From an optimization exercise on the open Yosys and OpenROAD flow, aimed at small area; shortcuts taken in it are not production practice. RTL that was checked went through simulation tests only; none was proved equivalent to the original. The series may have gaps, and a smaller design here may also do less where the tests do not look. Only the layout flow was run in run 11; the RTL was not checked for function there. Treat power and IR drop as tool artefacts here; the default activity estimate runs too high for this design.

===== flow/constraint.sdc =====
create_clock -name core_clock -period 10.0 [get_ports {i_clk}]
set_input_delay 2.0000 -clock core_clock [delete_from_list [all_inputs] [get_ports {i_clk}]]
set_output_delay 2.0000 -clock core_clock [all_outputs]
set_load 0.01 [all_outputs]

===== flow/run.sh =====
#!/bin/bash
# synth_recipe.tcl (not shown) runs the flow's synth.tcl, then flattens the netlist and writes it again
# the make line also repeats each setting of config.mk as NAME=value (left out here)
make -C /OpenROAD-flow-scripts/flow DESIGN_CONFIG=/design/flow/config.mk WORK_HOME=/design/flow/orfs CLKGATE_MAP_FILE= SYNTH_SCRIPT=/design/flow/synth_recipe.tcl finish

===== flow/config.mk =====
export PLATFORM = sky130hd
export DESIGN_NAME = chip_to_symbol
export DESIGN_NICKNAME = chip_to_symbol
export VERILOG_FILES = /design/flow/design.v
export SDC_FILE = /design/flow/constraint.sdc
export NUM_CORES = 4
export LEC_CHECK = 0
export CAP_MARGIN = 20
export CORE_MARGIN = 2
export CORE_UTILIZATION = 40
export SLEW_MARGIN = 20

===== flow/design.v =====
module chip_to_symbol 
(
input logic         i_clk,
input logic         i_rst_n,
input logic         i_stream,
input logic         i_stream_valid,
output logic [3:0]  o_symbol,
output logic        o_symbol_valid       
);
logic [4:0] r_bit_counter;
logic [31:0] r_received_chip;
logic [5:0] s_ones_counter[15:0];
logic	[31:0]	chip_values [15:0];  
initial 
begin
	chip_values[0] 		=  32'b11011001110000110101001000101110;
	chip_values[8] 		=  32'b11101101100111000011010100100010;
	chip_values[4] 		=  32'b00101110110110011100001101010010;
	chip_values[12] 	=  32'b00100010111011011001110000110101;
	chip_values[2] 		=  32'b01010010001011101101100111000011;
	chip_values[10] 	=  32'b00110101001000101110110110011100;
	chip_values[6] 		=  32'b11000011010100100010111011011001;
	chip_values[14] 	=  32'b10011100001101010010001011101101;
	chip_values[1] 		=  32'b10001100100101100000011101111011;
	chip_values[9] 		=  32'b10111000110010010110000001110111;
	chip_values[5] 		=  32'b01111011100011001001011000000111;
	chip_values[13] 	=  32'b01110111101110001100100101100000;
	chip_values[3]		=  32'b00000111011110111000110010010110;
	chip_values[11]		=  32'b01100000011101111011100011001001;
	chip_values[7] 		=  32'b10010110000001110111101110001100;
	chip_values[15] 	=  32'b11001001011000000111011110111000;
end
always_ff@(posedge i_clk , negedge i_rst_n)
begin
    if(!i_rst_n)
    begin
        r_bit_counter <= 'd0;
    end
    else if(r_bit_counter=='d31) 
    begin
        r_bit_counter <= 'd0;
    end
    else if(i_stream_valid)
    begin
        r_bit_counter <= r_bit_counter + 'd1;
    end
end
always_ff@(posedge i_clk , negedge i_rst_n)
begin
    if(!i_rst_n)
    begin
        r_received_chip <= 'd0;
		for(int i = 0 ; i<16 ; i++)
        begin
			s_ones_counter[i] <= 'd0;
		end
    end
	else if (r_bit_counter==31)
	begin
		for(int i = 0 ; i<16 ; i++)
        begin
			s_ones_counter[i] <= 'd0;
		end
	end
    else if(i_stream_valid)
    begin
        r_received_chip[r_bit_counter]<= i_stream;
        for(int i = 0 ; i<16 ; i++)
        begin
            s_ones_counter[i] <= s_ones_counter[i] + (i_stream ~^ chip_values[i][r_bit_counter]);
        end
    end    
end
	always@(*)
		begin
			if((s_ones_counter[0]>=s_ones_counter[1]) && (s_ones_counter[0]>=s_ones_counter[2]) && (s_ones_counter[0]>=s_ones_counter[3]) && (s_ones_counter[0]>=s_ones_counter[4]) && (s_ones_counter[0]>=s_ones_counter[5]) && (s_ones_counter[0]>=s_ones_counter[6]) && (s_ones_counter[0]>=s_ones_counter[7]) && (s_ones_counter[0]>=s_ones_counter[8]) && (s_ones_counter[0]>=s_ones_counter[9]) && (s_ones_counter[0]>=s_ones_counter[10]) && (s_ones_counter[0]>=s_ones_counter[11]) && (s_ones_counter[0]>=s_ones_counter[12]) && (s_ones_counter[0]>=s_ones_counter[13]) && (s_ones_counter[0]>=s_ones_counter[14]) && (s_ones_counter[0]>=s_ones_counter[15]) ) 
			begin
				o_symbol = 'd0;
			end
			else if((s_ones_counter[1]>=s_ones_counter[0]) && (s_ones_counter[1]>=s_ones_counter[2]) && (s_ones_counter[1]>=s_ones_counter[3]) && (s_ones_counter[1]>=s_ones_counter[4]) && (s_ones_counter[1]>=s_ones_counter[5]) && (s_ones_counter[1]>=s_ones_counter[6]) && (s_ones_counter[1]>=s_ones_counter[7]) && (s_ones_counter[1]>=s_ones_counter[8]) && (s_ones_counter[1]>=s_ones_counter[9]) && (s_ones_counter[1]>=s_ones_counter[10]) && (s_ones_counter[1]>=s_ones_counter[11]) && (s_ones_counter[1]>=s_ones_counter[12]) && (s_ones_counter[1]>=s_ones_counter[13]) && (s_ones_counter[1]>=s_ones_counter[14]) && (s_ones_counter[1]>=s_ones_counter[15]) ) 
			begin
				o_symbol = 'd1;
			end
			else if((s_ones_counter[2]>=s_ones_counter[0]) && (s_ones_counter[2]>=s_ones_counter[1]) && (s_ones_counter[2]>=s_ones_counter[3]) && (s_ones_counter[2]>=s_ones_counter[4]) && (s_ones_counter[2]>=s_ones_counter[5]) && (s_ones_counter[2]>=s_ones_counter[6]) && (s_ones_counter[2]>=s_ones_counter[7]) && (s_ones_counter[2]>=s_ones_counter[8]) && (s_ones_counter[2]>=s_ones_counter[9]) && (s_ones_counter[2]>=s_ones_counter[10]) && (s_ones_counter[2]>=s_ones_counter[11]) && (s_ones_counter[2]>=s_ones_counter[12]) && (s_ones_counter[2]>=s_ones_counter[13]) && (s_ones_counter[2]>=s_ones_counter[14]) && (s_ones_counter[2]>=s_ones_counter[15]) ) 
			begin
				o_symbol = 'd2;
			end
			else if((s_ones_counter[3]>=s_ones_counter[0]) && (s_ones_counter[3]>=s_ones_counter[1]) && (s_ones_counter[3]>=s_ones_counter[2]) && (s_ones_counter[3]>=s_ones_counter[4]) && (s_ones_counter[3]>=s_ones_counter[5]) && (s_ones_counter[3]>=s_ones_counter[6]) && (s_ones_counter[3]>=s_ones_counter[7]) && (s_ones_counter[3]>=s_ones_counter[8]) && (s_ones_counter[3]>=s_ones_counter[9]) && (s_ones_counter[3]>=s_ones_counter[10]) && (s_ones_counter[3]>=s_ones_counter[11]) && (s_ones_counter[3]>=s_ones_counter[12]) && (s_ones_counter[3]>=s_ones_counter[13]) && (s_ones_counter[3]>=s_ones_counter[14]) && (s_ones_counter[3]>=s_ones_counter[15]) ) 
			begin
				o_symbol = 'd3;
			end
			else if((s_ones_counter[4]>=s_ones_counter[0]) && (s_ones_counter[4]>=s_ones_counter[1]) && (s_ones_counter[4]>=s_ones_counter[2]) && (s_ones_counter[4]>=s_ones_counter[3]) && (s_ones_counter[4]>=s_ones_counter[5]) && (s_ones_counter[4]>=s_ones_counter[6]) && (s_ones_counter[4]>=s_ones_counter[7]) && (s_ones_counter[4]>=s_ones_counter[8]) && (s_ones_counter[4]>=s_ones_counter[9]) && (s_ones_counter[4]>=s_ones_counter[10]) && (s_ones_counter[4]>=s_ones_counter[11]) && (s_ones_counter[4]>=s_ones_counter[12]) && (s_ones_counter[4]>=s_ones_counter[13]) && (s_ones_counter[4]>=s_ones_counter[14]) && (s_ones_counter[4]>=s_ones_counter[15]) ) 
			begin
				o_symbol = 'd4;
			end
			else if((s_ones_counter[5]>=s_ones_counter[0]) && (s_ones_counter[5]>=s_ones_counter[1]) && (s_ones_counter[5]>=s_ones_counter[2]) && (s_ones_counter[5]>=s_ones_counter[3]) && (s_ones_counter[5]>=s_ones_counter[4]) && (s_ones_counter[5]>=s_ones_counter[6]) && (s_ones_counter[5]>=s_ones_counter[7]) && (s_ones_counter[5]>=s_ones_counter[8]) && (s_ones_counter[5]>=s_ones_counter[9]) && (s_ones_counter[5]>=s_ones_counter[10]) && (s_ones_counter[5]>=s_ones_counter[11]) && (s_ones_counter[5]>=s_ones_counter[12]) && (s_ones_counter[5]>=s_ones_counter[13]) && (s_ones_counter[5]>=s_ones_counter[14]) && (s_ones_counter[5]>=s_ones_counter[15]) ) 
			begin
				o_symbol = 'd5;
			end
			else if((s_ones_counter[6]>=s_ones_counter[0]) && (s_ones_counter[6]>=s_ones_counter[1]) && (s_ones_counter[6]>=s_ones_counter[2]) && (s_ones_counter[6]>=s_ones_counter[3]) && (s_ones_counter[6]>=s_ones_counter[4]) && (s_ones_counter[6]>=s_ones_counter[5]) && (s_ones_counter[6]>=s_ones_counter[7]) && (s_ones_counter[6]>=s_ones_counter[8]) && (s_ones_counter[6]>=s_ones_counter[9]) && (s_ones_counter[6]>=s_ones_counter[10]) && (s_ones_counter[6]>=s_ones_counter[11]) && (s_ones_counter[6]>=s_ones_counter[12]) && (s_ones_counter[6]>=s_ones_counter[13]) && (s_ones_counter[6]>=s_ones_counter[14]) && (s_ones_counter[6]>=s_ones_counter[15]) ) 
			begin
				o_symbol = 'd6;
			end
			else if((s_ones_counter[7]>=s_ones_counter[0]) && (s_ones_counter[7]>=s_ones_counter[1]) && (s_ones_counter[7]>=s_ones_counter[2]) && (s_ones_counter[7]>=s_ones_counter[3]) && (s_ones_counter[7]>=s_ones_counter[4]) && (s_ones_counter[7]>=s_ones_counter[5]) && (s_ones_counter[7]>=s_ones_counter[6]) && (s_ones_counter[7]>=s_ones_counter[8]) && (s_ones_counter[7]>=s_ones_counter[9]) && (s_ones_counter[7]>=s_ones_counter[10]) && (s_ones_counter[7]>=s_ones_counter[11]) && (s_ones_counter[7]>=s_ones_counter[12]) && (s_ones_counter[7]>=s_ones_counter[13]) && (s_ones_counter[7]>=s_ones_counter[14]) && (s_ones_counter[7]>=s_ones_counter[15]) ) 
			begin
				o_symbol = 'd7;
			end
			else if((s_ones_counter[8]>=s_ones_counter[0]) && (s_ones_counter[8]>=s_ones_counter[1]) && (s_ones_counter[8]>=s_ones_counter[2]) && (s_ones_counter[8]>=s_ones_counter[3]) && (s_ones_counter[8]>=s_ones_counter[4]) && (s_ones_counter[8]>=s_ones_counter[5]) && (s_ones_counter[8]>=s_ones_counter[6]) && (s_ones_counter[8]>=s_ones_counter[7]) && (s_ones_counter[8]>=s_ones_counter[9]) && (s_ones_counter[8]>=s_ones_counter[10]) && (s_ones_counter[8]>=s_ones_counter[11]) && (s_ones_counter[8]>=s_ones_counter[12]) && (s_ones_counter[8]>=s_ones_counter[13]) && (s_ones_counter[8]>=s_ones_counter[14]) && (s_ones_counter[8]>=s_ones_counter[15]) ) 
			begin
				o_symbol = 'd8;
			end
			else if((s_ones_counter[9]>=s_ones_counter[0]) && (s_ones_counter[9]>=s_ones_counter[1]) && (s_ones_counter[9]>=s_ones_counter[2]) && (s_ones_counter[9]>=s_ones_counter[3]) && (s_ones_counter[9]>=s_ones_counter[4]) && (s_ones_counter[9]>=s_ones_counter[5]) && (s_ones_counter[9]>=s_ones_counter[6]) && (s_ones_counter[9]>=s_ones_counter[7]) && (s_ones_counter[9]>=s_ones_counter[8]) && (s_ones_counter[9]>=s_ones_counter[10]) && (s_ones_counter[9]>=s_ones_counter[11]) && (s_ones_counter[9]>=s_ones_counter[12]) && (s_ones_counter[9]>=s_ones_counter[13]) && (s_ones_counter[9]>=s_ones_counter[14]) && (s_ones_counter[9]>=s_ones_counter[15]) ) 
			begin
				o_symbol = 'd9;
			end
			else if((s_ones_counter[10]>=s_ones_counter[0]) && (s_ones_counter[10]>=s_ones_counter[1]) && (s_ones_counter[10]>=s_ones_counter[2]) && (s_ones_counter[10]>=s_ones_counter[3]) && (s_ones_counter[10]>=s_ones_counter[4]) && (s_ones_counter[10]>=s_ones_counter[5]) && (s_ones_counter[10]>=s_ones_counter[6]) && (s_ones_counter[10]>=s_ones_counter[7]) && (s_ones_counter[10]>=s_ones_counter[8]) && (s_ones_counter[10]>=s_ones_counter[9]) && (s_ones_counter[10]>=s_ones_counter[11]) && (s_ones_counter[10]>=s_ones_counter[12]) && (s_ones_counter[10]>=s_ones_counter[13]) && (s_ones_counter[10]>=s_ones_counter[14]) && (s_ones_counter[10]>=s_ones_counter[15]) ) 
			begin
				o_symbol = 'd10;
			end
			else if((s_ones_counter[11]>=s_ones_counter[0]) && (s_ones_counter[11]>=s_ones_counter[1]) && (s_ones_counter[11]>=s_ones_counter[2]) && (s_ones_counter[11]>=s_ones_counter[3]) && (s_ones_counter[11]>=s_ones_counter[4]) && (s_ones_counter[11]>=s_ones_counter[5]) && (s_ones_counter[11]>=s_ones_counter[6]) && (s_ones_counter[11]>=s_ones_counter[7]) && (s_ones_counter[11]>=s_ones_counter[8]) && (s_ones_counter[11]>=s_ones_counter[9]) && (s_ones_counter[11]>=s_ones_counter[10]) && (s_ones_counter[11]>=s_ones_counter[12]) && (s_ones_counter[11]>=s_ones_counter[13]) && (s_ones_counter[11]>=s_ones_counter[14]) && (s_ones_counter[11]>=s_ones_counter[15]) ) 
			begin
				o_symbol = 'd11;
			end
			else if((s_ones_counter[12]>=s_ones_counter[0]) && (s_ones_counter[12]>=s_ones_counter[1]) && (s_ones_counter[12]>=s_ones_counter[2]) && (s_ones_counter[12]>=s_ones_counter[3]) && (s_ones_counter[12]>=s_ones_counter[4]) && (s_ones_counter[12]>=s_ones_counter[5]) && (s_ones_counter[12]>=s_ones_counter[6]) && (s_ones_counter[12]>=s_ones_counter[7]) && (s_ones_counter[12]>=s_ones_counter[8]) && (s_ones_counter[12]>=s_ones_counter[9]) && (s_ones_counter[12]>=s_ones_counter[10]) && (s_ones_counter[12]>=s_ones_counter[11]) && (s_ones_counter[12]>=s_ones_counter[13]) && (s_ones_counter[12]>=s_ones_counter[14]) && (s_ones_counter[12]>=s_ones_counter[15]) ) 
			begin
				o_symbol = 'd12;
			end
			else if((s_ones_counter[13]>=s_ones_counter[0]) && (s_ones_counter[13]>=s_ones_counter[1]) && (s_ones_counter[13]>=s_ones_counter[2]) && (s_ones_counter[13]>=s_ones_counter[3]) && (s_ones_counter[13]>=s_ones_counter[4]) && (s_ones_counter[13]>=s_ones_counter[5]) && (s_ones_counter[13]>=s_ones_counter[6]) && (s_ones_counter[13]>=s_ones_counter[7]) && (s_ones_counter[13]>=s_ones_counter[8]) && (s_ones_counter[13]>=s_ones_counter[9]) && (s_ones_counter[13]>=s_ones_counter[10]) && (s_ones_counter[13]>=s_ones_counter[11]) && (s_ones_counter[13]>=s_ones_counter[12]) && (s_ones_counter[13]>=s_ones_counter[15]) && (s_ones_counter[13]>=s_ones_counter[14]) ) 
			begin
				o_symbol = 'd13;
			end
			else if((s_ones_counter[14]>=s_ones_counter[0]) && (s_ones_counter[14]>=s_ones_counter[1]) && (s_ones_counter[14]>=s_ones_counter[2]) && (s_ones_counter[14]>=s_ones_counter[3]) && (s_ones_counter[14]>=s_ones_counter[4]) && (s_ones_counter[14]>=s_ones_counter[5]) && (s_ones_counter[14]>=s_ones_counter[6]) && (s_ones_counter[14]>=s_ones_counter[7]) && (s_ones_counter[14]>=s_ones_counter[8]) && (s_ones_counter[14]>=s_ones_counter[9]) && (s_ones_counter[14]>=s_ones_counter[10]) && (s_ones_counter[14]>=s_ones_counter[11]) && (s_ones_counter[14]>=s_ones_counter[12]) && (s_ones_counter[14]>=s_ones_counter[13]) && (s_ones_counter[14]>=s_ones_counter[15]) ) 
			begin
				o_symbol = 'd14;
			end
			else
				begin
				o_symbol = 'd15;
				end
			end
assign o_symbol_valid = (r_bit_counter==31);  
endmodule

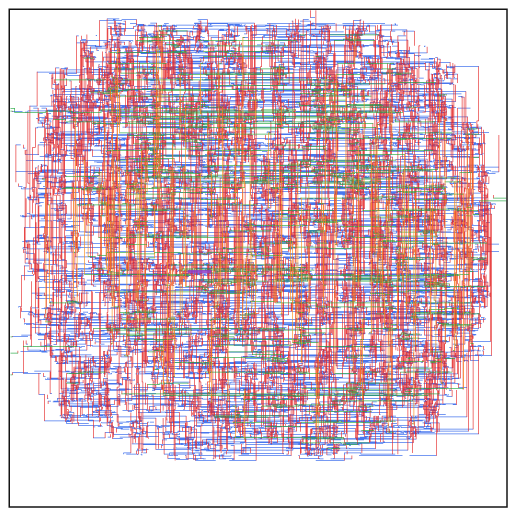
*Routed metal, one colour a layer, run 1*
Scale: 2 px per um.
legend:
  purple:
    layer: metal 5
    wire_length: 10.1 um
  green:
    layer: metal 3
    wire_length: 8650 um
  red:
    layer: metal 2
    wire_length: 42.1 mm
  blue:
    layer: metal 1
    wire_length: 40.9 mm
  orange:
    layer: metal 4
    wire_length: 6750 um

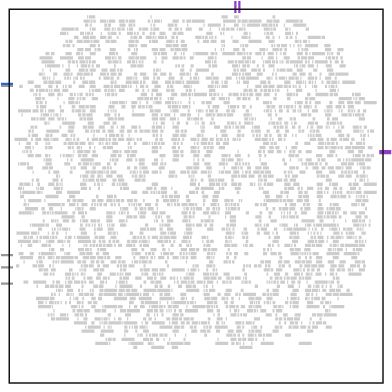
*I/O pins on the die edge, run 1*
Scale: 1.5 px per um. Pins as bars across the die edge, other pins in grey.
legend:
  blue:
    port: i_clk
    pins: 1
    direction: input
    edge: left
  purple:
    port: o_symbol
    pins: 4
    direction: output
    edge: 2 top, 2 right
all pins by edge: 5 left, 2 top, 2 right

==> impl_metrics.tcl, run 1 <==
set metrics [dict create \
    status "complete, no violations" \
    antenna_found_initial 1 \
    first_pass_grt_wire_length_mm 146 \
    core_area_um2 58900 \
    layout.filler_cells 5774 \
    cts-hold-fix-buffers 0 \
    synth.area.mux_share 0.0156 \
    drc 0 \
    placement.cell_area_um2 25100 \
    final_min_period_over_clock_period 0.716 \
    grt_max_degree 64 \
    cp_endpoint_kind "output pin" \
    critical_path.reg2reg.startpoint "r_bit_counter[1]$_DFFE_PN0P_" \
    synth_adder_area_share 0.400 \
    regToRegEndpoint "s_ones_counter[8][4]$_DFFE_PN0P_" \
    number_of_nets_in_the_layout 3689 \
    rsz0062_at_grt "false" \
    critPathMaxFanout 14 \
    worst_slew_margin_rel 0.232 \
    synth_compound_gate_area_share 0.225 \
    post_synth_instance_area_um2 23800 \
    final_cell_mix "760 x sky130_fd_sc_hd__ha_1, 285 x sky130_fd_sc_hd__a21oi_1, 189 x sky130_fd_sc_hd__nor2_1, 178 x sky130_fd_sc_hd__inv_1, 172 x sky130_fd_sc_hd__nand2_1" \
    layout.cells.non_filler 3703 \
    first_iteration_detailed_routing_drc_count 2012 \
    finalClockSkew_ns 0.0115 \
    multi_input_area_um2 20500 \
    avgViaCountPerCell 6.50 \
    min_delay_path_depth 2 \
    postSynth.topFlopCell "sky130_fd_sc_hd__dfrtp_1" \
    first_pass_iters 8 \
    place.port_buffers 8 \
    finalHoldViolCount 0 \
    critPathSlowestCell "sky130_fd_sc_hd__nor4b_1" \
    crit_required_ns 8.00 \
    synth_top_family_by_area "adder cells" \
    place_inst 3686 \
    core.rowCount 89 \
    io_pins 9 \
    synth-edff-count 0 \
    startpoint "s_ones_counter[1][5]$_DFFE_PN0P_" \
    largest_registers_ranked_by_flip_flop_count "s_ones_counter x96, r_bit_counter x5" \
    synth_area_leader_cell "sky130_fd_sc_hd__ha_1" \
    critPathCapture "o_symbol[0]" \
    cts_max_level 3 \
    clk_pin_slew_ns 0.09 \
    count_of_instances_resized_after_the_clock_tree_is_built 0 \
    timing_worst_slew_pin_value_ns 1.15 \
    initial_standard_cell_utilization_of_the_core 0.405 \
    clock_buffer_count_from_cts 9 \
    cts_post_setup_buffers_inserted 0 \
    syn_inst 2887 \
    max_clock_freq_ghz 0.140 \
    max_cap_violations 0 \
    gpl.final_weighted_congestion 1.02 \
    whs_ns 0.548 \
    detailedPlacementHpwl_mm 72.9 \
    holdPathEnd "s_ones_counter[15][4]$_DFFE_PN0P_" \
    clock_tree_from_tritoncts "built" \
    mostFrequentLayoutCell "sky130_fd_sc_hd__ha_1" \
    drv_slew 0 \
    numClockSinks 101 \
    synthesis.area_per_instance_um2 8.26 \
    critPathMaxStageDelay_ns 0.77 \
    critical_path.cell_chain "inv_1 > ha_1 > and3_1 > nand3_1 > o21ai_0 > and4_1 > o2111ai_1 > nor4b_1 > nand2b_1 > a31o_2 > nand2_1 > clkdlybuf4s50_1" \
    synth-simple-area-share 0.193 \
    yosys_synthesis_warning_count 2 \
    overflow 0 \
    cts.path.max_buffers 2 \
    ff_to_ff_path_depth 15 \
    ys_seq_area_frac 0.106 \
    via_count 24080 \
    hp-class "flop to flop" \
    design.die.area_um2 61600 \
    largest_reg_flops 96 \
    via_count_of_the_first_global_routing_pass 23477 \
    critical-path-top-delay-family "simple AND/OR/NAND/NOR gates" \
    worst_ep_arrival_time_ns 5.16 \
    area_contributors_post_synth "sky130_fd_sc_hd__ha_1 40%, sky130_fd_sc_hd__dfrtp_1 11%, sky130_fd_sc_hd__a21oi_1 6.0%" \
    setup_viol 0 \
    fin_crit_ns 7.16 \
    final_antenna_net_count 0 \
    clk_latency_worst_skew_pair_ns 0.41 \
    synth_seq_cells 101 \
    synth_top_area_share 0.400 \
    cts_root_buf "sky130_fd_sc_hd__clkbuf_16" \
    die_h_um 248 \
    drive_gt1_frac 0.0348 \
    path_depth 12 \
    area_growth_syn_to_layout_pct 6.78 \
    max_flop_register "s_ones_counter" \
    finalSetupTns_ns 0 \
    postSynthNetCount 3652 \
]
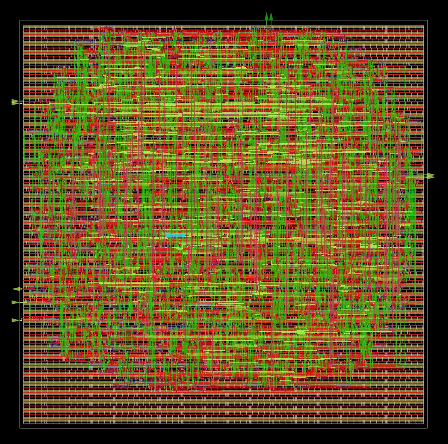
*Wires after detailed routing, run 1*
total global-route track usage: 0.319
met2 wirelength from detailed routing: 42.1 mm
wire per inst: 26.6 um
Total Routed Length: 98.4 mm

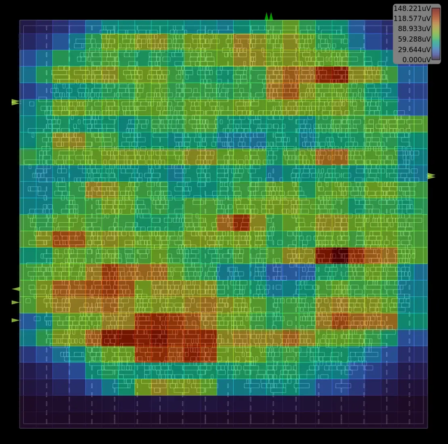
*Static IR drop, run 1*

==> run 1: layer usage <==
layer  track usage  up-vias  wire, um
li1              -    11070         -
met1         0.401    11585     40900
met2         0.498     1086     42100
met3        0.0704      337      8650
met4         0.189        2      6750
met5             0        -        10
==> run 1: area by class of cell <==
cell class	count	area share
diodes	1	0.0000983
clock buffers	10	0.00939
clock inverters	6	0.00241
inverters	179	0.0264
multi-input cells	2574	0.806
flip-flops and latches	101	0.0993
well taps	773	0.0380
repair buffers	59	0.0180
==> run 1: cells in the mapped netlist (all sizes together) (7+ instances only) <==
library cell and instances:
nand4 69, nand2 174, and3 12, mux2i 35, xnor2 70, nor2 189, o31ai 18, o2111ai 14
a31oi 11, o21a 70, o22ai 15, nor2b 93, ha 761, nor4 19, nand2b 86, a21oi 285
nand3 33, clkbuf 26, nor3 59, and4 60, o211ai 9, dfrtp 101, a221o 9, o21ai 173
a22oi 12, buf 7, a211oi 39, a21o 60, o21bai 19, or2 11, inv 178, a32oi 50
nor4b 13, o22a 8, a21boi 28
### The metal 2 layer, run 1

Scale: 2 px per um.
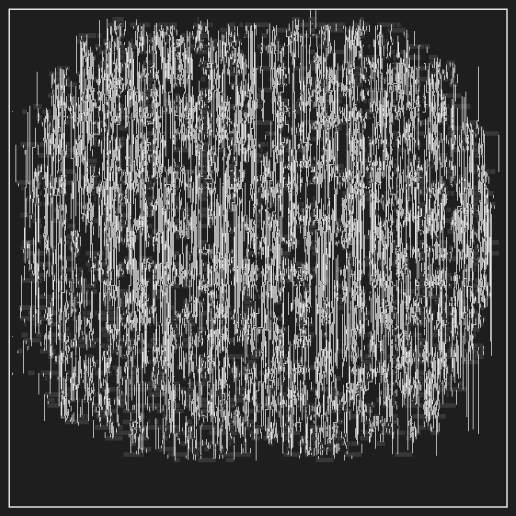

## Run 2: what changed since run 1
==> flow/design.v (replaced) <==
module chip_to_symbol
(
input  logic        i_clk,
input  logic        i_rst_n,
input  logic        i_stream,
input  logic        i_stream_valid,
output logic [3:0]  o_symbol,
output logic        o_symbol_valid
);
function automatic logic chip(input int s, input logic [4:0] k);
    logic [31:0] c;
    case (s)
     0: c = 32'b11011001110000110101001000101110;
     1: c = 32'b10001100100101100000011101111011;
     2: c = 32'b01010010001011101101100111000011;
     3: c = 32'b00000111011110111000110010010110;
     4: c = 32'b00101110110110011100001101010010;
     5: c = 32'b01111011100011001001011000000111;
     6: c = 32'b11000011010100100010111011011001;
     7: c = 32'b10010110000001110111101110001100;
     8: c = 32'b11101101100111000011010100100010;
     9: c = 32'b10111000110010010110000001110111;
    10: c = 32'b00110101001000101110110110011100;
    11: c = 32'b01100000011101111011100011001001;
    12: c = 32'b00100010111011011001110000110101;
    13: c = 32'b01110111101110001100100101100000;
    14: c = 32'b10011100001101010010001011101101;
    15: c = 32'b11001001011000000111011110111000;
    default: c = '0;
    endcase
    chip = c[k];
endfunction
logic [4:0] r_pos;
wire last  = &r_pos;
wire first = ~|r_pos;
always_ff @(posedge i_clk, negedge i_rst_n)
    if (!i_rst_n)
        r_pos <= '0;
    else if (i_stream_valid || last)
        r_pos <= r_pos + 5'd1;
logic [4:0] r_cnt [16];
wire clr = i_stream_valid & first;
always_ff @(posedge i_clk)
    for (int s = 0; s < 16; s++)
        r_cnt[s] <= (r_cnt[s] & {5{~clr}}) + {4'd0, i_stream_valid & (i_stream ~^ chip(s, r_pos))};
logic [15:0] alive, hit;
always_comb begin
    alive = '1;
    for (int b = 4; b >= 0; b--) begin
        for (int s = 0; s < 16; s++)
            hit[s] = alive[s] & r_cnt[s][b];
        if (|hit)
            alive = hit;
    end
    o_symbol = 4'd15;
    for (int s = 14; s >= 0; s--)
        if (alive[s])
            o_symbol = s[3:0];
end
assign o_symbol_valid = last;
endmodule
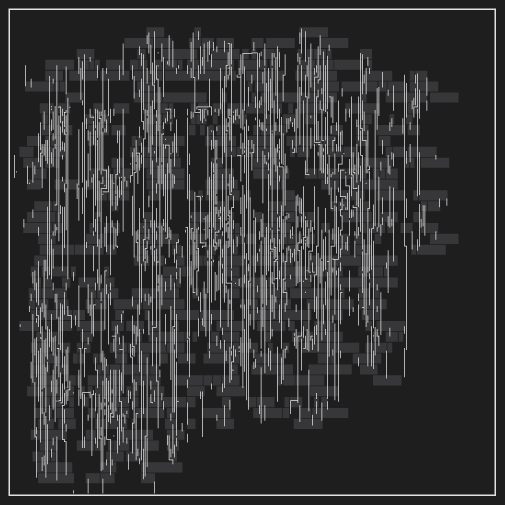
*The metal 2 layer, run 2*
Scale: 4 px per um.
nets with wire on the layer: 557
longest straight run: 69.7 um
main direction: vertical
wire length on this layer: 6690 um

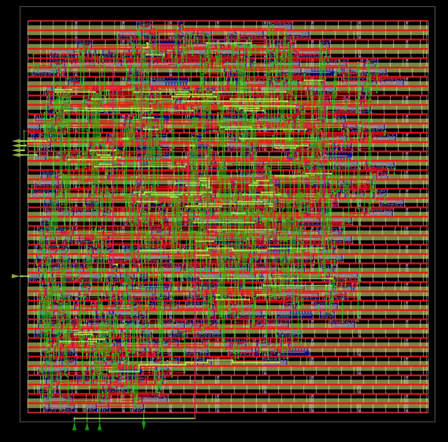
*Wires after detailed routing, run 2*
Routed met3 length: 849 um
vias post-DR: 4661
Total Routed Length: 14.7 mm
total global-route track usage: 0.212

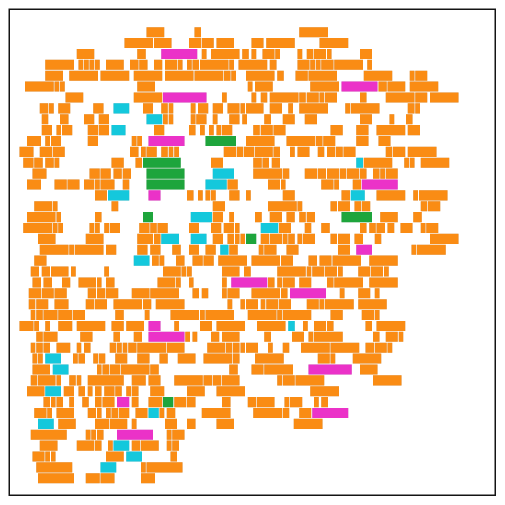
*Cells by drive strength, run 2*
Scale: 4 px per um.
legend:
  green:
    size: _3 and _4 cells
    cells: 8
  magenta:
    size: _6 and larger
    cells: 15
  orange:
    size: _0 and _1 cells
    cells: 591
  cyan:
    size: _2 cells
    cells: 23

==> impl_metrics.tcl, run 2 <==
set metrics [dict create \
    area_growth_syn_to_layout_pct 9.51 \
    syn_inst 639 \
    critPathSlowestCell "sky130_fd_sc_hd__nor4_4" \
    synth_area_leader_cell "sky130_fd_sc_hd__dfxtp_1" \
    place.port_buffers 8 \
    status "complete, no violations" \
    cts.path.max_buffers 2 \
    max_clock_freq_ghz 0.106 \
    gpl.final_weighted_congestion 0.956 \
    path_depth 20 \
    clock_buffer_count_from_cts 9 \
    post_synth_instance_area_um2 5490 \
    critical_path.reg2reg.startpoint "r_pos[3]$_DFFE_PN0P_" \
    finalClockSkew_ns 0.00822 \
    io_pins 9 \
    cp_endpoint_kind "output pin" \
    whs_ns 0.545 \
    rsz0062_at_grt "false" \
    largest_registers_ranked_by_flip_flop_count "r_cnt x80, r_pos x5" \
    holdPathEnd "r_cnt[5][2]$_DFF_P_" \
    die_h_um 121 \
    finalSetupTns_ns 0 \
    layout.cells.non_filler 813 \
    first_iteration_detailed_routing_drc_count 329 \
    setup_viol 0 \
    startpoint "r_cnt[5][4]$_DFF_P_" \
    via_count_of_the_first_global_routing_pass 4457 \
    overflow 0 \
    max_cap_violations 0 \
    postSynthNetCount 685 \
    cts_root_buf "sky130_fd_sc_hd__clkbuf_16" \
    yosys_synthesis_warning_count 2 \
    mostFrequentLayoutCell "sky130_fd_sc_hd__dfxtp_1" \
    number_of_nets_in_the_layout 678 \
    finalHoldViolCount 0 \
    detail_route.wl_per_cell_um 18.1 \
    worst_slew_margin_rel 0.250 \
    final_cell_mix "80 x sky130_fd_sc_hd__dfxtp_1, 79 x sky130_fd_sc_hd__nor2_1, 42 x sky130_fd_sc_hd__ha_1" \
    drc 0 \
    layout.filler_cells 1380 \
    area_contributors_post_synth "sky130_fd_sc_hd__dfxtp_1 29%, sky130_fd_sc_hd__ha_1 9.6%, sky130_fd_sc_hd__xor2_1 5.7%" \
    core.rowCount 42 \
    ys_seq_area_frac 0.315 \
    detailedPlacementHpwl_mm 11.2 \
    largest_reg_flops 80 \
    clk_latency_worst_skew_pair_ns 0.36 \
    critPathMaxFanout 44 \
    worst_ep_arrival_time_ns 7.45 \
    critPathMaxStageDelay_ns 0.99 \
    first_pass_iters 6 \
    first_pass_grt_wire_length_mm 23.9 \
    hp-class "flop to flop" \
    cts_max_level 3 \
    regToRegEndpoint "r_cnt[9][4]$_DFF_P_" \
    placement.cell_area_um2 5680 \
    design.die.area_um2 14700 \
    timing_worst_slew_pin_value_ns 1.12 \
    grt_max_degree 49 \
    cts-hold-fix-buffers 0 \
    antenna_found_initial 0 \
    final_antenna_net_count 0 \
    clock_tree_from_tritoncts "built" \
    fin_crit_ns 9.45 \
    post_synth_most_frequent_cells "80 x sky130_fd_sc_hd__dfxtp_1, 79 x sky130_fd_sc_hd__nor2_1, 42 x sky130_fd_sc_hd__ha_1" \
    cts_post_setup_buffers_inserted 0 \
    final_min_period_over_clock_period 0.945 \
    avgViaCountPerCell 5.73 \
    critical-path-top-delay-family "compound AO/OA/AOI/OAI gates" \
    core_area_um2 13300 \
]
[run 2: per-layer routing]
layer	global-route usage	vias up	wire (um)
met2	0.324	161	6690
met5	0	-	0
met3	0.0367	21	849
met4	0.0761	0	305
met1	0.301	2204	6900
li1	-	2275	-
[run 2: cells by family (layout without fill, tap and decap cells)]
family	count (synthesis)	in the layout	share of synthesized area
simple gates	215	215	0.192
compound gates	153	153	0.212
flops	85	85	0.315
xor+xnor	67	67	0.107
buf+inv	60	58	0.0465
fa+ha+maj	42	42	0.0957
mux	17	17	0.0326
[run 2: final cells by class]
class	count	area, um2	share of cell area
Clock buffer	9	225	0.0375
Clock inverter	7	96.3	0.0160
Inverter	30	113	0.0187
Multi-Input combinational cell	494	3520	0.585
Sequential cell	85	1730	0.287
Tap cell	176	220	0.0366
Timing Repair Buffer	12	114	0.0189
### Routed metal, one colour a layer, run 2

Scale: 4 px per um.
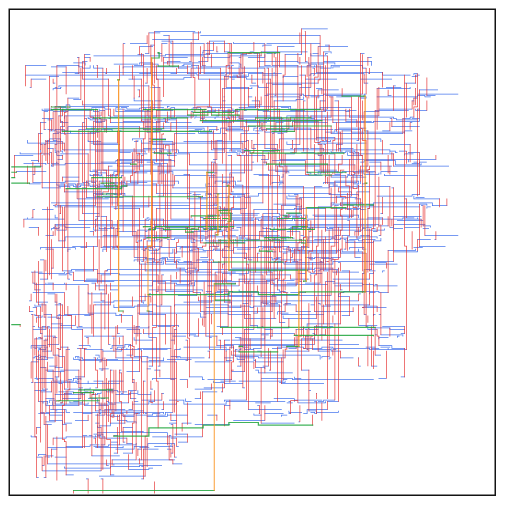

## Run 3: what changed since run 2
==> flow/design.v (replaced) <==
module chip_to_symbol
(
input  logic        i_clk,
input  logic        i_rst_n,
input  logic        i_stream,
input  logic        i_stream_valid,
output logic [3:0]  o_symbol,
output logic        o_symbol_valid
);
localparam logic [31:0] C0 = 32'b11011001110000110101001000101110;
logic [4:0] r_pos;
wire last  = &r_pos;
wire first = ~|r_pos;
always_ff @(posedge i_clk, negedge i_rst_n)
    if (!i_rst_n)
        r_pos <= '0;
    else if (i_stream_valid || last)
        r_pos <= r_pos + 5'd1;
logic [7:0] bm, mb, r1, r2, r3;
always_comb
    for (int i = 0; i < 8; i++)
        bm[i] = C0[4*i + r_pos[1:0]];
assign mb = ~(bm ^ {8{i_stream}});
assign r1 = r_pos[2] ? {mb[0],   mb[7:1]} : mb;
assign r2 = r_pos[3] ? {r1[1:0], r1[7:2]} : r1;
assign r3 = r_pos[4] ? {r2[3:0], r2[7:4]} : r2;
logic [7:0] m;
assign m = {r3[7], r3[3], r3[5], r3[1], r3[6], r3[2], r3[4], r3[0]};
wire clr = first;
wire odd = r_pos[0];
wire par = r_pos[1];    
logic [3:0] r_h  [8];
logic [3:0] r_dd [8];
logic [3:0] h    [8];
logic [3:0] dd   [8];
logic [3:0] th   [8];
logic [3:0] tdd  [8];
logic [7:0] inc, zero;
logic       any;
always_comb begin
    for (int j = 0; j < 8; j++) begin
        logic g, t, l;
        h[j]  = r_h[j]  & {4{~clr}};
        dd[j] = r_dd[j] & {4{~clr}};
        l = h[j][3];
        t = (h[j] == 4'd0) & ~par;
        g = ~l & ~t;
        inc[j]  = i_stream_valid & (odd ? m[j] : (t | (m[j] ? g : l)));
        zero[j] = dd[j] == 4'd0;
    end
    any = |(zero & inc);
end
always_comb
    for (int j = 0; j < 8; j++) begin
        logic eh, edd, c;
        eh = i_stream_valid & ~odd & (m[j] ~^ par);
        c  = eh;
        for (int k = 0; k < 4; k++) begin
            th[j][k] = c;
            c = c & (h[j][k] ~^ par);
        end
        th[j][3] = th[j][3] & (h[j][3] | ~par);
        edd = (any ^ inc[j]) & ~(any & (&dd[j]));
        c   = edd;
        for (int k = 0; k < 4; k++) begin
            tdd[j][k] = c;
            c = c & (dd[j][k] ~^ any);
        end
    end
always_ff @(posedge i_clk)
    for (int j = 0; j < 8; j++) begin
        r_h[j]  <= h[j]  ^ th[j];
        r_dd[j] <= dd[j] ^ tdd[j];
    end
logic [2:0] win;
always_comb begin
    win = 3'd7;
    for (int j = 6; j >= 0; j--)
        if (r_dd[j] == 4'd0)
            win = j[2:0];
    o_symbol = {win, r_h[win][3]};
end
assign o_symbol_valid = last;
endmodule
--- a/flow/config.mk
+++ b/flow/config.mk
@@ -6,4 +6,5 @@
 export NUM_CORES = 4
 export LEC_CHECK = 0
+export ABC_AREA = 1
 export CAP_MARGIN = 20
 export CORE_MARGIN = 2
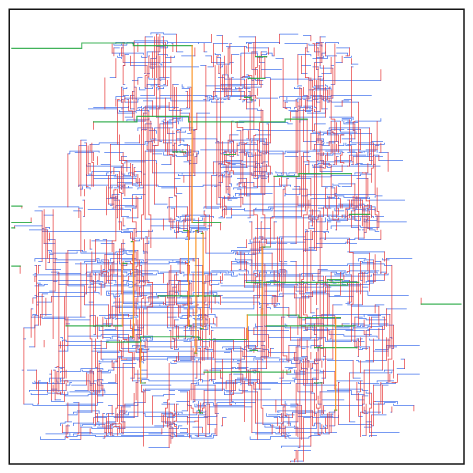
*Routed metal, one colour a layer, run 3*
Scale: 4 px per um.
legend:
  red:
    layer: metal 2
    wire_length: 5390 um
  green:
    layer: metal 3
    wire_length: 366 um
  blue:
    layer: metal 1
    wire_length: 5480 um
  orange:
    layer: metal 4
    wire_length: 218 um

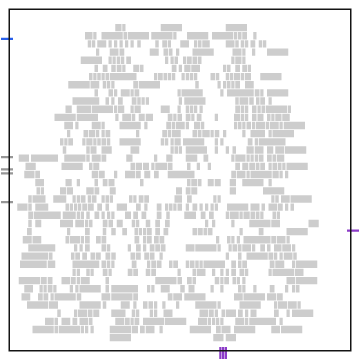
*I/O pins on the die edge, run 3*
Scale: 3 px per um. Pins as bars across the die edge, other pins in grey.
legend:
  purple:
    port: o_symbol
    pins: 4
    direction: output
    edge: 3 bottom, 1 right
  blue:
    port: i_clk
    pins: 1
    direction: input
    edge: left

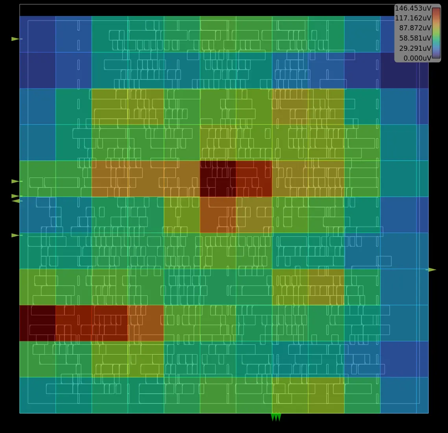
*Static IR drop, run 3*

==> impl_metrics.tcl, run 3 <==
set metrics [dict create \
    worst_slew_margin_rel 0.545 \
    ff_to_ff_path_depth 22 \
    via_count 4624 \
    first_iteration_detailed_routing_drc_count 278 \
    place.port_buffers 8 \
    clock_tree_from_tritoncts "built" \
    finalHoldViolCount 0 \
    grt_max_degree 46 \
    dr.max_layer_used "met4" \
    post_synth_instance_area_um2 4780 \
    total_global_route_track_usage 0.193 \
    drive_gt1_frac 0.0584 \
    async_flop_share 0.0725 \
    io_pins 9 \
    die_w_um 113 \
    synthesis.area_per_instance_um2 6.48 \
    fin_crit_ns 4.75 \
    count_of_instances_resized_after_the_clock_tree_is_built 0 \
    max_clock_freq_ghz 0.211 \
    mostFrequentLayoutCell "sky130_fd_sc_hd__nand2_1" \
    max_cap_violations 0 \
    holdPathEnd "r_h[1][2]$_DFF_P_" \
    critical_path.startpoint_type "input port" \
    core_area_um2 11500 \
    gpl.final_weighted_congestion 0.983 \
    ys_seq_area_frac 0.294 \
    cts-hold-fix-buffers 0 \
    number_of_nets_in_the_layout 741 \
    final_antenna_net_count 0 \
    most_frequent_cell_after_synthesis "sky130_fd_sc_hd__nand2_1" \
    synth_area_leader_cell "sky130_fd_sc_hd__dfxtp_1" \
    synth_top_area_share 0.268 \
    grt.busiest_layer "met2" \
    via_count_of_the_first_global_routing_pass 4389 \
    timing.hold.worst.start "r_h[1][2]$_DFF_P_" \
    first_pass_iters 4 \
    clock_buffer_count_from_cts 9 \
    detailroute.wirelength.met3_um 365 \
    post-route-util 0.449 \
    cts_max_level 3 \
    finalWorstSetupSlack_ns 5.25 \
    startpoint "i_stream" \
    hp-class "flop to flop" \
    layout.filler_cells 1182 \
    postSynth.topFlopCell "sky130_fd_sc_hd__dfxtp_1" \
    antenna_found_initial 0 \
    placement.cell_area_um2 4890 \
    global_route.usage.met3 0.0428 \
    register_cell_area_after_layout_um2 1410 \
    critPathMaxFanout 36 \
    timing_worst_slew_pin_value_ns 0.681 \
    synth-edff-count 0 \
    yosys_synthesis_warning_count 7 \
    worst_ep_arrival_time_ns 5.04 \
    synth_compound_gate_area_share 0.0366 \
    critical_path_class "input port to flop" \
    use_met2 0.315 \
    final_min_period_over_clock_period 0.475 \
    critical_path.reg2reg.startpoint "r_pos[0]$_DFFE_PN0P_" \
    yosysUniqueCellTypes 31 \
    core.rowCount 39 \
    detailedPlacementHpwl_mm 8.31 \
    numClockSinks 69 \
    design.die.area_um2 12800 \
    rsz0062_at_grt "false" \
    initial_standard_cell_utilization_of_the_core 0.415 \
    met1_length_mm 5.48 \
    critPathSlowestCell "sky130_fd_sc_hd__clkdlybuf4s50_1" \
    critPathMaxStageDelay_ns 0.61 \
    critPathCapture "r_dd[2][2]$_DFF_P_" \
    min_delay_path_depth 2 \
    cts.path.max_buffers 2 \
    finalSetupTns_ns 0 \
    drc 0 \
    post_synth_most_frequent_cells "250 x sky130_fd_sc_hd__nand2_1, 126 x sky130_fd_sc_hd__nand3_1, 64 x sky130_fd_sc_hd__dfxtp_1" \
    cp_endpoint_kind "flop" \
    diodes_inserted 0 \
    finalWirelength_mm 11.4 \
    whs_ns 0.523 \
    synth.area.mux_share 0 \
    setup.reg_to_reg.worst_slack_ns 5.35 \
    synth_seq_cells 69 \
    first_pass_grt_wire_length_mm 20.0 \
    post-place-ws_ns 4.96 \
    route.met2.wl_mm 5.39 \
    layout.cells.non_filler 879 \
    regToRegEndpoint "r_dd[2][2]$_DFF_P_" \
    overflow 0 \
    final_cell_mix "250 x sky130_fd_sc_hd__nand2_1, 126 x sky130_fd_sc_hd__nand3_1, 64 x sky130_fd_sc_hd__dfxtp_1, 51 x sky130_fd_sc_hd__inv_1, 45 x sky130_fd_sc_hd__xor2_1" \
    avgViaCountPerCell 5.26 \
    largest_registers_ranked_by_flip_flop_count "r_dd x32, r_h x32, r_pos x5" \
    finalClockSkew_ns 0.00490 \
    synth-xor-area-share 0.123 \
    clk_pin_slew_ns 0.05 \
    detail_route.wl_per_cell_um 13.0 \
    postSynthNetCount 747 \
    area_contributors_post_synth "sky130_fd_sc_hd__dfxtp_1 27%, sky130_fd_sc_hd__nand2_1 20%, sky130_fd_sc_hd__nand3_1 13%" \
    area_growth_syn_to_layout_pct 8.17 \
    critical_path.cell_chain "clkdlybuf4s50_1 > inv_2 > nand2_1 > nand3_1 > nand3_1 > nand2_1 > nand2_1 > nand2_1 > inv_1 > nand2_1 > nand4_1 > nand2_1 > nor2_4 > nand2_4 > inv_2 > nand2_1 > nand2_1 > nand2_1 > inv_1 > nand3_1 > nand2_1" \
    clk_latency_worst_skew_pair_ns 0.34 \
    crit_path_frequent_cell "sky130_fd_sc_hd__nand2_1" \
    status "complete, no violations" \
    drv_slew 0 \
    cts_post_setup_buffers_inserted 0 \
    postLayoutCellArea_um2 5170 \
    met1_layer_usage_reported_by_global_route 0.250 \
    setup_viol 0 \
    cts_root_buf "sky130_fd_sc_hd__clkbuf_16" \
    crit_required_ns 10.29 \
    die_h_um 113 \
    syn_inst 738 \
    synth_top_family_by_area "simple AND/OR/NAND/NOR gates" \
    synth-simple-area-share 0.452 \
    synth_adder_area_share 0.0131 \
    place_inst 864 \
    multi_input_area_um2 2990 \
]
run 3: cell count changes after synthesis, moves of 10 or more:
cell	before	now
sky130_fd_sc_hd__nor2_1	79	29
sky130_fd_sc_hd__o22a_1	11	0
sky130_fd_sc_hd__dfxtp_1	80	64
sky130_fd_sc_hd__and2_1	34	0
sky130_fd_sc_hd__inv_1	30	51
sky130_fd_sc_hd__o221ai_1	12	0
sky130_fd_sc_hd__o211ai_1	17	0
sky130_fd_sc_hd__nand4_1	6	37
sky130_fd_sc_hd__o21ai_0	35	9
sky130_fd_sc_hd__nand3_1	36	126
sky130_fd_sc_hd__mux2i_1	10	0
sky130_fd_sc_hd__nand2_1	36	250
sky130_fd_sc_hd__ha_1	42	5
run 3: worst max-delay path, delay by kind of cell:
kind | cells | cell delay [ns]
and+or+nand+nor | 16 | 1.86
buffers and inverters | 5 | 1.18
run 3: cell type report:
type | count | share of cell area
Tap cell | 143 | 0.0346
Timing Repair Buffer | 10 | 0.0184
Inverter | 60 | 0.0436
Multi-Input combinational cell | 582 | 0.577
Clock buffer | 14 | 0.0530
Sequential cell | 69 | 0.272
Clock inverter | 1 | 0.000968
### The metal 2 layer, run 3

Scale: 4 px per um.
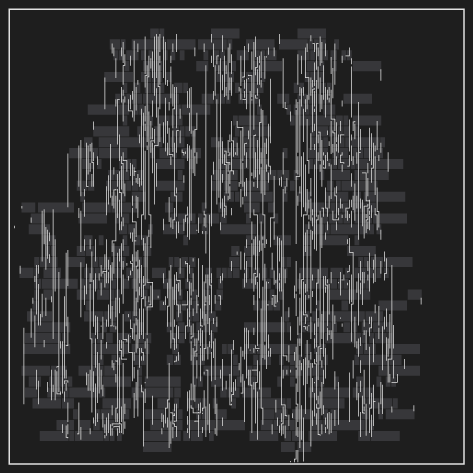

## Run 4: what changed since run 3
==> flow/flow/run.sh (new file) <==
#!/bin/bash
# Layout flow: the standard synthesis, then its combinational logic
# re-mapped for area by ABC (registers untouched, proven equal), then the standard flow's
# standard layout from floorplan to finish. Each tool writes its own log here.
set -euo pipefail
W=$PWD
R=$W/orfs/results/$FLOW_PLATFORM/chip_to_symbol/base
LIB=$FLOW_HOME/platforms/$FLOW_PLATFORM/lib/sky130_fd_sc_hd__tt_025C_1v80.lib

# 1. standard synthesis, netlist only
bash standard.sh $R/1_2_yosys.v > synth_standard.log 2>&1
cp $R/1_2_yosys.v $W/std_1_2_yosys.v

# 2. re-map combinational logic (dont-use list as the standard synthesis used it)
DU=$(grep -o -- "-dont_use [^ ]*" $W/orfs/logs/$FLOW_PLATFORM/chip_to_symbol/base/1_2_yosys.log | sort -u | tr '\n' ' ')
export REABC_LIB=$LIB REABC_DONTUSE="$DU" REABC_TOP=$FLOW_TOP \
       REABC_IN=$W/std_1_2_yosys.v REABC_OUT=$W/reabc_1_2_yosys.v \
       REABC_SCRIPT=$W/flow/area.abc
yosys -c $W/flow/reabc.tcl > reabc.log 2>&1

# 3. prove it equal to the standard netlist; keep the standard one otherwise
if EQ_A=$W/std_1_2_yosys.v EQ_B=$W/reabc_1_2_yosys.v yosys -c $W/flow/equiv.tcl > equiv.log 2>&1; then
  cp $W/reabc_1_2_yosys.v $R/1_2_yosys.v
  echo "re-mapped netlist used" > netlist_choice.log
else
  echo "equivalence failed: standard netlist kept" > netlist_choice.log
fi

# 4. standard layout from the (newer) netlist on
bash standard.sh > layout.log 2>&1
==> flow/flow/area.abc (new file) <==
strash
&get -n
&deepsyn -T 60
&put
dch
map -a
amap
topo
==> flow/flow/equiv.tcl (new file) <==
# Prove the re-mapped netlist equal to the standard one: registers are paired
# by name, so this is a combinational proof of every register input and output.
yosys -import
read_liberty -ignore_miss_func $::env(REABC_LIB)
read_verilog $::env(EQ_A)
yosys rename $::env(REABC_TOP) gold
read_verilog $::env(EQ_B)
yosys rename $::env(REABC_TOP) gate
hierarchy -check
flatten gold gate
opt_clean
async2sync
yosys rename -hide w:_*
opt_clean -purge
equiv_make gold gate equiv
hierarchy -top equiv
equiv_simple -seq 2
equiv_induct
equiv_status -assert
==> flow/flow/reabc.tcl (new file) <==
# Re-map the combinational logic of the standard synthesis netlist with a
# stronger, area-oriented ABC script. Sequential cells and tie cells are kept
# as they are (same instances, names and cell types), so the registers are
# exactly the standard synthesis's.
yosys -import
set lib    $::env(REABC_LIB)
set du     $::env(REABC_DONTUSE)

read_liberty -ignore_miss_func $lib
foreach pat {sky130_fd_sc_hd__df* sky130_fd_sc_hd__edf* sky130_fd_sc_hd__sdf* sky130_fd_sc_hd__sedf* sky130_fd_sc_hd__dl* sky130_fd_sc_hd__conb*} {
  catch { blackbox $pat }
}
read_verilog $::env(REABC_IN)
hierarchy -top $::env(REABC_TOP)
flatten
opt_clean -purge
tee -o reabc_before.txt stat -liberty $lib
abc -script $::env(REABC_SCRIPT) -liberty $lib {*}$du
read_liberty -lib -ignore_redef $lib
opt_clean -purge
hilomap -singleton -hicell sky130_fd_sc_hd__conb_1 HI -locell sky130_fd_sc_hd__conb_1 LO
splitnets
opt_clean -purge
tee -o reabc_after.txt stat -liberty $lib
check -assert -mapped
write_verilog -noattr -nohex -nodec $::env(REABC_OUT)
==> flow/standard.sh (new file) <==
#!/bin/bash
# synth_recipe.tcl (not shown) runs the flow's synth.tcl, then flattens the netlist and writes it again
# the make line also repeats each setting of config.mk as NAME=value (left out here)
make -C /OpenROAD-flow-scripts/flow DESIGN_CONFIG=/design/flow/config.mk WORK_HOME=/design/flow/orfs CLKGATE_MAP_FILE= SYNTH_SCRIPT=/design/flow/synth_recipe.tcl "${@:-finish}"
removed: flow/run.sh
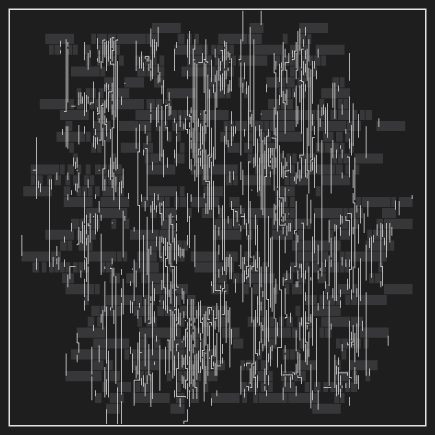
*The metal 2 layer, run 4*
Scale: 4 px per um.
longest straight run: 42.2 um
share of all routed wire: 44%

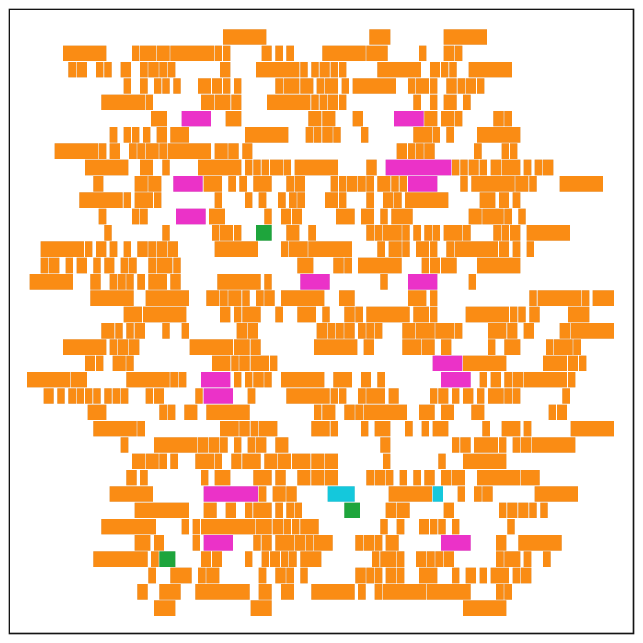
*Cells by drive strength, run 4*
Scale: 6 px per um.
legend:
  green:
    size: _3 and _4 cells
    cells: 3
  cyan:
    size: _2 cells
    cells: 2
  magenta:
    size: _6 and larger
    cells: 15
  orange:
    size: _0 and _1 cells
    cells: 601

==> impl_metrics.tcl, run 4 <==
set metrics [dict create \
    status "complete, no violations" \
    total_global_route_track_usage 0.188 \
    design.die.area_um2 10800 \
    cp_endpoint_kind "flop" \
    cts_root_buf "sky130_fd_sc_hd__clkbuf_8" \
    postSynthNetCount 598 \
    first_pass_iters 5 \
    clk_latency_worst_skew_pair_ns 0.36 \
    critical-path-top-delay-family "compound AO/OA/AOI/OAI gates" \
    antenna_found_initial 0 \
    hp-class "flop to flop" \
    timing_worst_slew_pin_value_ns 1.00 \
    finalHoldViolCount 0 \
    register_cell_area_after_layout_um2 1410 \
    count_of_instances_resized_after_the_clock_tree_is_built 0 \
    post-place-ws_ns 2.93 \
    initial_standard_cell_utilization_of_the_core 0.409 \
    clock_buffer_count_from_cts 9 \
    crit_required_ns 10.30 \
    place_inst 738 \
    yosys_synthesis_warning_count 7 \
    io_pins 9 \
    grt_max_degree 46 \
    largest_registers_ranked_by_flip_flop_count "r_dd x32, r_h x32, r_pos x5" \
    final_cell_mix "108 x sky130_fd_sc_hd__nor2_1, 93 x sky130_fd_sc_hd__clkinv_1, 85 x sky130_fd_sc_hd__nand2_1, 83 x sky130_fd_sc_hd__o21ai_0, 64 x sky130_fd_sc_hd__dfxtp_1" \
    fin_crit_ns 6.80 \
    placement.cell_area_um2 4260 \
    cts_post_setup_buffers_inserted 0 \
    whs_ns 0.506 \
    multi_input_area_um2 2230 \
    finalWirelength_mm 9.77 \
    cts.path.max_buffers 2 \
    finalWorstSetupSlack_ns 3.20 \
    worst-path-buf-inv 5 \
    finalSetupTns_ns 0 \
    mostFrequentLayoutCell "sky130_fd_sc_hd__nor2_1" \
    drv_slew 0 \
    die_w_um 104 \
    first_pass_grt_wire_length_mm 16.4 \
    setup_viol 0 \
    critPathSlowestCell "sky130_fd_sc_hd__o311ai_0" \
    critPathMaxFanout 25 \
    critPathMaxStageDelay_ns 0.70 \
    detail_route.wl_per_cell_um 13.0 \
    post-route-util 0.462 \
    critical_path.cell_chain "clkdlybuf4s50_1 > clkinv_1 > o22ai_1 > nand2_1 > a31o_1 > o22a_1 > o22ai_1 > clkinv_1 > o311ai_0 > o221ai_1 > a2111oi_0 > o21ai_1 > buf_4 > and3_1 > o32ai_1 > clkinv_1 > o21ai_0 > xor2_1" \
    layout.cells.non_filler 754 \
    core_area_um2 9730 \
    post_synth_instance_area_um2 3980 \
    synthesis.area_per_instance_um2 6.70 \
    core.rowCount 36 \
    numClockSinks 69 \
    max_cap_violations 0 \
    final_antenna_net_count 0 \
    drive_gt1_frac 0.0322 \
    avgViaCountPerCell 5.32 \
    max_clock_freq_ghz 0.147 \
    number_of_nets_in_the_layout 620 \
    rsz0062_at_grt "false" \
    critical_path.startpoint_type "input port" \
    overflow 0 \
    final_min_period_over_clock_period 0.680 \
    diodes_inserted 0 \
    place.port_buffers 8 \
    cts-hold-fix-buffers 0 \
    layout.filler_cells 1027 \
    critical_path_class "input port to flop" \
    drc 0 \
    gpl.final_weighted_congestion 0.841 \
    postLayoutCellArea_um2 4500 \
    clock_tree_from_tritoncts "built" \
    detailedPlacementHpwl_mm 6.94 \
    worst_ep_arrival_time_ns 7.09 \
    first_iteration_detailed_routing_drc_count 226 \
    die_h_um 104 \
    via_count 4008 \
    syn_inst 594 \
    via_count_of_the_first_global_routing_pass 3500 \
    cts_max_level 3 \
    area_growth_syn_to_layout_pct 12.9 \
    clk_pin_slew_ns 0.08 \
]
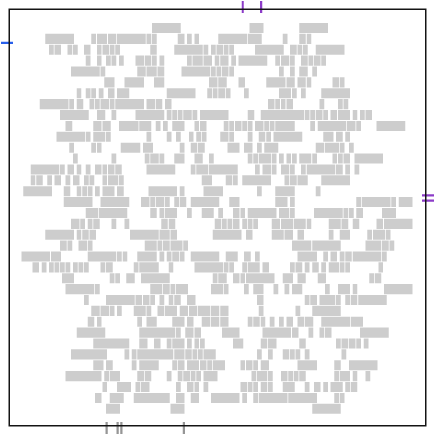
*I/O pins on the die edge, run 4*
Scale: 4 px per um. Pins as bars across the die edge, other pins in grey.
legend:
  blue:
    port: i_clk
    pins: 1
    direction: input
    edge: left
  purple:
    port: o_symbol
    pins: 4
    direction: output
    edge: 2 right, 2 top

## run 4: worst paths after layout
kind,startpoint,end,slack [ns],depth (start not counted)
max,i_stream,r_dd[4][2]$_DFF_P_,3.20,18
min,r_dd[6][3]$_DFF_P_,r_dd[6][3]$_DFF_P_,0.51,2
max reg2reg,r_pos[0]$_DFFE_PN0P_,r_dd[2][2]$_DFF_P_,4.14,21
min reg2reg,r_dd[6][3]$_DFF_P_,r_dd[6][3]$_DFF_P_,0.51,2
min in group asynchronous,i_rst_n,r_pos[2]$_DFFE_PN0P_,1.87,1
max in group asynchronous,i_rst_n,r_pos[4]$_DFFE_PN0P_,7.94,1
## run 4: metal layers
metal,part of all wire,global-route usage
met5,0,0
met2,0.44,0.295
met1,0.49,0.252
met4,0.016,0.0917
met3,0.051,0.0296
## run 4: cell type report
type,count,area share
Multi-Input combinational cell,432,0.497
Sequential cell,69,0.313
Inverter,93,0.0776
Clock buffer,14,0.0454
Tap cell,133,0.0370
Timing Repair Buffer,11,0.0228
Clock inverter,2,0.00779
### Wires after detailed routing, run 4

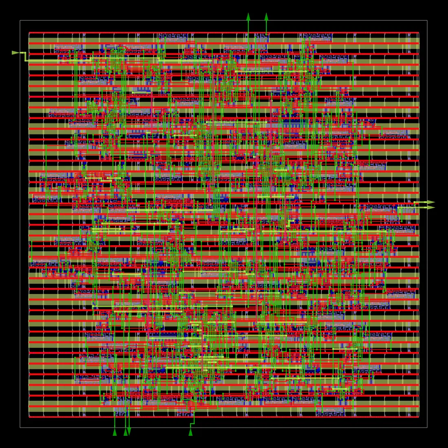

## Run 5: what changed since run 4
--- a/flow/flow/run.sh
+++ b/flow/flow/run.sh
@@ -27,4 +27,8 @@
 fi
 
-# 4. standard layout from the (newer) netlist on
+# 4. standard layout from the (newer) netlist on; clock tree options from
+#    cts_args.txt when present
+if [[ -f $W/flow/cts_args.txt ]]; then
+  export CTS_ARGS="$(cat $W/flow/cts_args.txt)"
+fi
 bash standard.sh > layout.log 2>&1
==> flow/flow/cts_args.txt (new file) <==
-sink_clustering_enable -repair_clock_nets -dont_use_dummy_load -buf_list sky130_fd_sc_hd__clkbuf_4 -sink_clustering_size 24
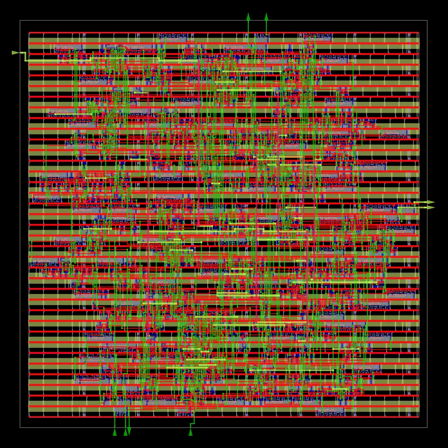
*Wires after detailed routing, run 5*
total global-route track usage: 0.187
Total Routed Length: 9.78 mm
vias post-DR: 4015
Routed met3 length: 426 um

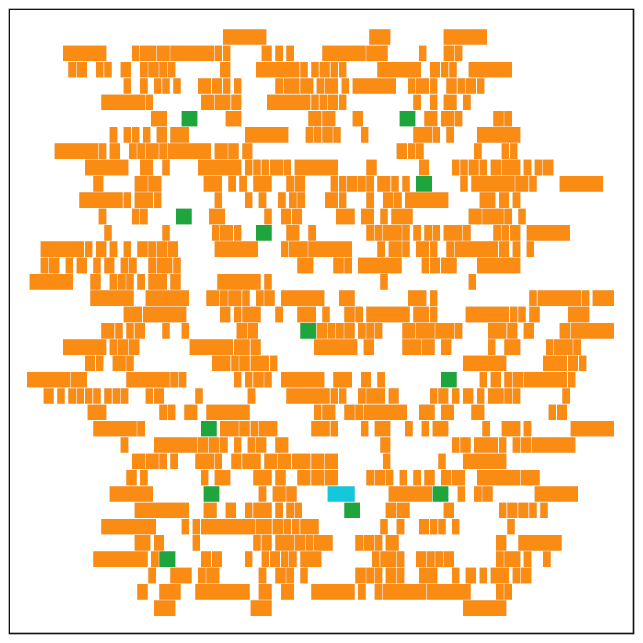
*Cells by drive strength, run 5*
Scale: 6 px per um.
legend:
  orange:
    size: _0 and _1 cells
    cells: 601
  cyan:
    size: _2 cells
    cells: 1
  green:
    size: _3 and _4 cells
    cells: 12

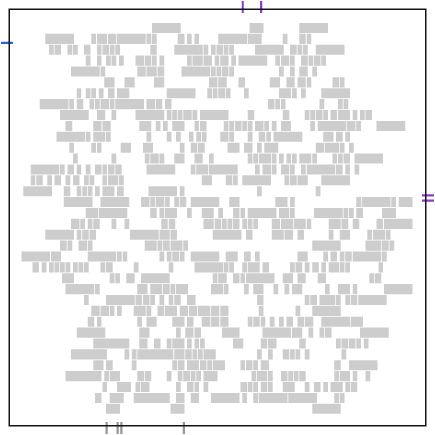
*I/O pins on the die edge, run 5*
Scale: 4 px per um. Pins as bars across the die edge, other pins in grey.
legend:
  blue:
    port: i_clk
    pins: 1
    direction: input
    edge: left
  purple:
    port: o_symbol
    pins: 4
    direction: output
    edge: 2 right, 2 top
all pins by edge: 4 bottom, 2 right, 2 top, 1 left

==> impl_metrics.tcl, run 5 <==
set metrics [dict create \
    finalClockSkew_ns 0.0292 \
    max_clock_freq_ghz 0.150 \
    clock_tree_from_tritoncts "built" \
    die_h_um 104 \
    core_area_um2 9730 \
    max_cap_violations 0 \
    initial_standard_cell_utilization_of_the_core 0.409 \
    core.rowCount 36 \
    dr.max_layer_used "met4" \
    design.die.area_um2 10800 \
    cp_endpoint_kind "flop" \
    crit_path_frequent_cell "sky130_fd_sc_hd__clkinv_1" \
    met1_length_mm 4.88 \
    yosys_synthesis_warning_count 7 \
    overflow 0 \
    critical-path-top-delay-family "compound AO/OA/AOI/OAI gates" \
    crit_required_ns 10.37 \
    via_count_of_the_first_global_routing_pass 3500 \
    placement.cell_area_um2 4260 \
    layout.cells.non_filler 747 \
    detail_route.wl_per_cell_um 13.1 \
    whs_ns 0.513 \
    first_pass_iters 5 \
    numClockSinks 69 \
    mostFrequentLayoutCell "sky130_fd_sc_hd__nor2_1" \
    clk_pin_slew_ns 0.12 \
    critical_path.cell_chain "clkdlybuf4s50_1 > clkinv_1 > o22ai_1 > nand2_1 > a31o_1 > o22a_1 > o22ai_1 > clkinv_1 > o311ai_0 > o221ai_1 > a2111oi_0 > o21ai_1 > buf_4 > and3_1 > o32ai_1 > clkinv_1 > o21ai_0 > xor2_1" \
    place.port_buffers 8 \
    final_cell_mix "108 x sky130_fd_sc_hd__nor2_1, 93 x sky130_fd_sc_hd__clkinv_1, 85 x sky130_fd_sc_hd__nand2_1, 83 x sky130_fd_sc_hd__o21ai_0, 64 x sky130_fd_sc_hd__dfxtp_1" \
    fin_crit_ns 6.68 \
    finalWorstSetupSlack_ns 3.32 \
    cts_post_setup_buffers_inserted 0 \
    critPathMaxFanout 25 \
    clk_latency_worst_skew_pair_ns 0.43 \
    worst-path-buf-inv 5 \
    hp-class "flop to flop" \
    layout.filler_cells 1046 \
    drv_slew 0 \
    io_pins 9 \
    grt_max_degree 46 \
    diodes_inserted 0 \
    final_antenna_net_count 0 \
    first_pass_grt_wire_length_mm 16.4 \
    route.met2.wl_mm 4.22 \
    largest_registers_ranked_by_flip_flop_count "r_dd x32, r_h x32, r_pos x5" \
    post-place-ws_ns 2.93 \
    syn_inst 594 \
    critPathSlowestCell "sky130_fd_sc_hd__o311ai_0" \
    timing_worst_slew_pin_value_ns 0.988 \
    critPathMaxStageDelay_ns 0.69 \
    first_iteration_detailed_routing_drc_count 260 \
    critical_path_class "input port to flop" \
    area_growth_syn_to_layout_pct 8.61 \
    status "complete, no violations" \
    die_w_um 104 \
    postLayoutCellArea_um2 4330 \
    rsz0062_at_grt "false" \
    worst_ep_arrival_time_ns 7.06 \
    post_synth_instance_area_um2 3980 \
    clock_buffer_count_from_cts 9 \
    number_of_nets_in_the_layout 620 \
    final_min_period_over_clock_period 0.668 \
    drive_gt1_frac 0.0212 \
    cts.path.max_buffers 2 \
    finalSetupTns_ns 0 \
    avgViaCountPerCell 5.37 \
    critical_path.startpoint_type "input port" \
    setup.reg_to_reg.worst_slack_ns 4.18 \
    count_of_instances_resized_after_the_clock_tree_is_built 0 \
    setup_viol 0 \
    worst_slew_margin_rel 0.337 \
    antenna_found_initial 0 \
    cts_root_buf "sky130_fd_sc_hd__clkbuf_4" \
    post-route-util 0.445 \
    postSynthNetCount 598 \
    place_inst 738 \
    detailedPlacementHpwl_mm 6.94 \
    drc 0 \
    cts-hold-fix-buffers 0 \
    register_cell_area_after_layout_um2 1410 \
    cts_max_level 3 \
    synthesis.area_per_instance_um2 6.70 \
    finalHoldViolCount 0 \
]
-- run 5: path summary, 6_finish.rpt --
check,start,end,cells after the start
min in group asynchronous,i_rst_n,r_pos[2]$_DFFE_PN0P_,1
worst min register to register,r_dd[6][3]$_DFF_P_,r_dd[6][3]$_DFF_P_,2
worst max-delay path,i_stream,r_dd[4][2]$_DFF_P_,18
worst min-delay path,r_dd[6][3]$_DFF_P_,r_dd[6][3]$_DFF_P_,2
max in group asynchronous,i_rst_n,r_pos[0]$_DFFE_PN0P_,1
worst max register to register,r_pos[0]$_DFFE_PN0P_,r_dd[2][2]$_DFF_P_,21
-- run 5: layer usage --
metal / vias up / global-route usage
met2: 89 / 0.293
met5: - / 0
met3: 19 / 0.0271
li1: 2127 / -
met4: 0 / 0.0907
met1: 1780 / 0.253
-- run 5: layout make-up --
cell class | instances | share of cell area
clock buffers | 9 | 0.0156
multi-input cells | 432 | 0.516
inverters | 93 | 0.0807
flip-flops and latches | 69 | 0.325
well taps | 133 | 0.0385
repair buffers | 11 | 0.0237
### Routed metal, one colour a layer, run 5

Scale: 4 px per um.
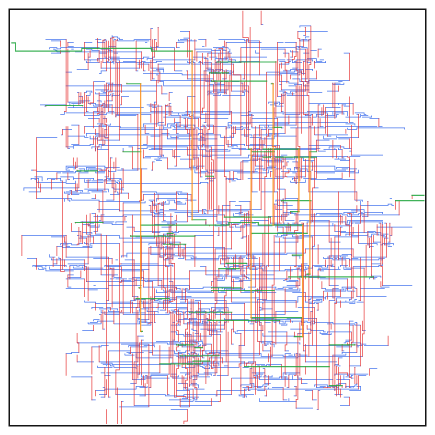

## Run 6: what changed since run 5
==> flow/flow/cts_args.txt (replaced) <==
-sink_clustering_enable -repair_clock_nets -dont_use_dummy_load -buf_list sky130_fd_sc_hd__clkbuf_8
--- a/flow/config.mk
+++ b/flow/config.mk
@@ -9,4 +9,5 @@
 export CAP_MARGIN = 20
 export CORE_MARGIN = 2
-export CORE_UTILIZATION = 40
+export CORE_UTILIZATION = 65
+export PLACE_DENSITY = 0.8
 export SLEW_MARGIN = 20
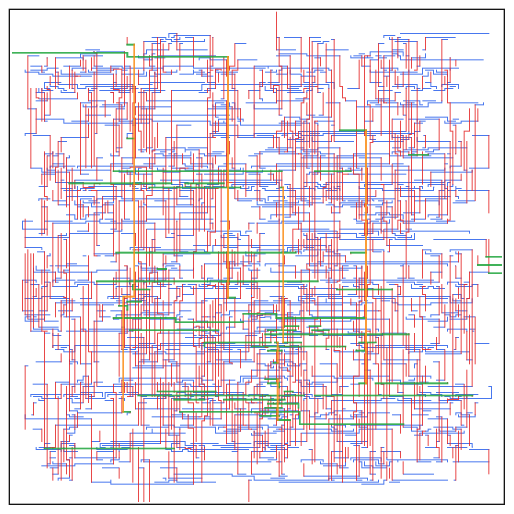
*Routed metal, one colour a layer, run 6*
Scale: 6 px per um.
legend:
  red:
    layer: metal 2
    wire_length: 4580 um
  orange:
    layer: metal 4
    wire_length: 181 um
  green:
    layer: metal 3
    wire_length: 522 um
  blue:
    layer: metal 1
    wire_length: 4350 um

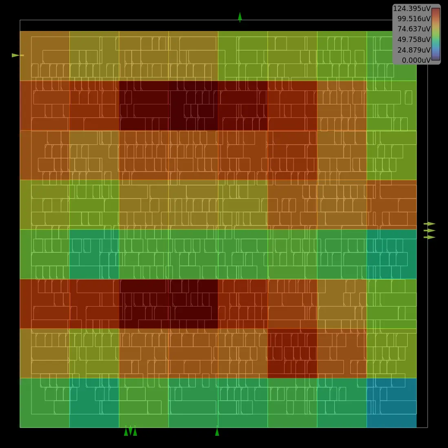
*Static IR drop, run 6*

==> impl_metrics.tcl, run 6 <==
set metrics [dict create \
    status "complete, no violations" \
    core.rowCount 28 \
    clk_pin_slew_ns 0.07 \
    num-nonclk-inverters 93 \
    detailedPlacementHpwl_mm 7.03 \
    drive_gt1_frac 0.0228 \
    critPathCapture "r_dd[4][2]$_DFF_P_" \
    count_of_instances_resized_after_the_clock_tree_is_built 0 \
    syn_inst 594 \
    post-route-util 0.729 \
    critPathMaxFanout 25 \
    timing.hold.worst.start "r_dd[6][3]$_DFF_P_" \
    critical_path.reg2reg.startpoint "r_pos[1]$_DFFE_PN0P_" \
    number_of_nets_in_the_layout 621 \
    clk_latency_worst_skew_pair_ns 0.35 \
    detail_route.wl_per_cell_um 14.0 \
    antenna_found_initial 0 \
    cts_max_level 3 \
    diodes_inserted 0 \
    detailroute.wirelength.met3_um 521 \
    setup.reg_to_reg.worst_slack_ns 4.36 \
    final_cell_mix "108 x sky130_fd_sc_hd__nor2_1, 93 x sky130_fd_sc_hd__clkinv_1, 85 x sky130_fd_sc_hd__nand2_1, 83 x sky130_fd_sc_hd__o21ai_0, 64 x sky130_fd_sc_hd__dfxtp_1" \
    cts-hold-fix-buffers 0 \
    io_pins 9 \
    num-multi-input-gates 432 \
    hp-class "flop to flop" \
    via_count_of_the_first_global_routing_pass 3635 \
    timing_worst_slew_pin_value_ns 0.958 \
    share_of_cell_area_taken_by_multi_input_logic_gates 0.517 \
    yosys_synthesis_warning_count 7 \
    holdPathEnd "r_dd[6][3]$_DFF_P_" \
    post-place-ws_ns 3.09 \
    finalClockSkew_ns 0.0144 \
    largest_registers_ranked_by_flip_flop_count "r_dd x32, r_h x32, r_pos x5" \
    via_count 4110 \
    critical_path.startpoint_type "input port" \
    clockNetworkAreaShare 0.0287 \
    met1_layer_usage_reported_by_global_route 0.372 \
    cp_endpoint_kind "flop" \
    global_route.usage.met3 0.0620 \
    core_area_um2 5920 \
    setup_viol 0 \
    startpoint "i_stream" \
    clkbuf_count 9 \
    min_delay_path_depth 2 \
    first_pass_iters 6 \
    postLayoutCellArea_um2 4320 \
    seq_cell_count 69 \
    finalWirelength_mm 9.63 \
    worst_slew_margin_rel 0.353 \
    avgViaCountPerCell 5.96 \
    drv_slew 0 \
    rsz0062_at_grt "false" \
    cts_root_buf "sky130_fd_sc_hd__clkbuf_8" \
    gpl.final_weighted_congestion 0.929 \
    die_h_um 82.3 \
    finalSetupTns_ns 0 \
    biggestCellCategory "multi-input combinational cells" \
    synthesis.area_per_instance_um2 6.70 \
    final_min_period_over_clock_period 0.670 \
    total_global_route_track_usage 0.306 \
    drc 0 \
    grt_max_degree 31 \
    max_clock_freq_ghz 0.149 \
    clock_tree_from_tritoncts "built" \
    overflow 0 \
    postSynthNetCount 598 \
    initial_standard_cell_utilization_of_the_core 0.673 \
    post_synth_instance_area_um2 3980 \
    clock_buffer_count_from_cts 9 \
    worst_ep_arrival_time_ns 6.99 \
    ff_to_ff_path_depth 21 \
    cts.path.max_buffers 2 \
    max_cap_violations 0 \
    met1_length_mm 4.35 \
    tap_cell_instance_count 75 \
    place.port_buffers 8 \
    placement.cell_area_um2 4190 \
    layout.filler_cells 507 \
    first_pass_grt_wire_length_mm 15.8 \
    multi_input_area_um2 2230 \
    register_cell_area_after_layout_um2 1410 \
    crit_required_ns 10.28 \
    grt.busiest_layer "met2" \
    layout.cells.non_filler 690 \
    critical_path_class "input port to flop" \
    final_antenna_net_count 0 \
    layout.non_clock_buffers 12 \
    numClockSinks 69 \
    use_met2 0.523 \
    finalHoldViolCount 0 \
    first_iteration_detailed_routing_drc_count 238 \
    design.die.area_um2 6770 \
    die_w_um 82.3 \
]
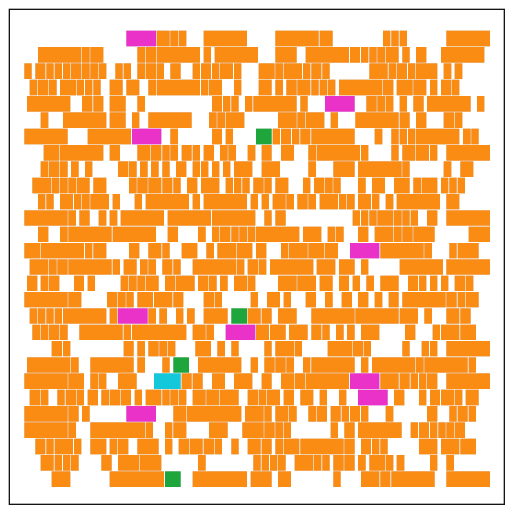
*Cells by drive strength, run 6*
Scale: 6 px per um.
legend:
  magenta:
    size: _6 and larger
    cells: 9
  orange:
    size: _0 and _1 cells
    cells: 601
  cyan:
    size: _2 cells
    cells: 1
  green:
    size: _3 and _4 cells
    cells: 4

-- run 6: worst max-delay path, stage by stage --
cell,delay [ns]
sky130_fd_sc_hd__clkdlybuf4s50_1,0.52
sky130_fd_sc_hd__clkinv_1,0.10
sky130_fd_sc_hd__o22ai_1,0.29
sky130_fd_sc_hd__nor2_1,0.11
sky130_fd_sc_hd__clkinv_1,0.11
sky130_fd_sc_hd__nand3_1,0.11
sky130_fd_sc_hd__a21boi_0,0.18
sky130_fd_sc_hd__nand2_1,0.11
sky130_fd_sc_hd__o21ai_0,0.12
sky130_fd_sc_hd__o22ai_1,0.24
sky130_fd_sc_hd__clkinv_1,0.15
sky130_fd_sc_hd__o311ai_0,0.62
sky130_fd_sc_hd__o22ai_1,0.18
sky130_fd_sc_hd__a2111oi_0,0.64
sky130_fd_sc_hd__o21ai_1,0.20
sky130_fd_sc_hd__buf_4,0.28
sky130_fd_sc_hd__and3_1,0.23
sky130_fd_sc_hd__o32ai_1,0.37
sky130_fd_sc_hd__clkinv_1,0.15
sky130_fd_sc_hd__o21ai_0,0.12
sky130_fd_sc_hd__xor2_1,0.17
### The metal 2 layer, run 6

Scale: 6 px per um.
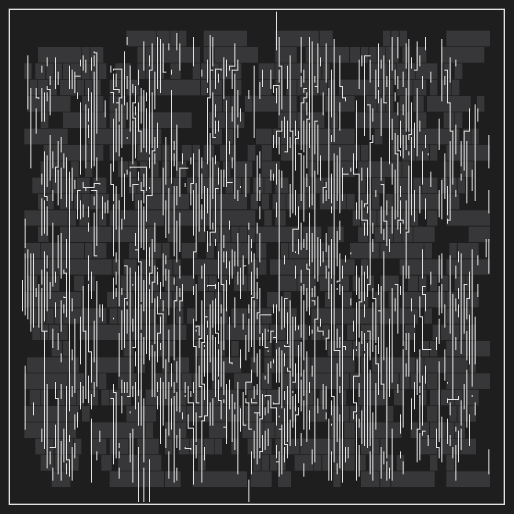

## Run 7: what changed since run 6
--- a/flow/config.mk
+++ b/flow/config.mk
@@ -10,4 +10,5 @@
 export CORE_MARGIN = 2
 export CORE_UTILIZATION = 65
+export GPL_TIMING_DRIVEN = 0
 export PLACE_DENSITY = 0.8
 export SLEW_MARGIN = 20
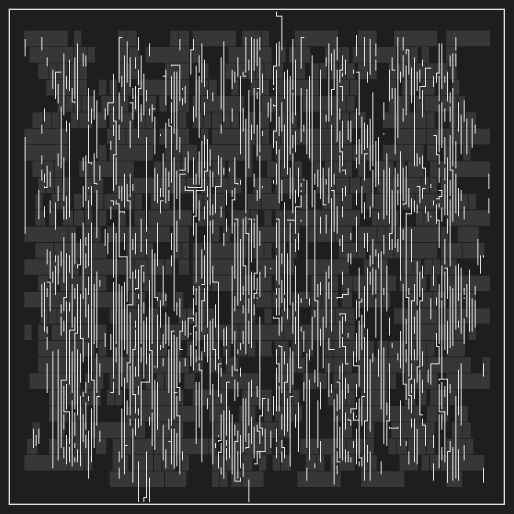
*The metal 2 layer, run 7*
Scale: 6 px per um.
nets with wire on the layer: 540
share of all routed wire: 47%
wire length on this layer: 4500 um

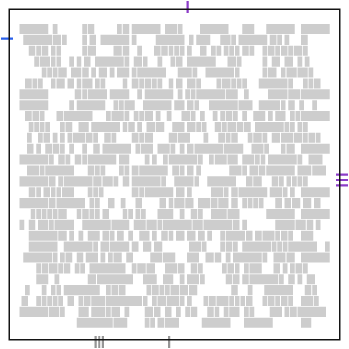
*I/O pins on the die edge, run 7*
Scale: 4 px per um. Pins as bars across the die edge, other pins in grey.
legend:
  blue:
    port: i_clk
    pins: 1
    direction: input
    edge: left
  purple:
    port: o_symbol
    pins: 4
    direction: output
    edge: 3 right, 1 top

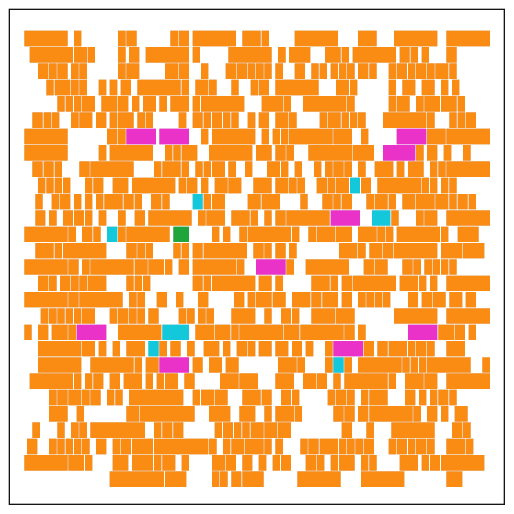
*Cells by drive strength, run 7*
Scale: 6 px per um.
legend:
  green:
    size: _3 and _4 cells
    cells: 1
  cyan:
    size: _2 cells
    cells: 7
  orange:
    size: _0 and _1 cells
    cells: 600
  magenta:
    size: _6 and larger
    cells: 10

==> impl_metrics.tcl, run 7 <==
set metrics [dict create \
    seq-cell-share 0.324 \
    regToRegEndpoint "r_dd[1][2]$_DFF_P_" \
    worst-path-buf-inv 6 \
    diodes_inserted 0 \
    number_of_nets_in_the_layout 624 \
    critical_path.reg2reg.startpoint "r_pos[1]$_DFFE_PN0P_" \
    syn_inst 594 \
    first_pass_iters 4 \
    layout.non_clock_buffers 15 \
    final_antenna_net_count 0 \
    detailedPlacementHpwl_mm 6.85 \
    status "complete, no violations" \
    num-nonclk-inverters 93 \
    clock_buffer_count_from_cts 9 \
    worst_slew_margin_rel 0.270 \
    clk_pin_slew_ns 0.07 \
    finalWirelength_mm 9.51 \
    max_cap_violations 0 \
    mostFrequentLayoutCell "sky130_fd_sc_hd__nor2_1" \
    tap_cell_instance_count 75 \
    grt.busiest_layer "met2" \
    post_synth_instance_area_um2 3980 \
    met1_length_mm 4.44 \
    drive_gt1_frac 0.0291 \
    dr.max_layer_used "met4" \
    cts-hold-fix-buffers 0 \
    critical-path-top-delay-family "compound AO/OA/AOI/OAI gates" \
    design.die.area_um2 6770 \
    min_delay_path_depth 2 \
    count_of_instances_resized_after_the_clock_tree_is_built 0 \
    gpl.final_weighted_congestion 0.859 \
    via_count 4106 \
    non_clock_buffer_area_share 0.0294 \
    cts.path.max_buffers 2 \
    met1_layer_usage_reported_by_global_route 0.363 \
    die_w_um 82.3 \
    worst_ep_arrival_time_ns 7.47 \
    cts_post_setup_buffers_inserted 0 \
    crit_required_ns 10.24 \
    initial_standard_cell_utilization_of_the_core 0.673 \
    path_depth 19 \
    multi_input_area_um2 2240 \
    final_cell_mix "108 x sky130_fd_sc_hd__nor2_1, 93 x sky130_fd_sc_hd__clkinv_1, 85 x sky130_fd_sc_hd__nand2_1, 83 x sky130_fd_sc_hd__o21ai_0, 64 x sky130_fd_sc_hd__dfxtp_1" \
    total_global_route_track_usage 0.301 \
    clockNetworkAreaShare 0.0286 \
    avgViaCountPerCell 5.92 \
    synthesis.area_per_instance_um2 6.70 \
    via_count_of_the_first_global_routing_pass 3668 \
    critPathMaxFanout 19 \
    critPathMaxStageDelay_ns 0.88 \
    drc 0 \
    critical_path.startpoint_type "input port" \
    use_met2 0.519 \
    io_pins 9 \
    share_of_cell_area_taken_by_multi_input_logic_gates 0.516 \
    hp-class "flop to flop" \
    drv_slew 0 \
    route.met2.wl_mm 4.50 \
    setup.reg_to_reg.worst_slack_ns 3.27 \
    critical_path.cell_chain "clkdlybuf4s50_1 > clkinv_1 > o22ai_1 > nand2_1 > a31o_1 > o22a_1 > o22ai_1 > clkinv_1 > o311ai_0 > o221ai_1 > a2111oi_0 > o21ai_2 > buf_8 > clkinv_1 > nor3_1 > o32ai_1 > clkinv_1 > o21ai_0 > o21ai_0" \
    critPathCapture "r_dd[1][2]$_DFF_P_" \
    layout.filler_cells 492 \
    finalHoldViolCount 0 \
    fin_crit_ns 7.23 \
    detail_route.wl_per_cell_um 13.7 \
    critical_path_class "input port to flop" \
    layout.cells.non_filler 693 \
    startpoint "i_stream" \
    num-multi-input-gates 432 \
    first_iteration_detailed_routing_drc_count 281 \
    rsz0062_at_grt "false" \
    cts_max_level 3 \
    die_h_um 82.3 \
    biggestCellCategory "multi-input combinational cells" \
    cts_root_buf "sky130_fd_sc_hd__clkbuf_8" \
    numClockSinks 69 \
    critPathSlowestCell "sky130_fd_sc_hd__a2111oi_0" \
    max_clock_freq_ghz 0.138 \
    post-route-util 0.733 \
    antenna_found_initial 0 \
    place_inst 684 \
    cp_endpoint_kind "flop" \
    ff_to_ff_path_depth 18 \
    yosys_synthesis_warning_count 7 \
    core_area_um2 5920 \
    setup_viol 0 \
    timing_worst_slew_pin_value_ns 1.07 \
    detailroute.wirelength.met3_um 463 \
    area_growth_syn_to_layout_pct 8.92 \
    largest_registers_ranked_by_flip_flop_count "r_dd x32, r_h x32, r_pos x5" \
    clkbuf_count 9 \
    grt_max_degree 31 \
    clk_latency_worst_skew_pair_ns 0.35 \
    crit_path_frequent_cell "sky130_fd_sc_hd__clkinv_1" \
    first_pass_grt_wire_length_mm 15.6 \
    place.port_buffers 8 \
    clock_tree_from_tritoncts "built" \
    register_cell_area_after_layout_um2 1410 \
    core.rowCount 28 \
    global_route.usage.met3 0.0902 \
    finalClockSkew_ns 0.0176 \
    overflow 0 \
    final_min_period_over_clock_period 0.723 \
    seq_cell_count 69 \
    postSynthNetCount 598 \
]
run 7: changes by cell type in the layout (fill, tap and decap cells not counted), sizes merged:
cell  previous run  this run
buf              4         7
run 7: worst min path at each step:
stage | start | end | slack (ns)
floorplan | r_dd[6][3]$_DFF_P_ | r_dd[6][3]$_DFF_P_ | 0.47
global placement | r_dd[6][3]$_DFF_P_ | r_dd[6][3]$_DFF_P_ | 0.48
detailed placement | r_dd[6][3]$_DFF_P_ | r_dd[6][3]$_DFF_P_ | 0.49
CTS | r_dd[6][3]$_DFF_P_ | r_dd[6][3]$_DFF_P_ | 0.50
global route | r_dd[0][3]$_DFF_P_ | r_dd[0][3]$_DFF_P_ | 0.56
finish | r_dd[6][3]$_DFF_P_ | r_dd[6][3]$_DFF_P_ | 0.50
run 7: metrics by stage:
step | setup WS (ns) | cell area [um2] | hold slack [ns] | TNS (ns)
2_1_floorplan | 0.228 | 3980 | 0.470 | 0
3_3_place_gp | -5.09 | 4160 | 0.485 | -163.40
3_5_place_dp | 2.53 | 4210 | 0.487 | 0
4_1_cts | 2.90 | 4340 | 0.504 | 0
5_1_grt | 2.27 | 4340 | 0.556 | 0
6_report | 2.77 | 4340 | 0.499 | 0
### Static IR drop, run 7

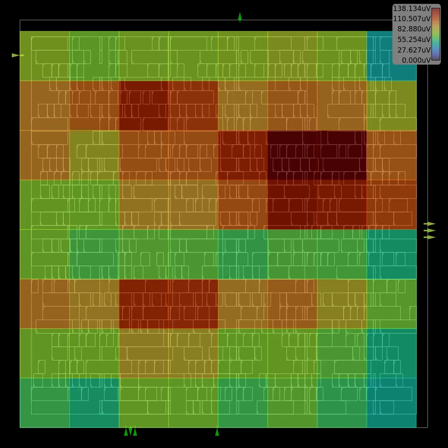

## Run 8: what changed since run 7
--- a/flow/config.mk
+++ b/flow/config.mk
@@ -9,6 +9,4 @@
 export CAP_MARGIN = 20
 export CORE_MARGIN = 2
-export CORE_UTILIZATION = 65
-export GPL_TIMING_DRIVEN = 0
-export PLACE_DENSITY = 0.8
+export CORE_UTILIZATION = 40
 export SLEW_MARGIN = 20
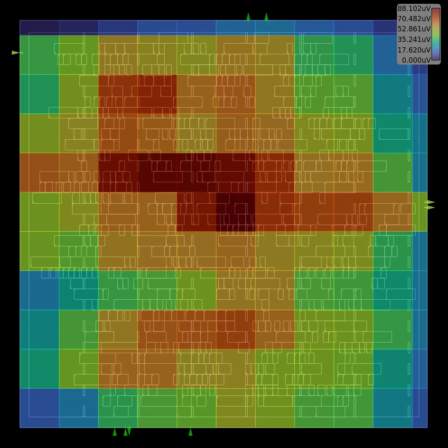
*Static IR drop, run 8*

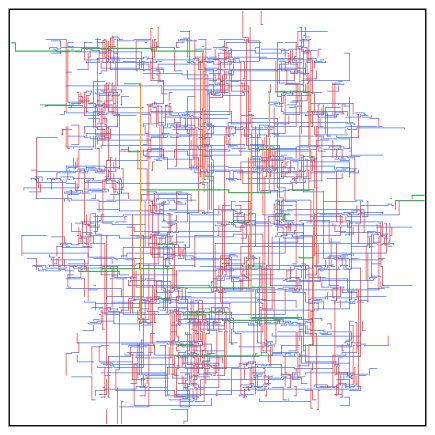
*Routed metal, one colour a layer, run 8*
Scale: 4 px per um.
legend:
  red:
    layer: metal 2
    wire_length: 4240 um
  blue:
    layer: metal 1
    wire_length: 5060 um
  green:
    layer: metal 3
    wire_length: 287 um
  orange:
    layer: metal 4
    wire_length: 216 um

==> impl_metrics.tcl, run 8 <==
set metrics [dict create \
    critPathMaxFanout 25 \
    critPathSlowestCell "sky130_fd_sc_hd__o311ai_0" \
    timing_worst_slew_pin_value_ns 1.01 \
    postLayoutCellArea_um2 4380 \
    cts_post_setup_buffers_inserted 0 \
    clock_tree_from_tritoncts "built" \
    grt_max_degree 46 \
    multi_input_area_um2 2230 \
    syn_inst 594 \
    clk_pin_slew_ns 0.08 \
    cts_root_buf "sky130_fd_sc_hd__clkbuf_8" \
    diodes_inserted 0 \
    setup_viol 0 \
    worst_ep_arrival_time_ns 7.07 \
    synthesis.area_per_instance_um2 6.70 \
    avgViaCountPerCell 5.33 \
    via_count 3979 \
    die_h_um 104 \
    critical_path.cell_chain "clkdlybuf4s50_1 > clkinv_1 > o22ai_1 > nand2_1 > a31o_1 > o22a_1 > o22ai_1 > clkinv_1 > o311ai_0 > o221ai_1 > a2111oi_0 > o21ai_1 > buf_4 > and3_1 > o32ai_1 > clkinv_1 > o21ai_0 > xor2_1" \
    core_area_um2 9730 \
    area_growth_syn_to_layout_pct 10.0 \
    whs_ns 0.506 \
    rsz0062_at_grt "false" \
    critical-path-top-delay-family "compound AO/OA/AOI/OAI gates" \
    critical_path.reg2reg.startpoint "r_pos[0]$_DFFE_PN0P_" \
    io_pins 9 \
    layout.cells.non_filler 747 \
    mostFrequentLayoutCell "sky130_fd_sc_hd__nor2_1" \
    first_pass_iters 5 \
    final_antenna_net_count 0 \
    layout.filler_cells 1038 \
    drv_slew 0 \
    finalHoldViolCount 0 \
    largest_registers_ranked_by_flip_flop_count "r_dd x32, r_h x32, r_pos x5" \
    placement.cell_area_um2 4260 \
    post-route-util 0.450 \
    cp_endpoint_kind "flop" \
    crit_path_frequent_cell "sky130_fd_sc_hd__clkinv_1" \
    status "complete, no violations" \
    finalClockSkew_ns 0.0160 \
    cts.path.max_buffers 2 \
    crit_required_ns 10.29 \
    antenna_found_initial 0 \
    drive_gt1_frac 0.0212 \
    max_clock_freq_ghz 0.147 \
    ff_to_ff_path_depth 21 \
    min_delay_path_depth 2 \
    numClockSinks 69 \
    first_pass_grt_wire_length_mm 16.5 \
    critical_path_class "input port to flop" \
    register_cell_area_after_layout_um2 1410 \
    clock_buffer_count_from_cts 9 \
    final_cell_mix "108 x sky130_fd_sc_hd__nor2_1, 93 x sky130_fd_sc_hd__clkinv_1, 85 x sky130_fd_sc_hd__nand2_1, 83 x sky130_fd_sc_hd__o21ai_0, 64 x sky130_fd_sc_hd__dfxtp_1" \
    via_count_of_the_first_global_routing_pass 3510 \
    design.die.area_um2 10800 \
    max_cap_violations 0 \
    postSynthNetCount 598 \
    post-place-ws_ns 2.93 \
    die_w_um 104 \
    core.rowCount 36 \
    path_depth 18 \
    initial_standard_cell_utilization_of_the_core 0.409 \
    worst-path-buf-inv 5 \
    total_global_route_track_usage 0.187 \
    number_of_nets_in_the_layout 620 \
    final_min_period_over_clock_period 0.678 \
    finalWirelength_mm 9.80 \
    finalWorstSetupSlack_ns 3.22 \
    cts-hold-fix-buffers 0 \
    startpoint "i_stream" \
    first_iteration_detailed_routing_drc_count 214 \
    place_inst 738 \
    critPathMaxStageDelay_ns 0.69 \
    detailedPlacementHpwl_mm 6.94 \
    gpl.final_weighted_congestion 0.841 \
    worst_slew_margin_rel 0.320 \
    overflow 0 \
    yosys_synthesis_warning_count 7 \
    finalSetupTns_ns 0 \
    drc 0 \
    post_synth_instance_area_um2 3980 \
    place.port_buffers 8 \
    clk_latency_worst_skew_pair_ns 0.36 \
    critical_path.startpoint_type "input port" \
    detail_route.wl_per_cell_um 13.1 \
    fin_crit_ns 6.78 \
    hp-class "flop to flop" \
    cts_max_level 3 \
    timing.hold.worst.start "r_dd[6][3]$_DFF_P_" \
    count_of_instances_resized_after_the_clock_tree_is_built 0 \
]
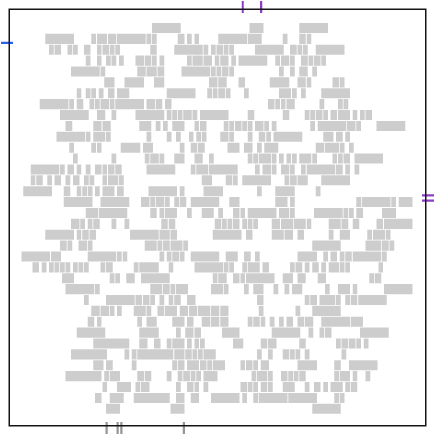
*I/O pins on the die edge, run 8*
Scale: 4 px per um. Pins as bars across the die edge, other pins in grey.
legend:
  blue:
    port: i_clk
    pins: 1
    direction: input
    edge: left
  purple:
    port: o_symbol
    pins: 4
    direction: output
    edge: 2 right, 2 top
all pins by edge: 4 bottom, 2 right, 2 top, 1 left

-- run 8: cell type report --
cell class	instances	area share
inverter	93	0.0797
sequential	69	0.321
tap	133	0.0380
multi-input combinational	432	0.510
clock buffer	9	0.0283
timing repair buffer	11	0.0234
-- run 8: worst paths after layout --
path	slack (ns)	end
setup / recovery	3.22	r_dd[4][2]$_DFF_P_
hold / removal	0.51	r_dd[6][3]$_DFF_P_
setup reg to reg	4.14	r_dd[2][2]$_DFF_P_
hold reg to reg	0.51	r_dd[6][3]$_DFF_P_
max in group asynchronous	7.92	r_pos[4]$_DFFE_PN0P_
min in group asynchronous	1.88	r_pos[2]$_DFFE_PN0P_
-- run 8: per-layer routing --
layer  GRT usage  vias to the layer above  part of all wire
li1            -                     2129                 -
met1       0.252                     1778              0.52
met2       0.294                       56              0.43
met3      0.0283                       16             0.029
met4      0.0917                        0             0.022
met5           0                        -                 0
### The metal 2 layer, run 8

Scale: 4 px per um.
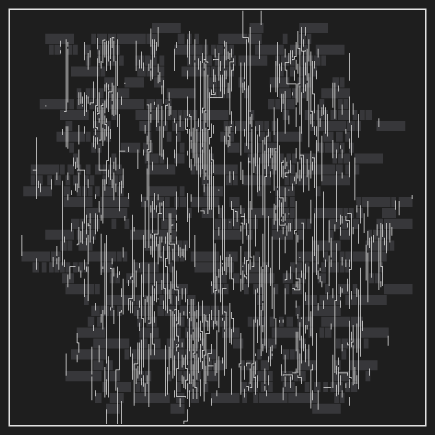

## Run 9: what changed since run 8
--- a/flow/flow/run.sh
+++ b/flow/flow/run.sh
@@ -32,3 +32,7 @@
   export CTS_ARGS="$(cat $W/flow/cts_args.txt)"
 fi
+# port buffer cell from buffer_ports_args.txt when present
+if [[ -f $W/flow/buffer_ports_args.txt ]]; then
+  export BUFFER_PORTS_ARGS="$(cat $W/flow/buffer_ports_args.txt)"
+fi
 bash standard.sh > layout.log 2>&1
==> flow/flow/buffer_ports_args.txt (new file) <==
-buffer_cell sky130_fd_sc_hd__buf_1
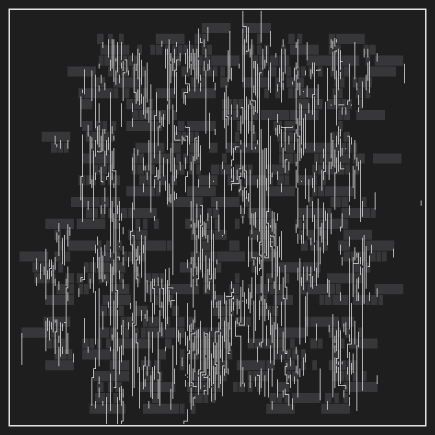
*The metal 2 layer, run 9*
Scale: 4 px per um.
share of all routed wire: 44%
wire length on this layer: 4210 um
main direction: vertical
nets with wire on the layer: 508
longest straight run: 48.1 um

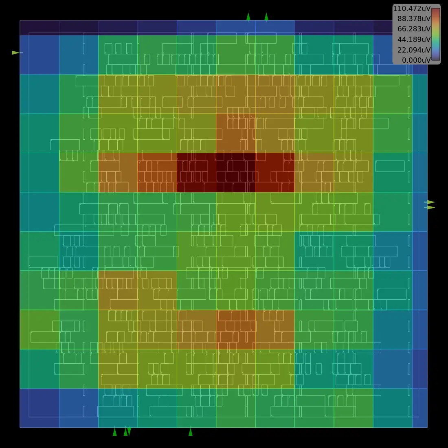
*Static IR drop, run 9*

==> impl_metrics.tcl, run 9 <==
set metrics [dict create \
    status "complete, no violations" \
    worst_ep_arrival_time_ns 6.83 \
    hp-class "flop to flop" \
    grt_max_degree 46 \
    critPathMaxStageDelay_ns 0.71 \
    whs_ns 0.510 \
    post_synth_instance_area_um2 3980 \
    io_pins 9 \
    clk_pin_slew_ns 0.07 \
    min_delay_path_depth 2 \
    overflow 0 \
    cts.path.max_buffers 2 \
    total_global_route_track_usage 0.189 \
    setup_viol 0 \
    avgViaCountPerCell 5.28 \
    finalWorstSetupSlack_ns 3.41 \
    worst-path-buf-inv 7 \
    critPathSlowestCell "sky130_fd_sc_hd__o311ai_0" \
    critical_path.cell_chain "buf_1 > clkinv_1 > o22ai_1 > nor2_1 > clkinv_1 > nand3_1 > a21boi_0 > nand2_1 > o21ai_0 > o22ai_1 > clkinv_1 > o311ai_0 > o22ai_1 > a2111oi_0 > o21ai_2 > buf_4 > clkinv_1 > nor3_1 > o32ai_1 > clkinv_1 > o21ai_0 > o21ai_0" \
    gpl.final_weighted_congestion 0.866 \
    multi_input_area_um2 2240 \
    cts_max_level 3 \
    cts-hold-fix-buffers 0 \
    via_count 3950 \
    number_of_nets_in_the_layout 621 \
    cp_endpoint_kind "flop" \
    first_pass_grt_wire_length_mm 16.6 \
    drc 0 \
    critPathMaxFanout 18 \
    clk_latency_worst_skew_pair_ns 0.36 \
    post-place-ws_ns 3.10 \
    first_iteration_detailed_routing_drc_count 285 \
    critical-path-top-delay-family "compound AO/OA/AOI/OAI gates" \
    cts_root_buf "sky130_fd_sc_hd__clkbuf_8" \
    design.die.area_um2 10800 \
    area_growth_syn_to_layout_pct 9.05 \
    layout.cells.non_filler 748 \
    placement.cell_area_um2 4220 \
    max_clock_freq_ghz 0.152 \
    max_cap_violations 0 \
    first_pass_iters 4 \
    postLayoutCellArea_um2 4340 \
    core_area_um2 9730 \
    drive_gt1_frac 0.0244 \
    path_depth 22 \
    place_inst 739 \
    yosys_synthesis_warning_count 7 \
    register_cell_area_after_layout_um2 1410 \
    clock_tree_from_tritoncts "built" \
    detail_route.wl_per_cell_um 12.8 \
    finalHoldViolCount 0 \
    crit_required_ns 10.24 \
    antenna_found_initial 0 \
    die_h_um 104 \
    diodes_inserted 0 \
    die_w_um 104 \
    syn_inst 594 \
    critical_path.startpoint_type "input port" \
    layout.filler_cells 1048 \
    via_count_of_the_first_global_routing_pass 3586 \
    synthesis.area_per_instance_um2 6.70 \
    largest_registers_ranked_by_flip_flop_count "r_dd x32, r_h x32, r_pos x5" \
    final_min_period_over_clock_period 0.659 \
    rsz0062_at_grt "false" \
    detailedPlacementHpwl_mm 7.00 \
    postSynthNetCount 598 \
    initial_standard_cell_utilization_of_the_core 0.409 \
    clock_buffer_count_from_cts 9 \
    final_cell_mix "108 x sky130_fd_sc_hd__nor2_1, 93 x sky130_fd_sc_hd__clkinv_1, 85 x sky130_fd_sc_hd__nand2_1, 83 x sky130_fd_sc_hd__o21ai_0, 64 x sky130_fd_sc_hd__dfxtp_1" \
    drv_slew 0 \
    post-route-util 0.446 \
    numClockSinks 69 \
    crit_path_frequent_cell "sky130_fd_sc_hd__clkinv_1" \
    count_of_instances_resized_after_the_clock_tree_is_built 0 \
    final_antenna_net_count 0 \
    finalSetupTns_ns 0 \
    core.rowCount 36 \
    mostFrequentLayoutCell "sky130_fd_sc_hd__nor2_1" \
    fin_crit_ns 6.59 \
    critical_path_class "input port to flop" \
    worst_slew_margin_rel 0.431 \
    timing_worst_slew_pin_value_ns 0.842 \
    finalWirelength_mm 9.60 \
    place.port_buffers 8 \
    ff_to_ff_path_depth 22 \
    finalClockSkew_ns 0.0192 \
    cts_post_setup_buffers_inserted 0 \
]
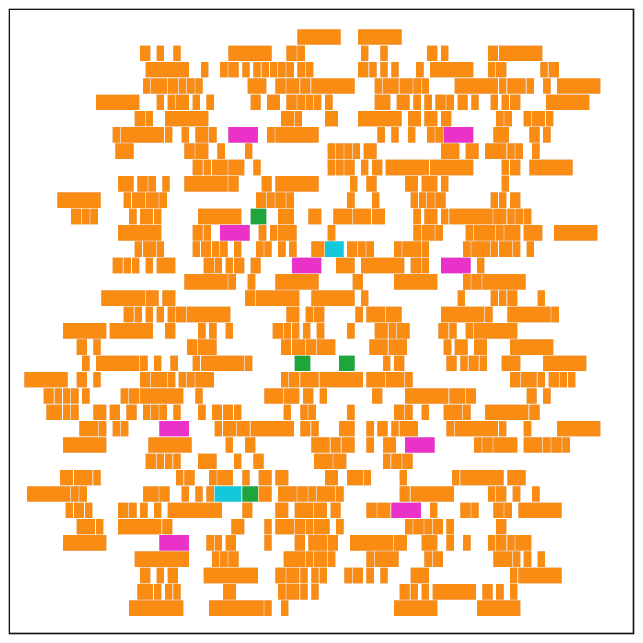
*Cells by drive strength, run 9*
Scale: 6 px per um.
legend:
  cyan:
    size: _2 cells
    cells: 2
  green:
    size: _3 and _4 cells
    cells: 4
  magenta:
    size: _6 and larger
    cells: 9
  orange:
    size: _0 and _1 cells
    cells: 600

run 9: worst paths after layout:
path / from / to / slack, ns
max reg2reg: r_pos[1]$_DFFE_PN0P_ / r_dd[1][2]$_DFF_P_ / 3.85
min: r_dd[6][3]$_DFF_P_ / r_dd[6][3]$_DFF_P_ / 0.51
min reg2reg: r_dd[6][3]$_DFF_P_ / r_dd[6][3]$_DFF_P_ / 0.51
min in group asynchronous: i_rst_n / r_pos[0]$_DFFE_PN0P_ / 1.49
max: i_stream / r_dd[1][2]$_DFF_P_ / 3.41
max in group asynchronous: i_rst_n / r_pos[3]$_DFFE_PN0P_ / 8.30
run 9: area by class of cell:
| class | instances | area share |
|---|---|---|
| tap | 133 | 0.0383 |
| clock buffer | 9 | 0.0285 |
| timing repair buffer | 12 | 0.0138 |
| multi-input combinational | 432 | 0.515 |
| inverter | 93 | 0.0804 |
| sequential | 69 | 0.324 |
run 9: metal layers:
| layer | part of all wire | GRT usage |
|---|---|---|
| met3 | 0.031 | 0.0428 |
| met1 | 0.52 | 0.253 |
| met2 | 0.44 | 0.301 |
| met4 | 0.015 | 0.0656 |
| met5 | 0 | 0 |
### Routed metal, one colour a layer, run 9

Scale: 4 px per um.
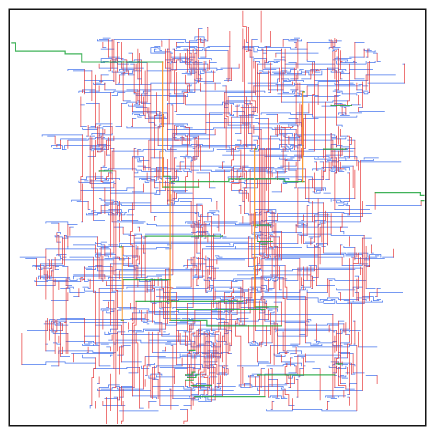

## Run 10: what changed since run 9
==> flow/flow/cts_args.txt (replaced) <==
-sink_clustering_enable -repair_clock_nets -dont_use_dummy_load -buf_list sky130_fd_sc_hd__clkbuf_4
--- a/flow/config.mk
+++ b/flow/config.mk
@@ -9,4 +9,4 @@
 export CAP_MARGIN = 20
 export CORE_MARGIN = 2
-export CORE_UTILIZATION = 40
+export CORE_UTILIZATION = 60
 export SLEW_MARGIN = 20
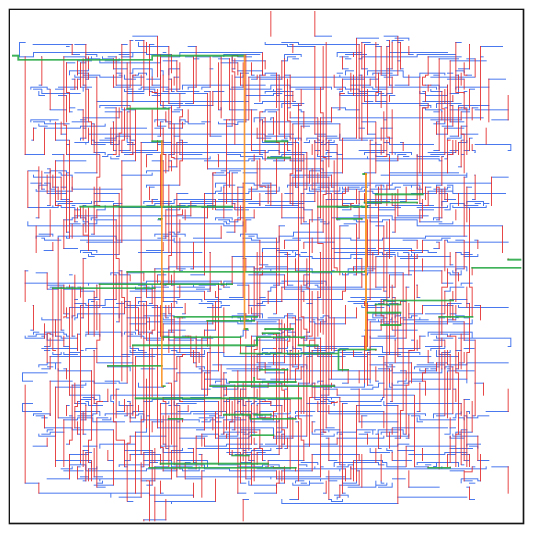
*Routed metal, one colour a layer, run 10*
Scale: 6 px per um.
legend:
  red:
    layer: metal 2
    wire_length: 4280 um
  orange:
    layer: metal 4
    wire_length: 116 um
  blue:
    layer: metal 1
    wire_length: 4560 um
  green:
    layer: metal 3
    wire_length: 476 um

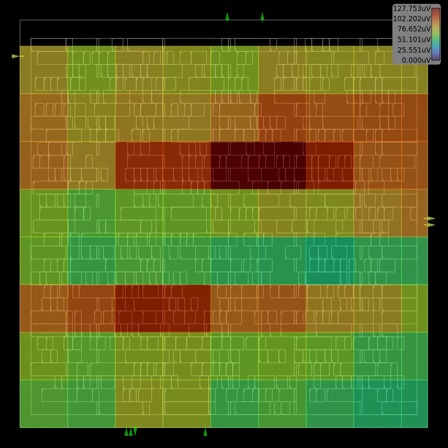
*Static IR drop, run 10*

==> impl_metrics.tcl, run 10 <==
set metrics [dict create \
    initial_standard_cell_utilization_of_the_core 0.624 \
    die_w_um 85.5 \
    post-place-ws_ns 3.32 \
    largest_registers_ranked_by_flip_flop_count "r_dd x32, r_h x32, r_pos x5" \
    count_of_instances_resized_after_the_clock_tree_is_built 0 \
    first_pass_grt_wire_length_mm 16.1 \
    post-route-util 0.660 \
    max_cap_violations 0 \
    regToRegEndpoint "r_dd[4][2]$_DFF_P_" \
    number_of_nets_in_the_layout 621 \
    ff_to_ff_path_depth 20 \
    antenna_found_initial 0 \
    finalWirelength_mm 9.43 \
    timing.hold.worst.start "r_dd[6][3]$_DFF_P_" \
    critical_path.cell_chain "buf_1 > clkinv_1 > o22ai_1 > nor2_1 > clkinv_1 > nand2_1 > o22ai_1 > o21ai_0 > o22ai_1 > clkinv_1 > o311ai_0 > o22ai_1 > a2111oi_0 > o21ai_1 > buf_4 > and3_1 > o32ai_1 > clkinv_1 > o21ai_0 > xor2_1" \
    detail_route.wl_per_cell_um 13.6 \
    core_area_um2 6390 \
    cts.path.max_buffers 2 \
    gpl.final_weighted_congestion 0.880 \
    diodes_inserted 0 \
    rsz0062_at_grt "false" \
    postSynthNetCount 598 \
    yosys_synthesis_warning_count 7 \
    status "complete, no violations" \
    die_h_um 85.5 \
    synthesis.area_per_instance_um2 6.70 \
    cts_root_buf "sky130_fd_sc_hd__clkbuf_4" \
    grt_max_degree 45 \
    cts_post_setup_buffers_inserted 0 \
    critPathMaxFanout 23 \
    mostFrequentLayoutCell "sky130_fd_sc_hd__nor2_1" \
    max_clock_freq_ghz 0.156 \
    timing_worst_slew_pin_value_ns 0.778 \
    critPathMaxStageDelay_ns 0.67 \
    critPathSlowestCell "sky130_fd_sc_hd__a2111oi_0" \
    critical_path.reg2reg.startpoint "r_pos[1]$_DFFE_PN0P_" \
    hp-class "flop to flop" \
    setup_viol 0 \
    critical_path_class "input port to flop" \
    finalWorstSetupSlack_ns 3.61 \
    avgViaCountPerCell 5.79 \
    finalClockSkew_ns 0.0339 \
    finalSetupTns_ns 0 \
    drv_slew 0 \
    place_inst 683 \
    final_antenna_net_count 0 \
    drive_gt1_frac 0.0228 \
    io_pins 9 \
    postLayoutCellArea_um2 4210 \
    fin_crit_ns 6.39 \
    worst_slew_margin_rel 0.474 \
    design.die.area_um2 7310 \
    syn_inst 594 \
    finalHoldViolCount 0 \
    setup.reg_to_reg.worst_slack_ns 4.24 \
    min_delay_path_depth 2 \
    first_iteration_detailed_routing_drc_count 211 \
    placement.cell_area_um2 4150 \
    first_pass_iters 5 \
    clock_buffer_count_from_cts 9 \
    worst_ep_arrival_time_ns 6.75 \
    via_count_of_the_first_global_routing_pass 3639 \
    cp_endpoint_kind "flop" \
    critical_path.startpoint_type "input port" \
    total_global_route_track_usage 0.273 \
    drc 0 \
    final_cell_mix "108 x sky130_fd_sc_hd__nor2_1, 93 x sky130_fd_sc_hd__clkinv_1, 85 x sky130_fd_sc_hd__nand2_1, 83 x sky130_fd_sc_hd__o21ai_0, 64 x sky130_fd_sc_hd__dfxtp_1" \
    post_synth_instance_area_um2 3980 \
    core.rowCount 29 \
    clk_latency_worst_skew_pair_ns 0.41 \
    detailedPlacementHpwl_mm 6.83 \
    whs_ns 0.507 \
    numClockSinks 69 \
    cts-hold-fix-buffers 0 \
    layout.cells.non_filler 692 \
    final_min_period_over_clock_period 0.639 \
    overflow 0 \
    place.port_buffers 8 \
    cts_max_level 3 \
    via_count 4004 \
    area_growth_syn_to_layout_pct 5.78 \
    holdPathEnd "r_dd[6][3]$_DFF_P_" \
    clock_tree_from_tritoncts "built" \
    clk_pin_slew_ns 0.12 \
    crit_required_ns 10.36 \
]
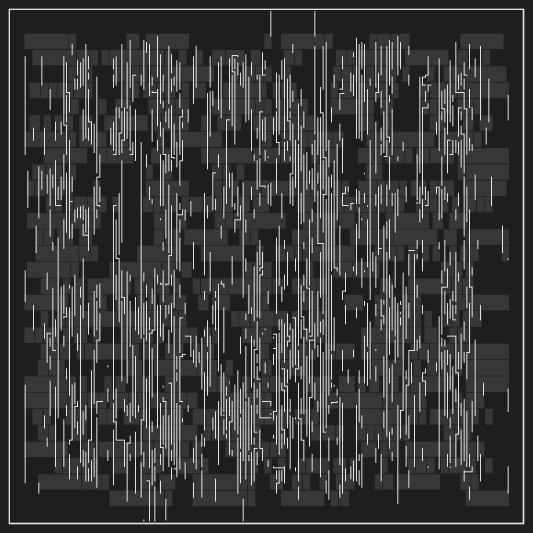
*The metal 2 layer, run 10*
Scale: 6 px per um.
main direction: vertical
nets with wire on the layer: 516
share of all routed wire: 45%
wire length on this layer: 4280 um
longest straight run: 38.1 um

-- run 10: layout make-up --
cell class              instances  area [um2]
well taps                      77        96.3
inverters                      93         349
repair buffers                 12        60.1
multi-input cells             432        2230
fillers                       570        2170
clock buffers                   9        67.6
flip-flops and latches         69        1410
-- run 10: worst max-delay path by stage --
stage	start	end	slack, ns	depth (start not counted)
after floorplan	r_pos[1]$_DFFE_PN0P_	r_dd[5][3]$_DFF_P_	0.23	15
after global placement	i_stream	r_dd[4][2]$_DFF_P_	3.66	18
after detailed placement	i_stream	r_dd[4][2]$_DFF_P_	3.32	20
after CTS	i_stream	r_dd[4][2]$_DFF_P_	3.72	20
after global routing	i_stream	r_dd[4][2]$_DFF_P_	3.14	20
final	i_stream	r_dd[4][2]$_DFF_P_	3.61	20
-- run 10: critical path, delay by kind of cell --
kind	cells	cell delay, ns
compound gates	10	3.26
xor+xnor	1	0.16
buf+inv	6	0.93
simple gates	3	0.42
-- run 10: per-layer routing --
layer  wire length (um)  GRT usage  vias to the layer above
met2               4280      0.446                       89
li1                   -          -                     2128
met1               4560      0.367                     1778
met3                476     0.0350                        9
met4                115     0.0981                        0
met5                  0     0.0420                        -
### I/O pins on the die edge, run 10

Scale: 4 px per um. Pins as bars across the die edge, other pins in grey.
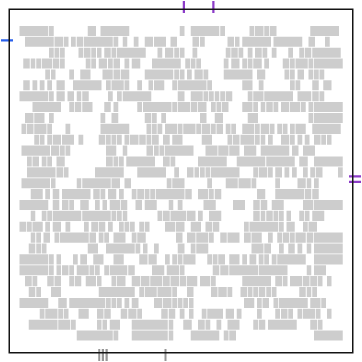

## Run 11: what changed since run 10
--- a/flow/design.v
+++ b/flow/design.v
@@ -41,6 +41,6 @@
     for (int j = 0; j < 8; j++) begin
         logic g, t, l;
-        h[j]  = r_h[j]  & {4{~clr}};
-        dd[j] = r_dd[j] & {4{~clr}};
+        h[j]  = r_h[j];
+        dd[j] = r_dd[j];
         l = h[j][3];
         t = (h[j] == 4'd0) & ~par;
@@ -70,6 +70,6 @@
 always_ff @(posedge i_clk)
     for (int j = 0; j < 8; j++) begin
-        r_h[j]  <= h[j]  ^ th[j];
-        r_dd[j] <= dd[j] ^ tdd[j];
+        r_h[j]  <= clr ? {4{i_stream_valid & ~m[j]}} : (h[j] ^ th[j]);
+        r_dd[j] <= (dd[j] ^ tdd[j]) & {4{~clr}};
     end
 logic [2:0] win;
==> flow/flow/run.sh (replaced) <==
#!/bin/bash
# Layout flow: the standard synthesis; then its combinational logic is
# re-mapped for area by ABC with a few scripts (flow/abc/*.abc), registers
# untouched; the smallest result that is proven equal to the standard netlist
# is kept; then the standard layout from floorplan to finish.
# Each tool run writes its own log in this folder.
set -euo pipefail
W=$PWD
R=$W/orfs/results/$FLOW_PLATFORM/chip_to_symbol/base
LIB=$FLOW_HOME/platforms/$FLOW_PLATFORM/lib/sky130_fd_sc_hd__tt_025C_1v80.lib

# 1. standard synthesis, netlist only
bash standard.sh $R/1_2_yosys.v > synth_standard.log 2>&1
cp $R/1_2_yosys.v $W/std_1_2_yosys.v

# 2. re-map combinational logic, one job per ABC script, 4 at a time
DU=$(grep -o -- "-dont_use [^ ]*" $W/orfs/logs/$FLOW_PLATFORM/chip_to_symbol/base/1_2_yosys.log | sort -u | tr '\n' ' ')
export REABC_LIB=$LIB REABC_DONTUSE="$DU" REABC_TOP=$FLOW_TOP REABC_IN=$W/std_1_2_yosys.v
mkdir -p $W/reabc
for s in $W/flow/abc/*.abc; do
  n=$(basename $s .abc)
  mkdir -p $W/reabc/$n
  ( cd $W/reabc/$n && REABC_OUT=$W/reabc/$n/out.v REABC_SCRIPT=$s \
      timeout 900 yosys -c $W/flow/reabc.tcl > $W/reabc/$n/yosys.log 2>&1 || true ) &
  while [[ $(jobs -r | wc -l) -ge 4 ]]; do sleep 1; done
done
wait

# 3. smallest candidate proven equal to the standard netlist; else the standard one
: > $W/reabc/areas.txt
for d in $W/reabc/*/; do
  if [[ -f $d/out.v && -f $d/reabc_after.txt ]]; then
    a=$(grep "Chip area" $d/reabc_after.txt | awk '{print $NF}')
    echo "$a $d" >> $W/reabc/areas.txt
  fi
done
sort -g $W/reabc/areas.txt -o $W/reabc/areas.txt
chosen=""
while read -r a d; do
  if EQ_A=$W/std_1_2_yosys.v EQ_B=$d/out.v yosys -c $W/flow/equiv.tcl > $d/equiv.log 2>&1; then
    chosen=$d; break
  fi
done < $W/reabc/areas.txt
if [[ -n $chosen ]]; then
  cp $chosen/out.v $R/1_2_yosys.v
  echo "re-mapped netlist used: $chosen" > netlist_choice.log
else
  echo "no re-mapped netlist proven equal: standard netlist kept" > netlist_choice.log
fi
cat $W/reabc/areas.txt >> netlist_choice.log

# 4. standard layout from the (newer) netlist on; clock tree options from
#    cts_args.txt and port buffer options from buffer_ports_args.txt
if [[ -f $W/flow/cts_args.txt ]]; then
  export CTS_ARGS="$(cat $W/flow/cts_args.txt)"
fi
if [[ -f $W/flow/buffer_ports_args.txt ]]; then
  export BUFFER_PORTS_ARGS="$(cat $W/flow/buffer_ports_args.txt)"
fi
bash standard.sh > layout.log 2>&1
==> flow/flow/abc/s1.abc (new file) <==
strash
&get -n
&deepsyn -J 100 -S 0
&put
dch
map -a
amap
topo
==> flow/flow/abc/s2.abc (new file) <==
strash
&get -n
&deepsyn -J 100 -S 0
&put
dch
amap -m
topo
==> flow/flow/abc/s3.abc (new file) <==
strash
&get -n
&deepsyn -J 100 -S 0
&dch -f
&nf -R 1000
&put
topo
==> flow/flow/abc/s4.abc (new file) <==
strash
&get -n
&deepsyn -J 100 -S 5
&put
dch
map -a
amap
topo
==> flow/flow/abc/s5.abc (new file) <==
strash
&get -n
&deepsyn -J 100 -S 5
&put
dch
amap -m
topo
==> flow/flow/abc/s6.abc (new file) <==
strash
&get -n
&deepsyn -J 100 -S 5
&dch -f
&nf -R 1000
&put
topo
==> flow/flow/abc/s7.abc (new file) <==
strash
&get -n
&deepsyn -J 100 -S 7
&put
dch
map -a
amap
topo
==> flow/flow/abc/s8.abc (new file) <==
strash
&get -n
&deepsyn -J 100 -S 7
&put
dch
amap -m
topo
==> flow/flow/abc/s9.abc (new file) <==
strash
&get -n
&deepsyn -J 100 -S 7
&dch -f
&nf -R 1000
&put
topo
==> flow/flow/cts_args.txt (replaced) <==
-sink_clustering_enable -repair_clock_nets -dont_use_dummy_load -buf_list sky130_fd_sc_hd__clkbuf_8
--- a/flow/flow/reabc.tcl
+++ b/flow/flow/reabc.tcl
@@ -15,5 +15,5 @@
 flatten
 opt_clean -purge
-tee -o reabc_before.txt stat -liberty $lib
+tee -q -o reabc_before.txt stat -liberty $lib
 abc -script $::env(REABC_SCRIPT) -liberty $lib {*}$du
 read_liberty -lib -ignore_redef $lib
--- a/flow/config.mk
+++ b/flow/config.mk
@@ -9,4 +9,4 @@
 export CAP_MARGIN = 20
 export CORE_MARGIN = 2
-export CORE_UTILIZATION = 60
+export CORE_UTILIZATION = 40
 export SLEW_MARGIN = 20
removed: flow/flow/area.abc
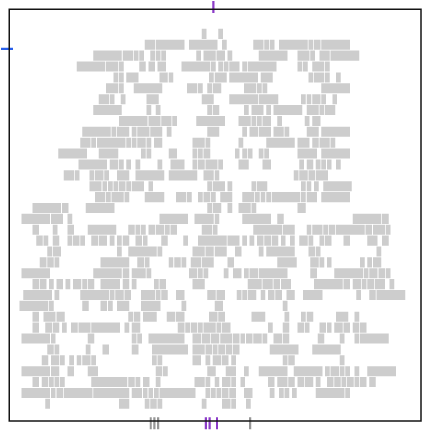
*I/O pins on the die edge, run 11*
Scale: 4 px per um. Pins as bars across the die edge, other pins in grey.
legend:
  blue:
    port: i_clk
    pins: 1
    direction: input
    edge: left
  purple:
    port: o_symbol
    pins: 4
    direction: output
    edge: 3 bottom, 1 top
all pins by edge: 7 bottom, 1 left, 1 top

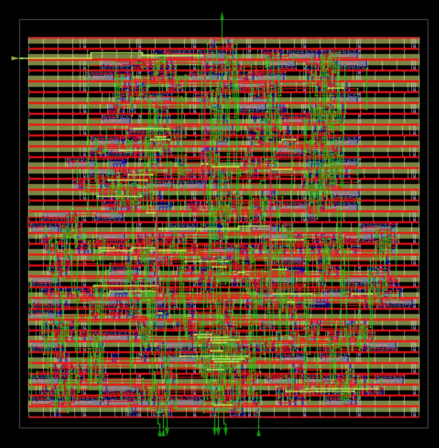
*Wires after detailed routing, run 11*
wire per inst: 13.4 um
Total Routed Length: 9.41 mm

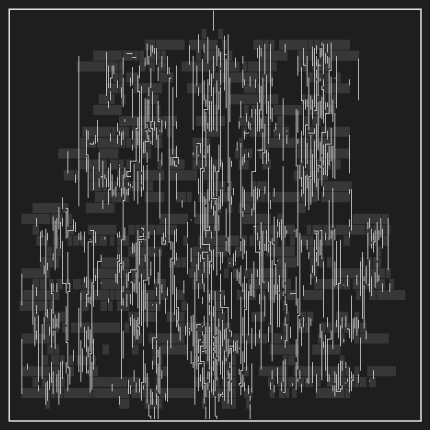
*The metal 2 layer, run 11*
Scale: 4 px per um.
share of all routed wire: 46%
longest straight run: 41.1 um
wire length on this layer: 4330 um
main direction: vertical

==> impl_metrics.tcl, run 11 <==
set metrics [dict create \
    status "complete, no violations" \
    numClockSinks 69 \
    finalHoldViolCount 0 \
    whs_ns 0.479 \
    initial_standard_cell_utilization_of_the_core 0.416 \
    grt_max_degree 40 \
    final_min_period_over_clock_period 0.700 \
    design.die.area_um2 10500 \
    post_synth_instance_area_um2 3880 \
    postSynthNetCount 557 \
    cts_post_setup_buffers_inserted 0 \
    die_w_um 103 \
    largest_registers_ranked_by_flip_flop_count "r_dd x32, r_h x32, r_pos x5" \
    die_h_um 103 \
    first_iteration_detailed_routing_drc_count 288 \
    critPathSlowestCell "sky130_fd_sc_hd__a211oi_1" \
    cts.path.max_buffers 2 \
    route.met2.wl_mm 4.33 \
    max_cap_violations 0 \
    met1_length_mm 4.64 \
    timing_worst_slew_pin_value_ns 0.861 \
    clock_tree_from_tritoncts "built" \
    setup_viol 0 \
    multi_input_area_um2 2100 \
    place.port_buffers 8 \
    critical_path.startpoint_type "input port" \
    rsz0062_at_grt "false" \
    core.rowCount 35 \
    crit_path_frequent_cell "sky130_fd_sc_hd__nor2_1" \
    via_count 3926 \
    finalSetupTns_ns 0 \
    area_growth_syn_to_layout_pct 9.31 \
    drc 0 \
    yosys_synthesis_warning_count 7 \
    detailroute.wirelength.met3_um 349 \
    io_pins 9 \
    critPathMaxFanout 17 \
    total_global_route_track_usage 0.192 \
    crit_required_ns 10.25 \
    fin_crit_ns 7.00 \
    overflow 0 \
    cts-hold-fix-buffers 0 \
    detailedPlacementHpwl_mm 6.64 \
    first_pass_grt_wire_length_mm 16.0 \
    placement.cell_area_um2 4120 \
    use_met2 0.323 \
    register_cell_area_after_layout_um2 1410 \
    hp-class "flop to flop" \
    worst_slew_margin_rel 0.419 \
    via_count_of_the_first_global_routing_pass 3430 \
    dr.max_layer_used "met4" \
    syn_inst 553 \
    count_of_instances_resized_after_the_clock_tree_is_built 0 \
    critPathMaxStageDelay_ns 0.50 \
    post-route-util 0.455 \
    number_of_nets_in_the_layout 581 \
    cts_root_buf "sky130_fd_sc_hd__clkbuf_8" \
    layout.filler_cells 950 \
    worst_ep_arrival_time_ns 7.25 \
    grt.busiest_layer "met2" \
    clk_latency_worst_skew_pair_ns 0.35 \
    final_cell_mix "104 x sky130_fd_sc_hd__nor2_1, 103 x sky130_fd_sc_hd__clkinv_1, 68 x sky130_fd_sc_hd__o21ai_0, 64 x sky130_fd_sc_hd__dfxtp_1, 38 x sky130_fd_sc_hd__o22ai_1" \
    diodes_inserted 0 \
    place_inst 695 \
    synthesis.area_per_instance_um2 7.02 \
    mostFrequentLayoutCell "sky130_fd_sc_hd__nor2_1" \
    final_antenna_net_count 0 \
    post-place-ws_ns 2.77 \
    global_route.usage.met3 0.0305 \
    postLayoutCellArea_um2 4250 \
    finalClockSkew_ns 0.0200 \
    max_clock_freq_ghz 0.143 \
    drive_gt1_frac 0.0278 \
    cp_endpoint_kind "flop" \
    met1_layer_usage_reported_by_global_route 0.255 \
    clock_buffer_count_from_cts 9 \
    avgViaCountPerCell 5.58 \
    critical_path_class "input port to flop" \
    drv_slew 0 \
    core_area_um2 9330 \
    first_pass_iters 5 \
    gpl.final_weighted_congestion 0.881 \
    clk_pin_slew_ns 0.07 \
    finalWorstSetupSlack_ns 3.00 \
    antenna_found_initial 0 \
    cts_max_level 3 \
    layout.cells.non_filler 704 \
]
run 11: worst paths after layout:
| check | start | endpoint | slack, ns | cells past startpoint |
|---|---|---|---|---|
| worst min register to register | r_dd[7][2]$_DFF_P_ | r_dd[7][2]$_DFF_P_ | 0.48 | 2 |
| worst max register to register | r_pos[1]$_DFFE_PN0P_ | r_dd[3][3]$_DFF_P_ | 3.81 | 28 |
| max in group asynchronous | i_rst_n | r_pos[3]$_DFFE_PN0P_ | 8.29 | 1 |
| min in group asynchronous | i_rst_n | r_pos[1]$_DFFE_PN0P_ | 1.48 | 1 |
| worst min-delay path | r_dd[7][2]$_DFF_P_ | r_dd[7][2]$_DFF_P_ | 0.48 | 2 |
| worst max-delay path | i_stream | r_dd[3][3]$_DFF_P_ | 3.00 | 26 |
run 11: worst max-delay path: cells and delay by family:
kind,cells,cell delay (ns)
buffers and inverters,4,0.76
AO/OA/AOI/OAI,14,3.24
AND/OR/NAND/NOR,7,0.82
multiplexers,1,0.40
run 11: final cells by class:
class                   count  area share
clock buffers               9      0.0292
flip-flops and latches     69       0.331
well taps                 129      0.0380
repair buffers             13      0.0159
inverters                 103      0.0911
multi-input cells         381       0.495

## re-timing with driven ports
Ports are ideal in the flow. The routed layouts listed here were re-timed in OpenROAD. Step 1 sets driving cells, clkbuf_16 on the clock port and buf_2 on the other inputs (assumed; they add their load-dependent delay and slew). Step 2, shift: input delay + t, output delay - t, t = (earliest + latest rising clock arrival at the registers) / 2. This alone moves slack from input paths to output paths. Three values: no drivers, after step 1, after step 2; two values: the first two.
run | shift t [ns] | setup WS [ns] | worst hold slack (ns)
run 1 | 0.469 | 2.838 / 2.775 / 3.244 | 0.548 / 0.548 / 0.548
run 2 | 0.392 | 0.550 / 0.515 / 0.907 | 0.545 / 0.545 / 0.545
run 3 | 0.379 | 5.251 / 5.258 / 4.889 | 0.523 / 0.523 / 0.523
run 4 | 0.388 | 3.202 / 3.211 / 2.823 | 0.506 / 0.506 / 0.506
run 5 | 0.448 | 3.316 / 3.323 / 2.875 | 0.513 / 0.513 / 0.513
run 6 | 0.377 | 3.296 / 3.307 / 2.930 | 0.514 / 0.514 / 0.514
run 7 | 0.378 | 2.768 / 2.779 / 2.401 | 0.499 / 0.499 / 0.499
run 8 | 0.380 | 3.219 / 3.228 / 2.848 | 0.506 / 0.506 / 0.506
run 9 | 0.377 | 3.413 / 3.421 / 3.044 | 0.510 / 0.510 / 0.510
run 10 | 0.429 | 3.610 / 3.619 / 3.190 | 0.507 / 0.507 / 0.507
run 11 | 0.372 | 2.997 / 3.008 / 2.636 | 0.479 / 0.479 / 0.479
After both steps every run listed still meets setup and hold. For run 5, which loses most, drivers alone change the setup slack by +0.007 ns; drivers and shift together by -0.441 ns.
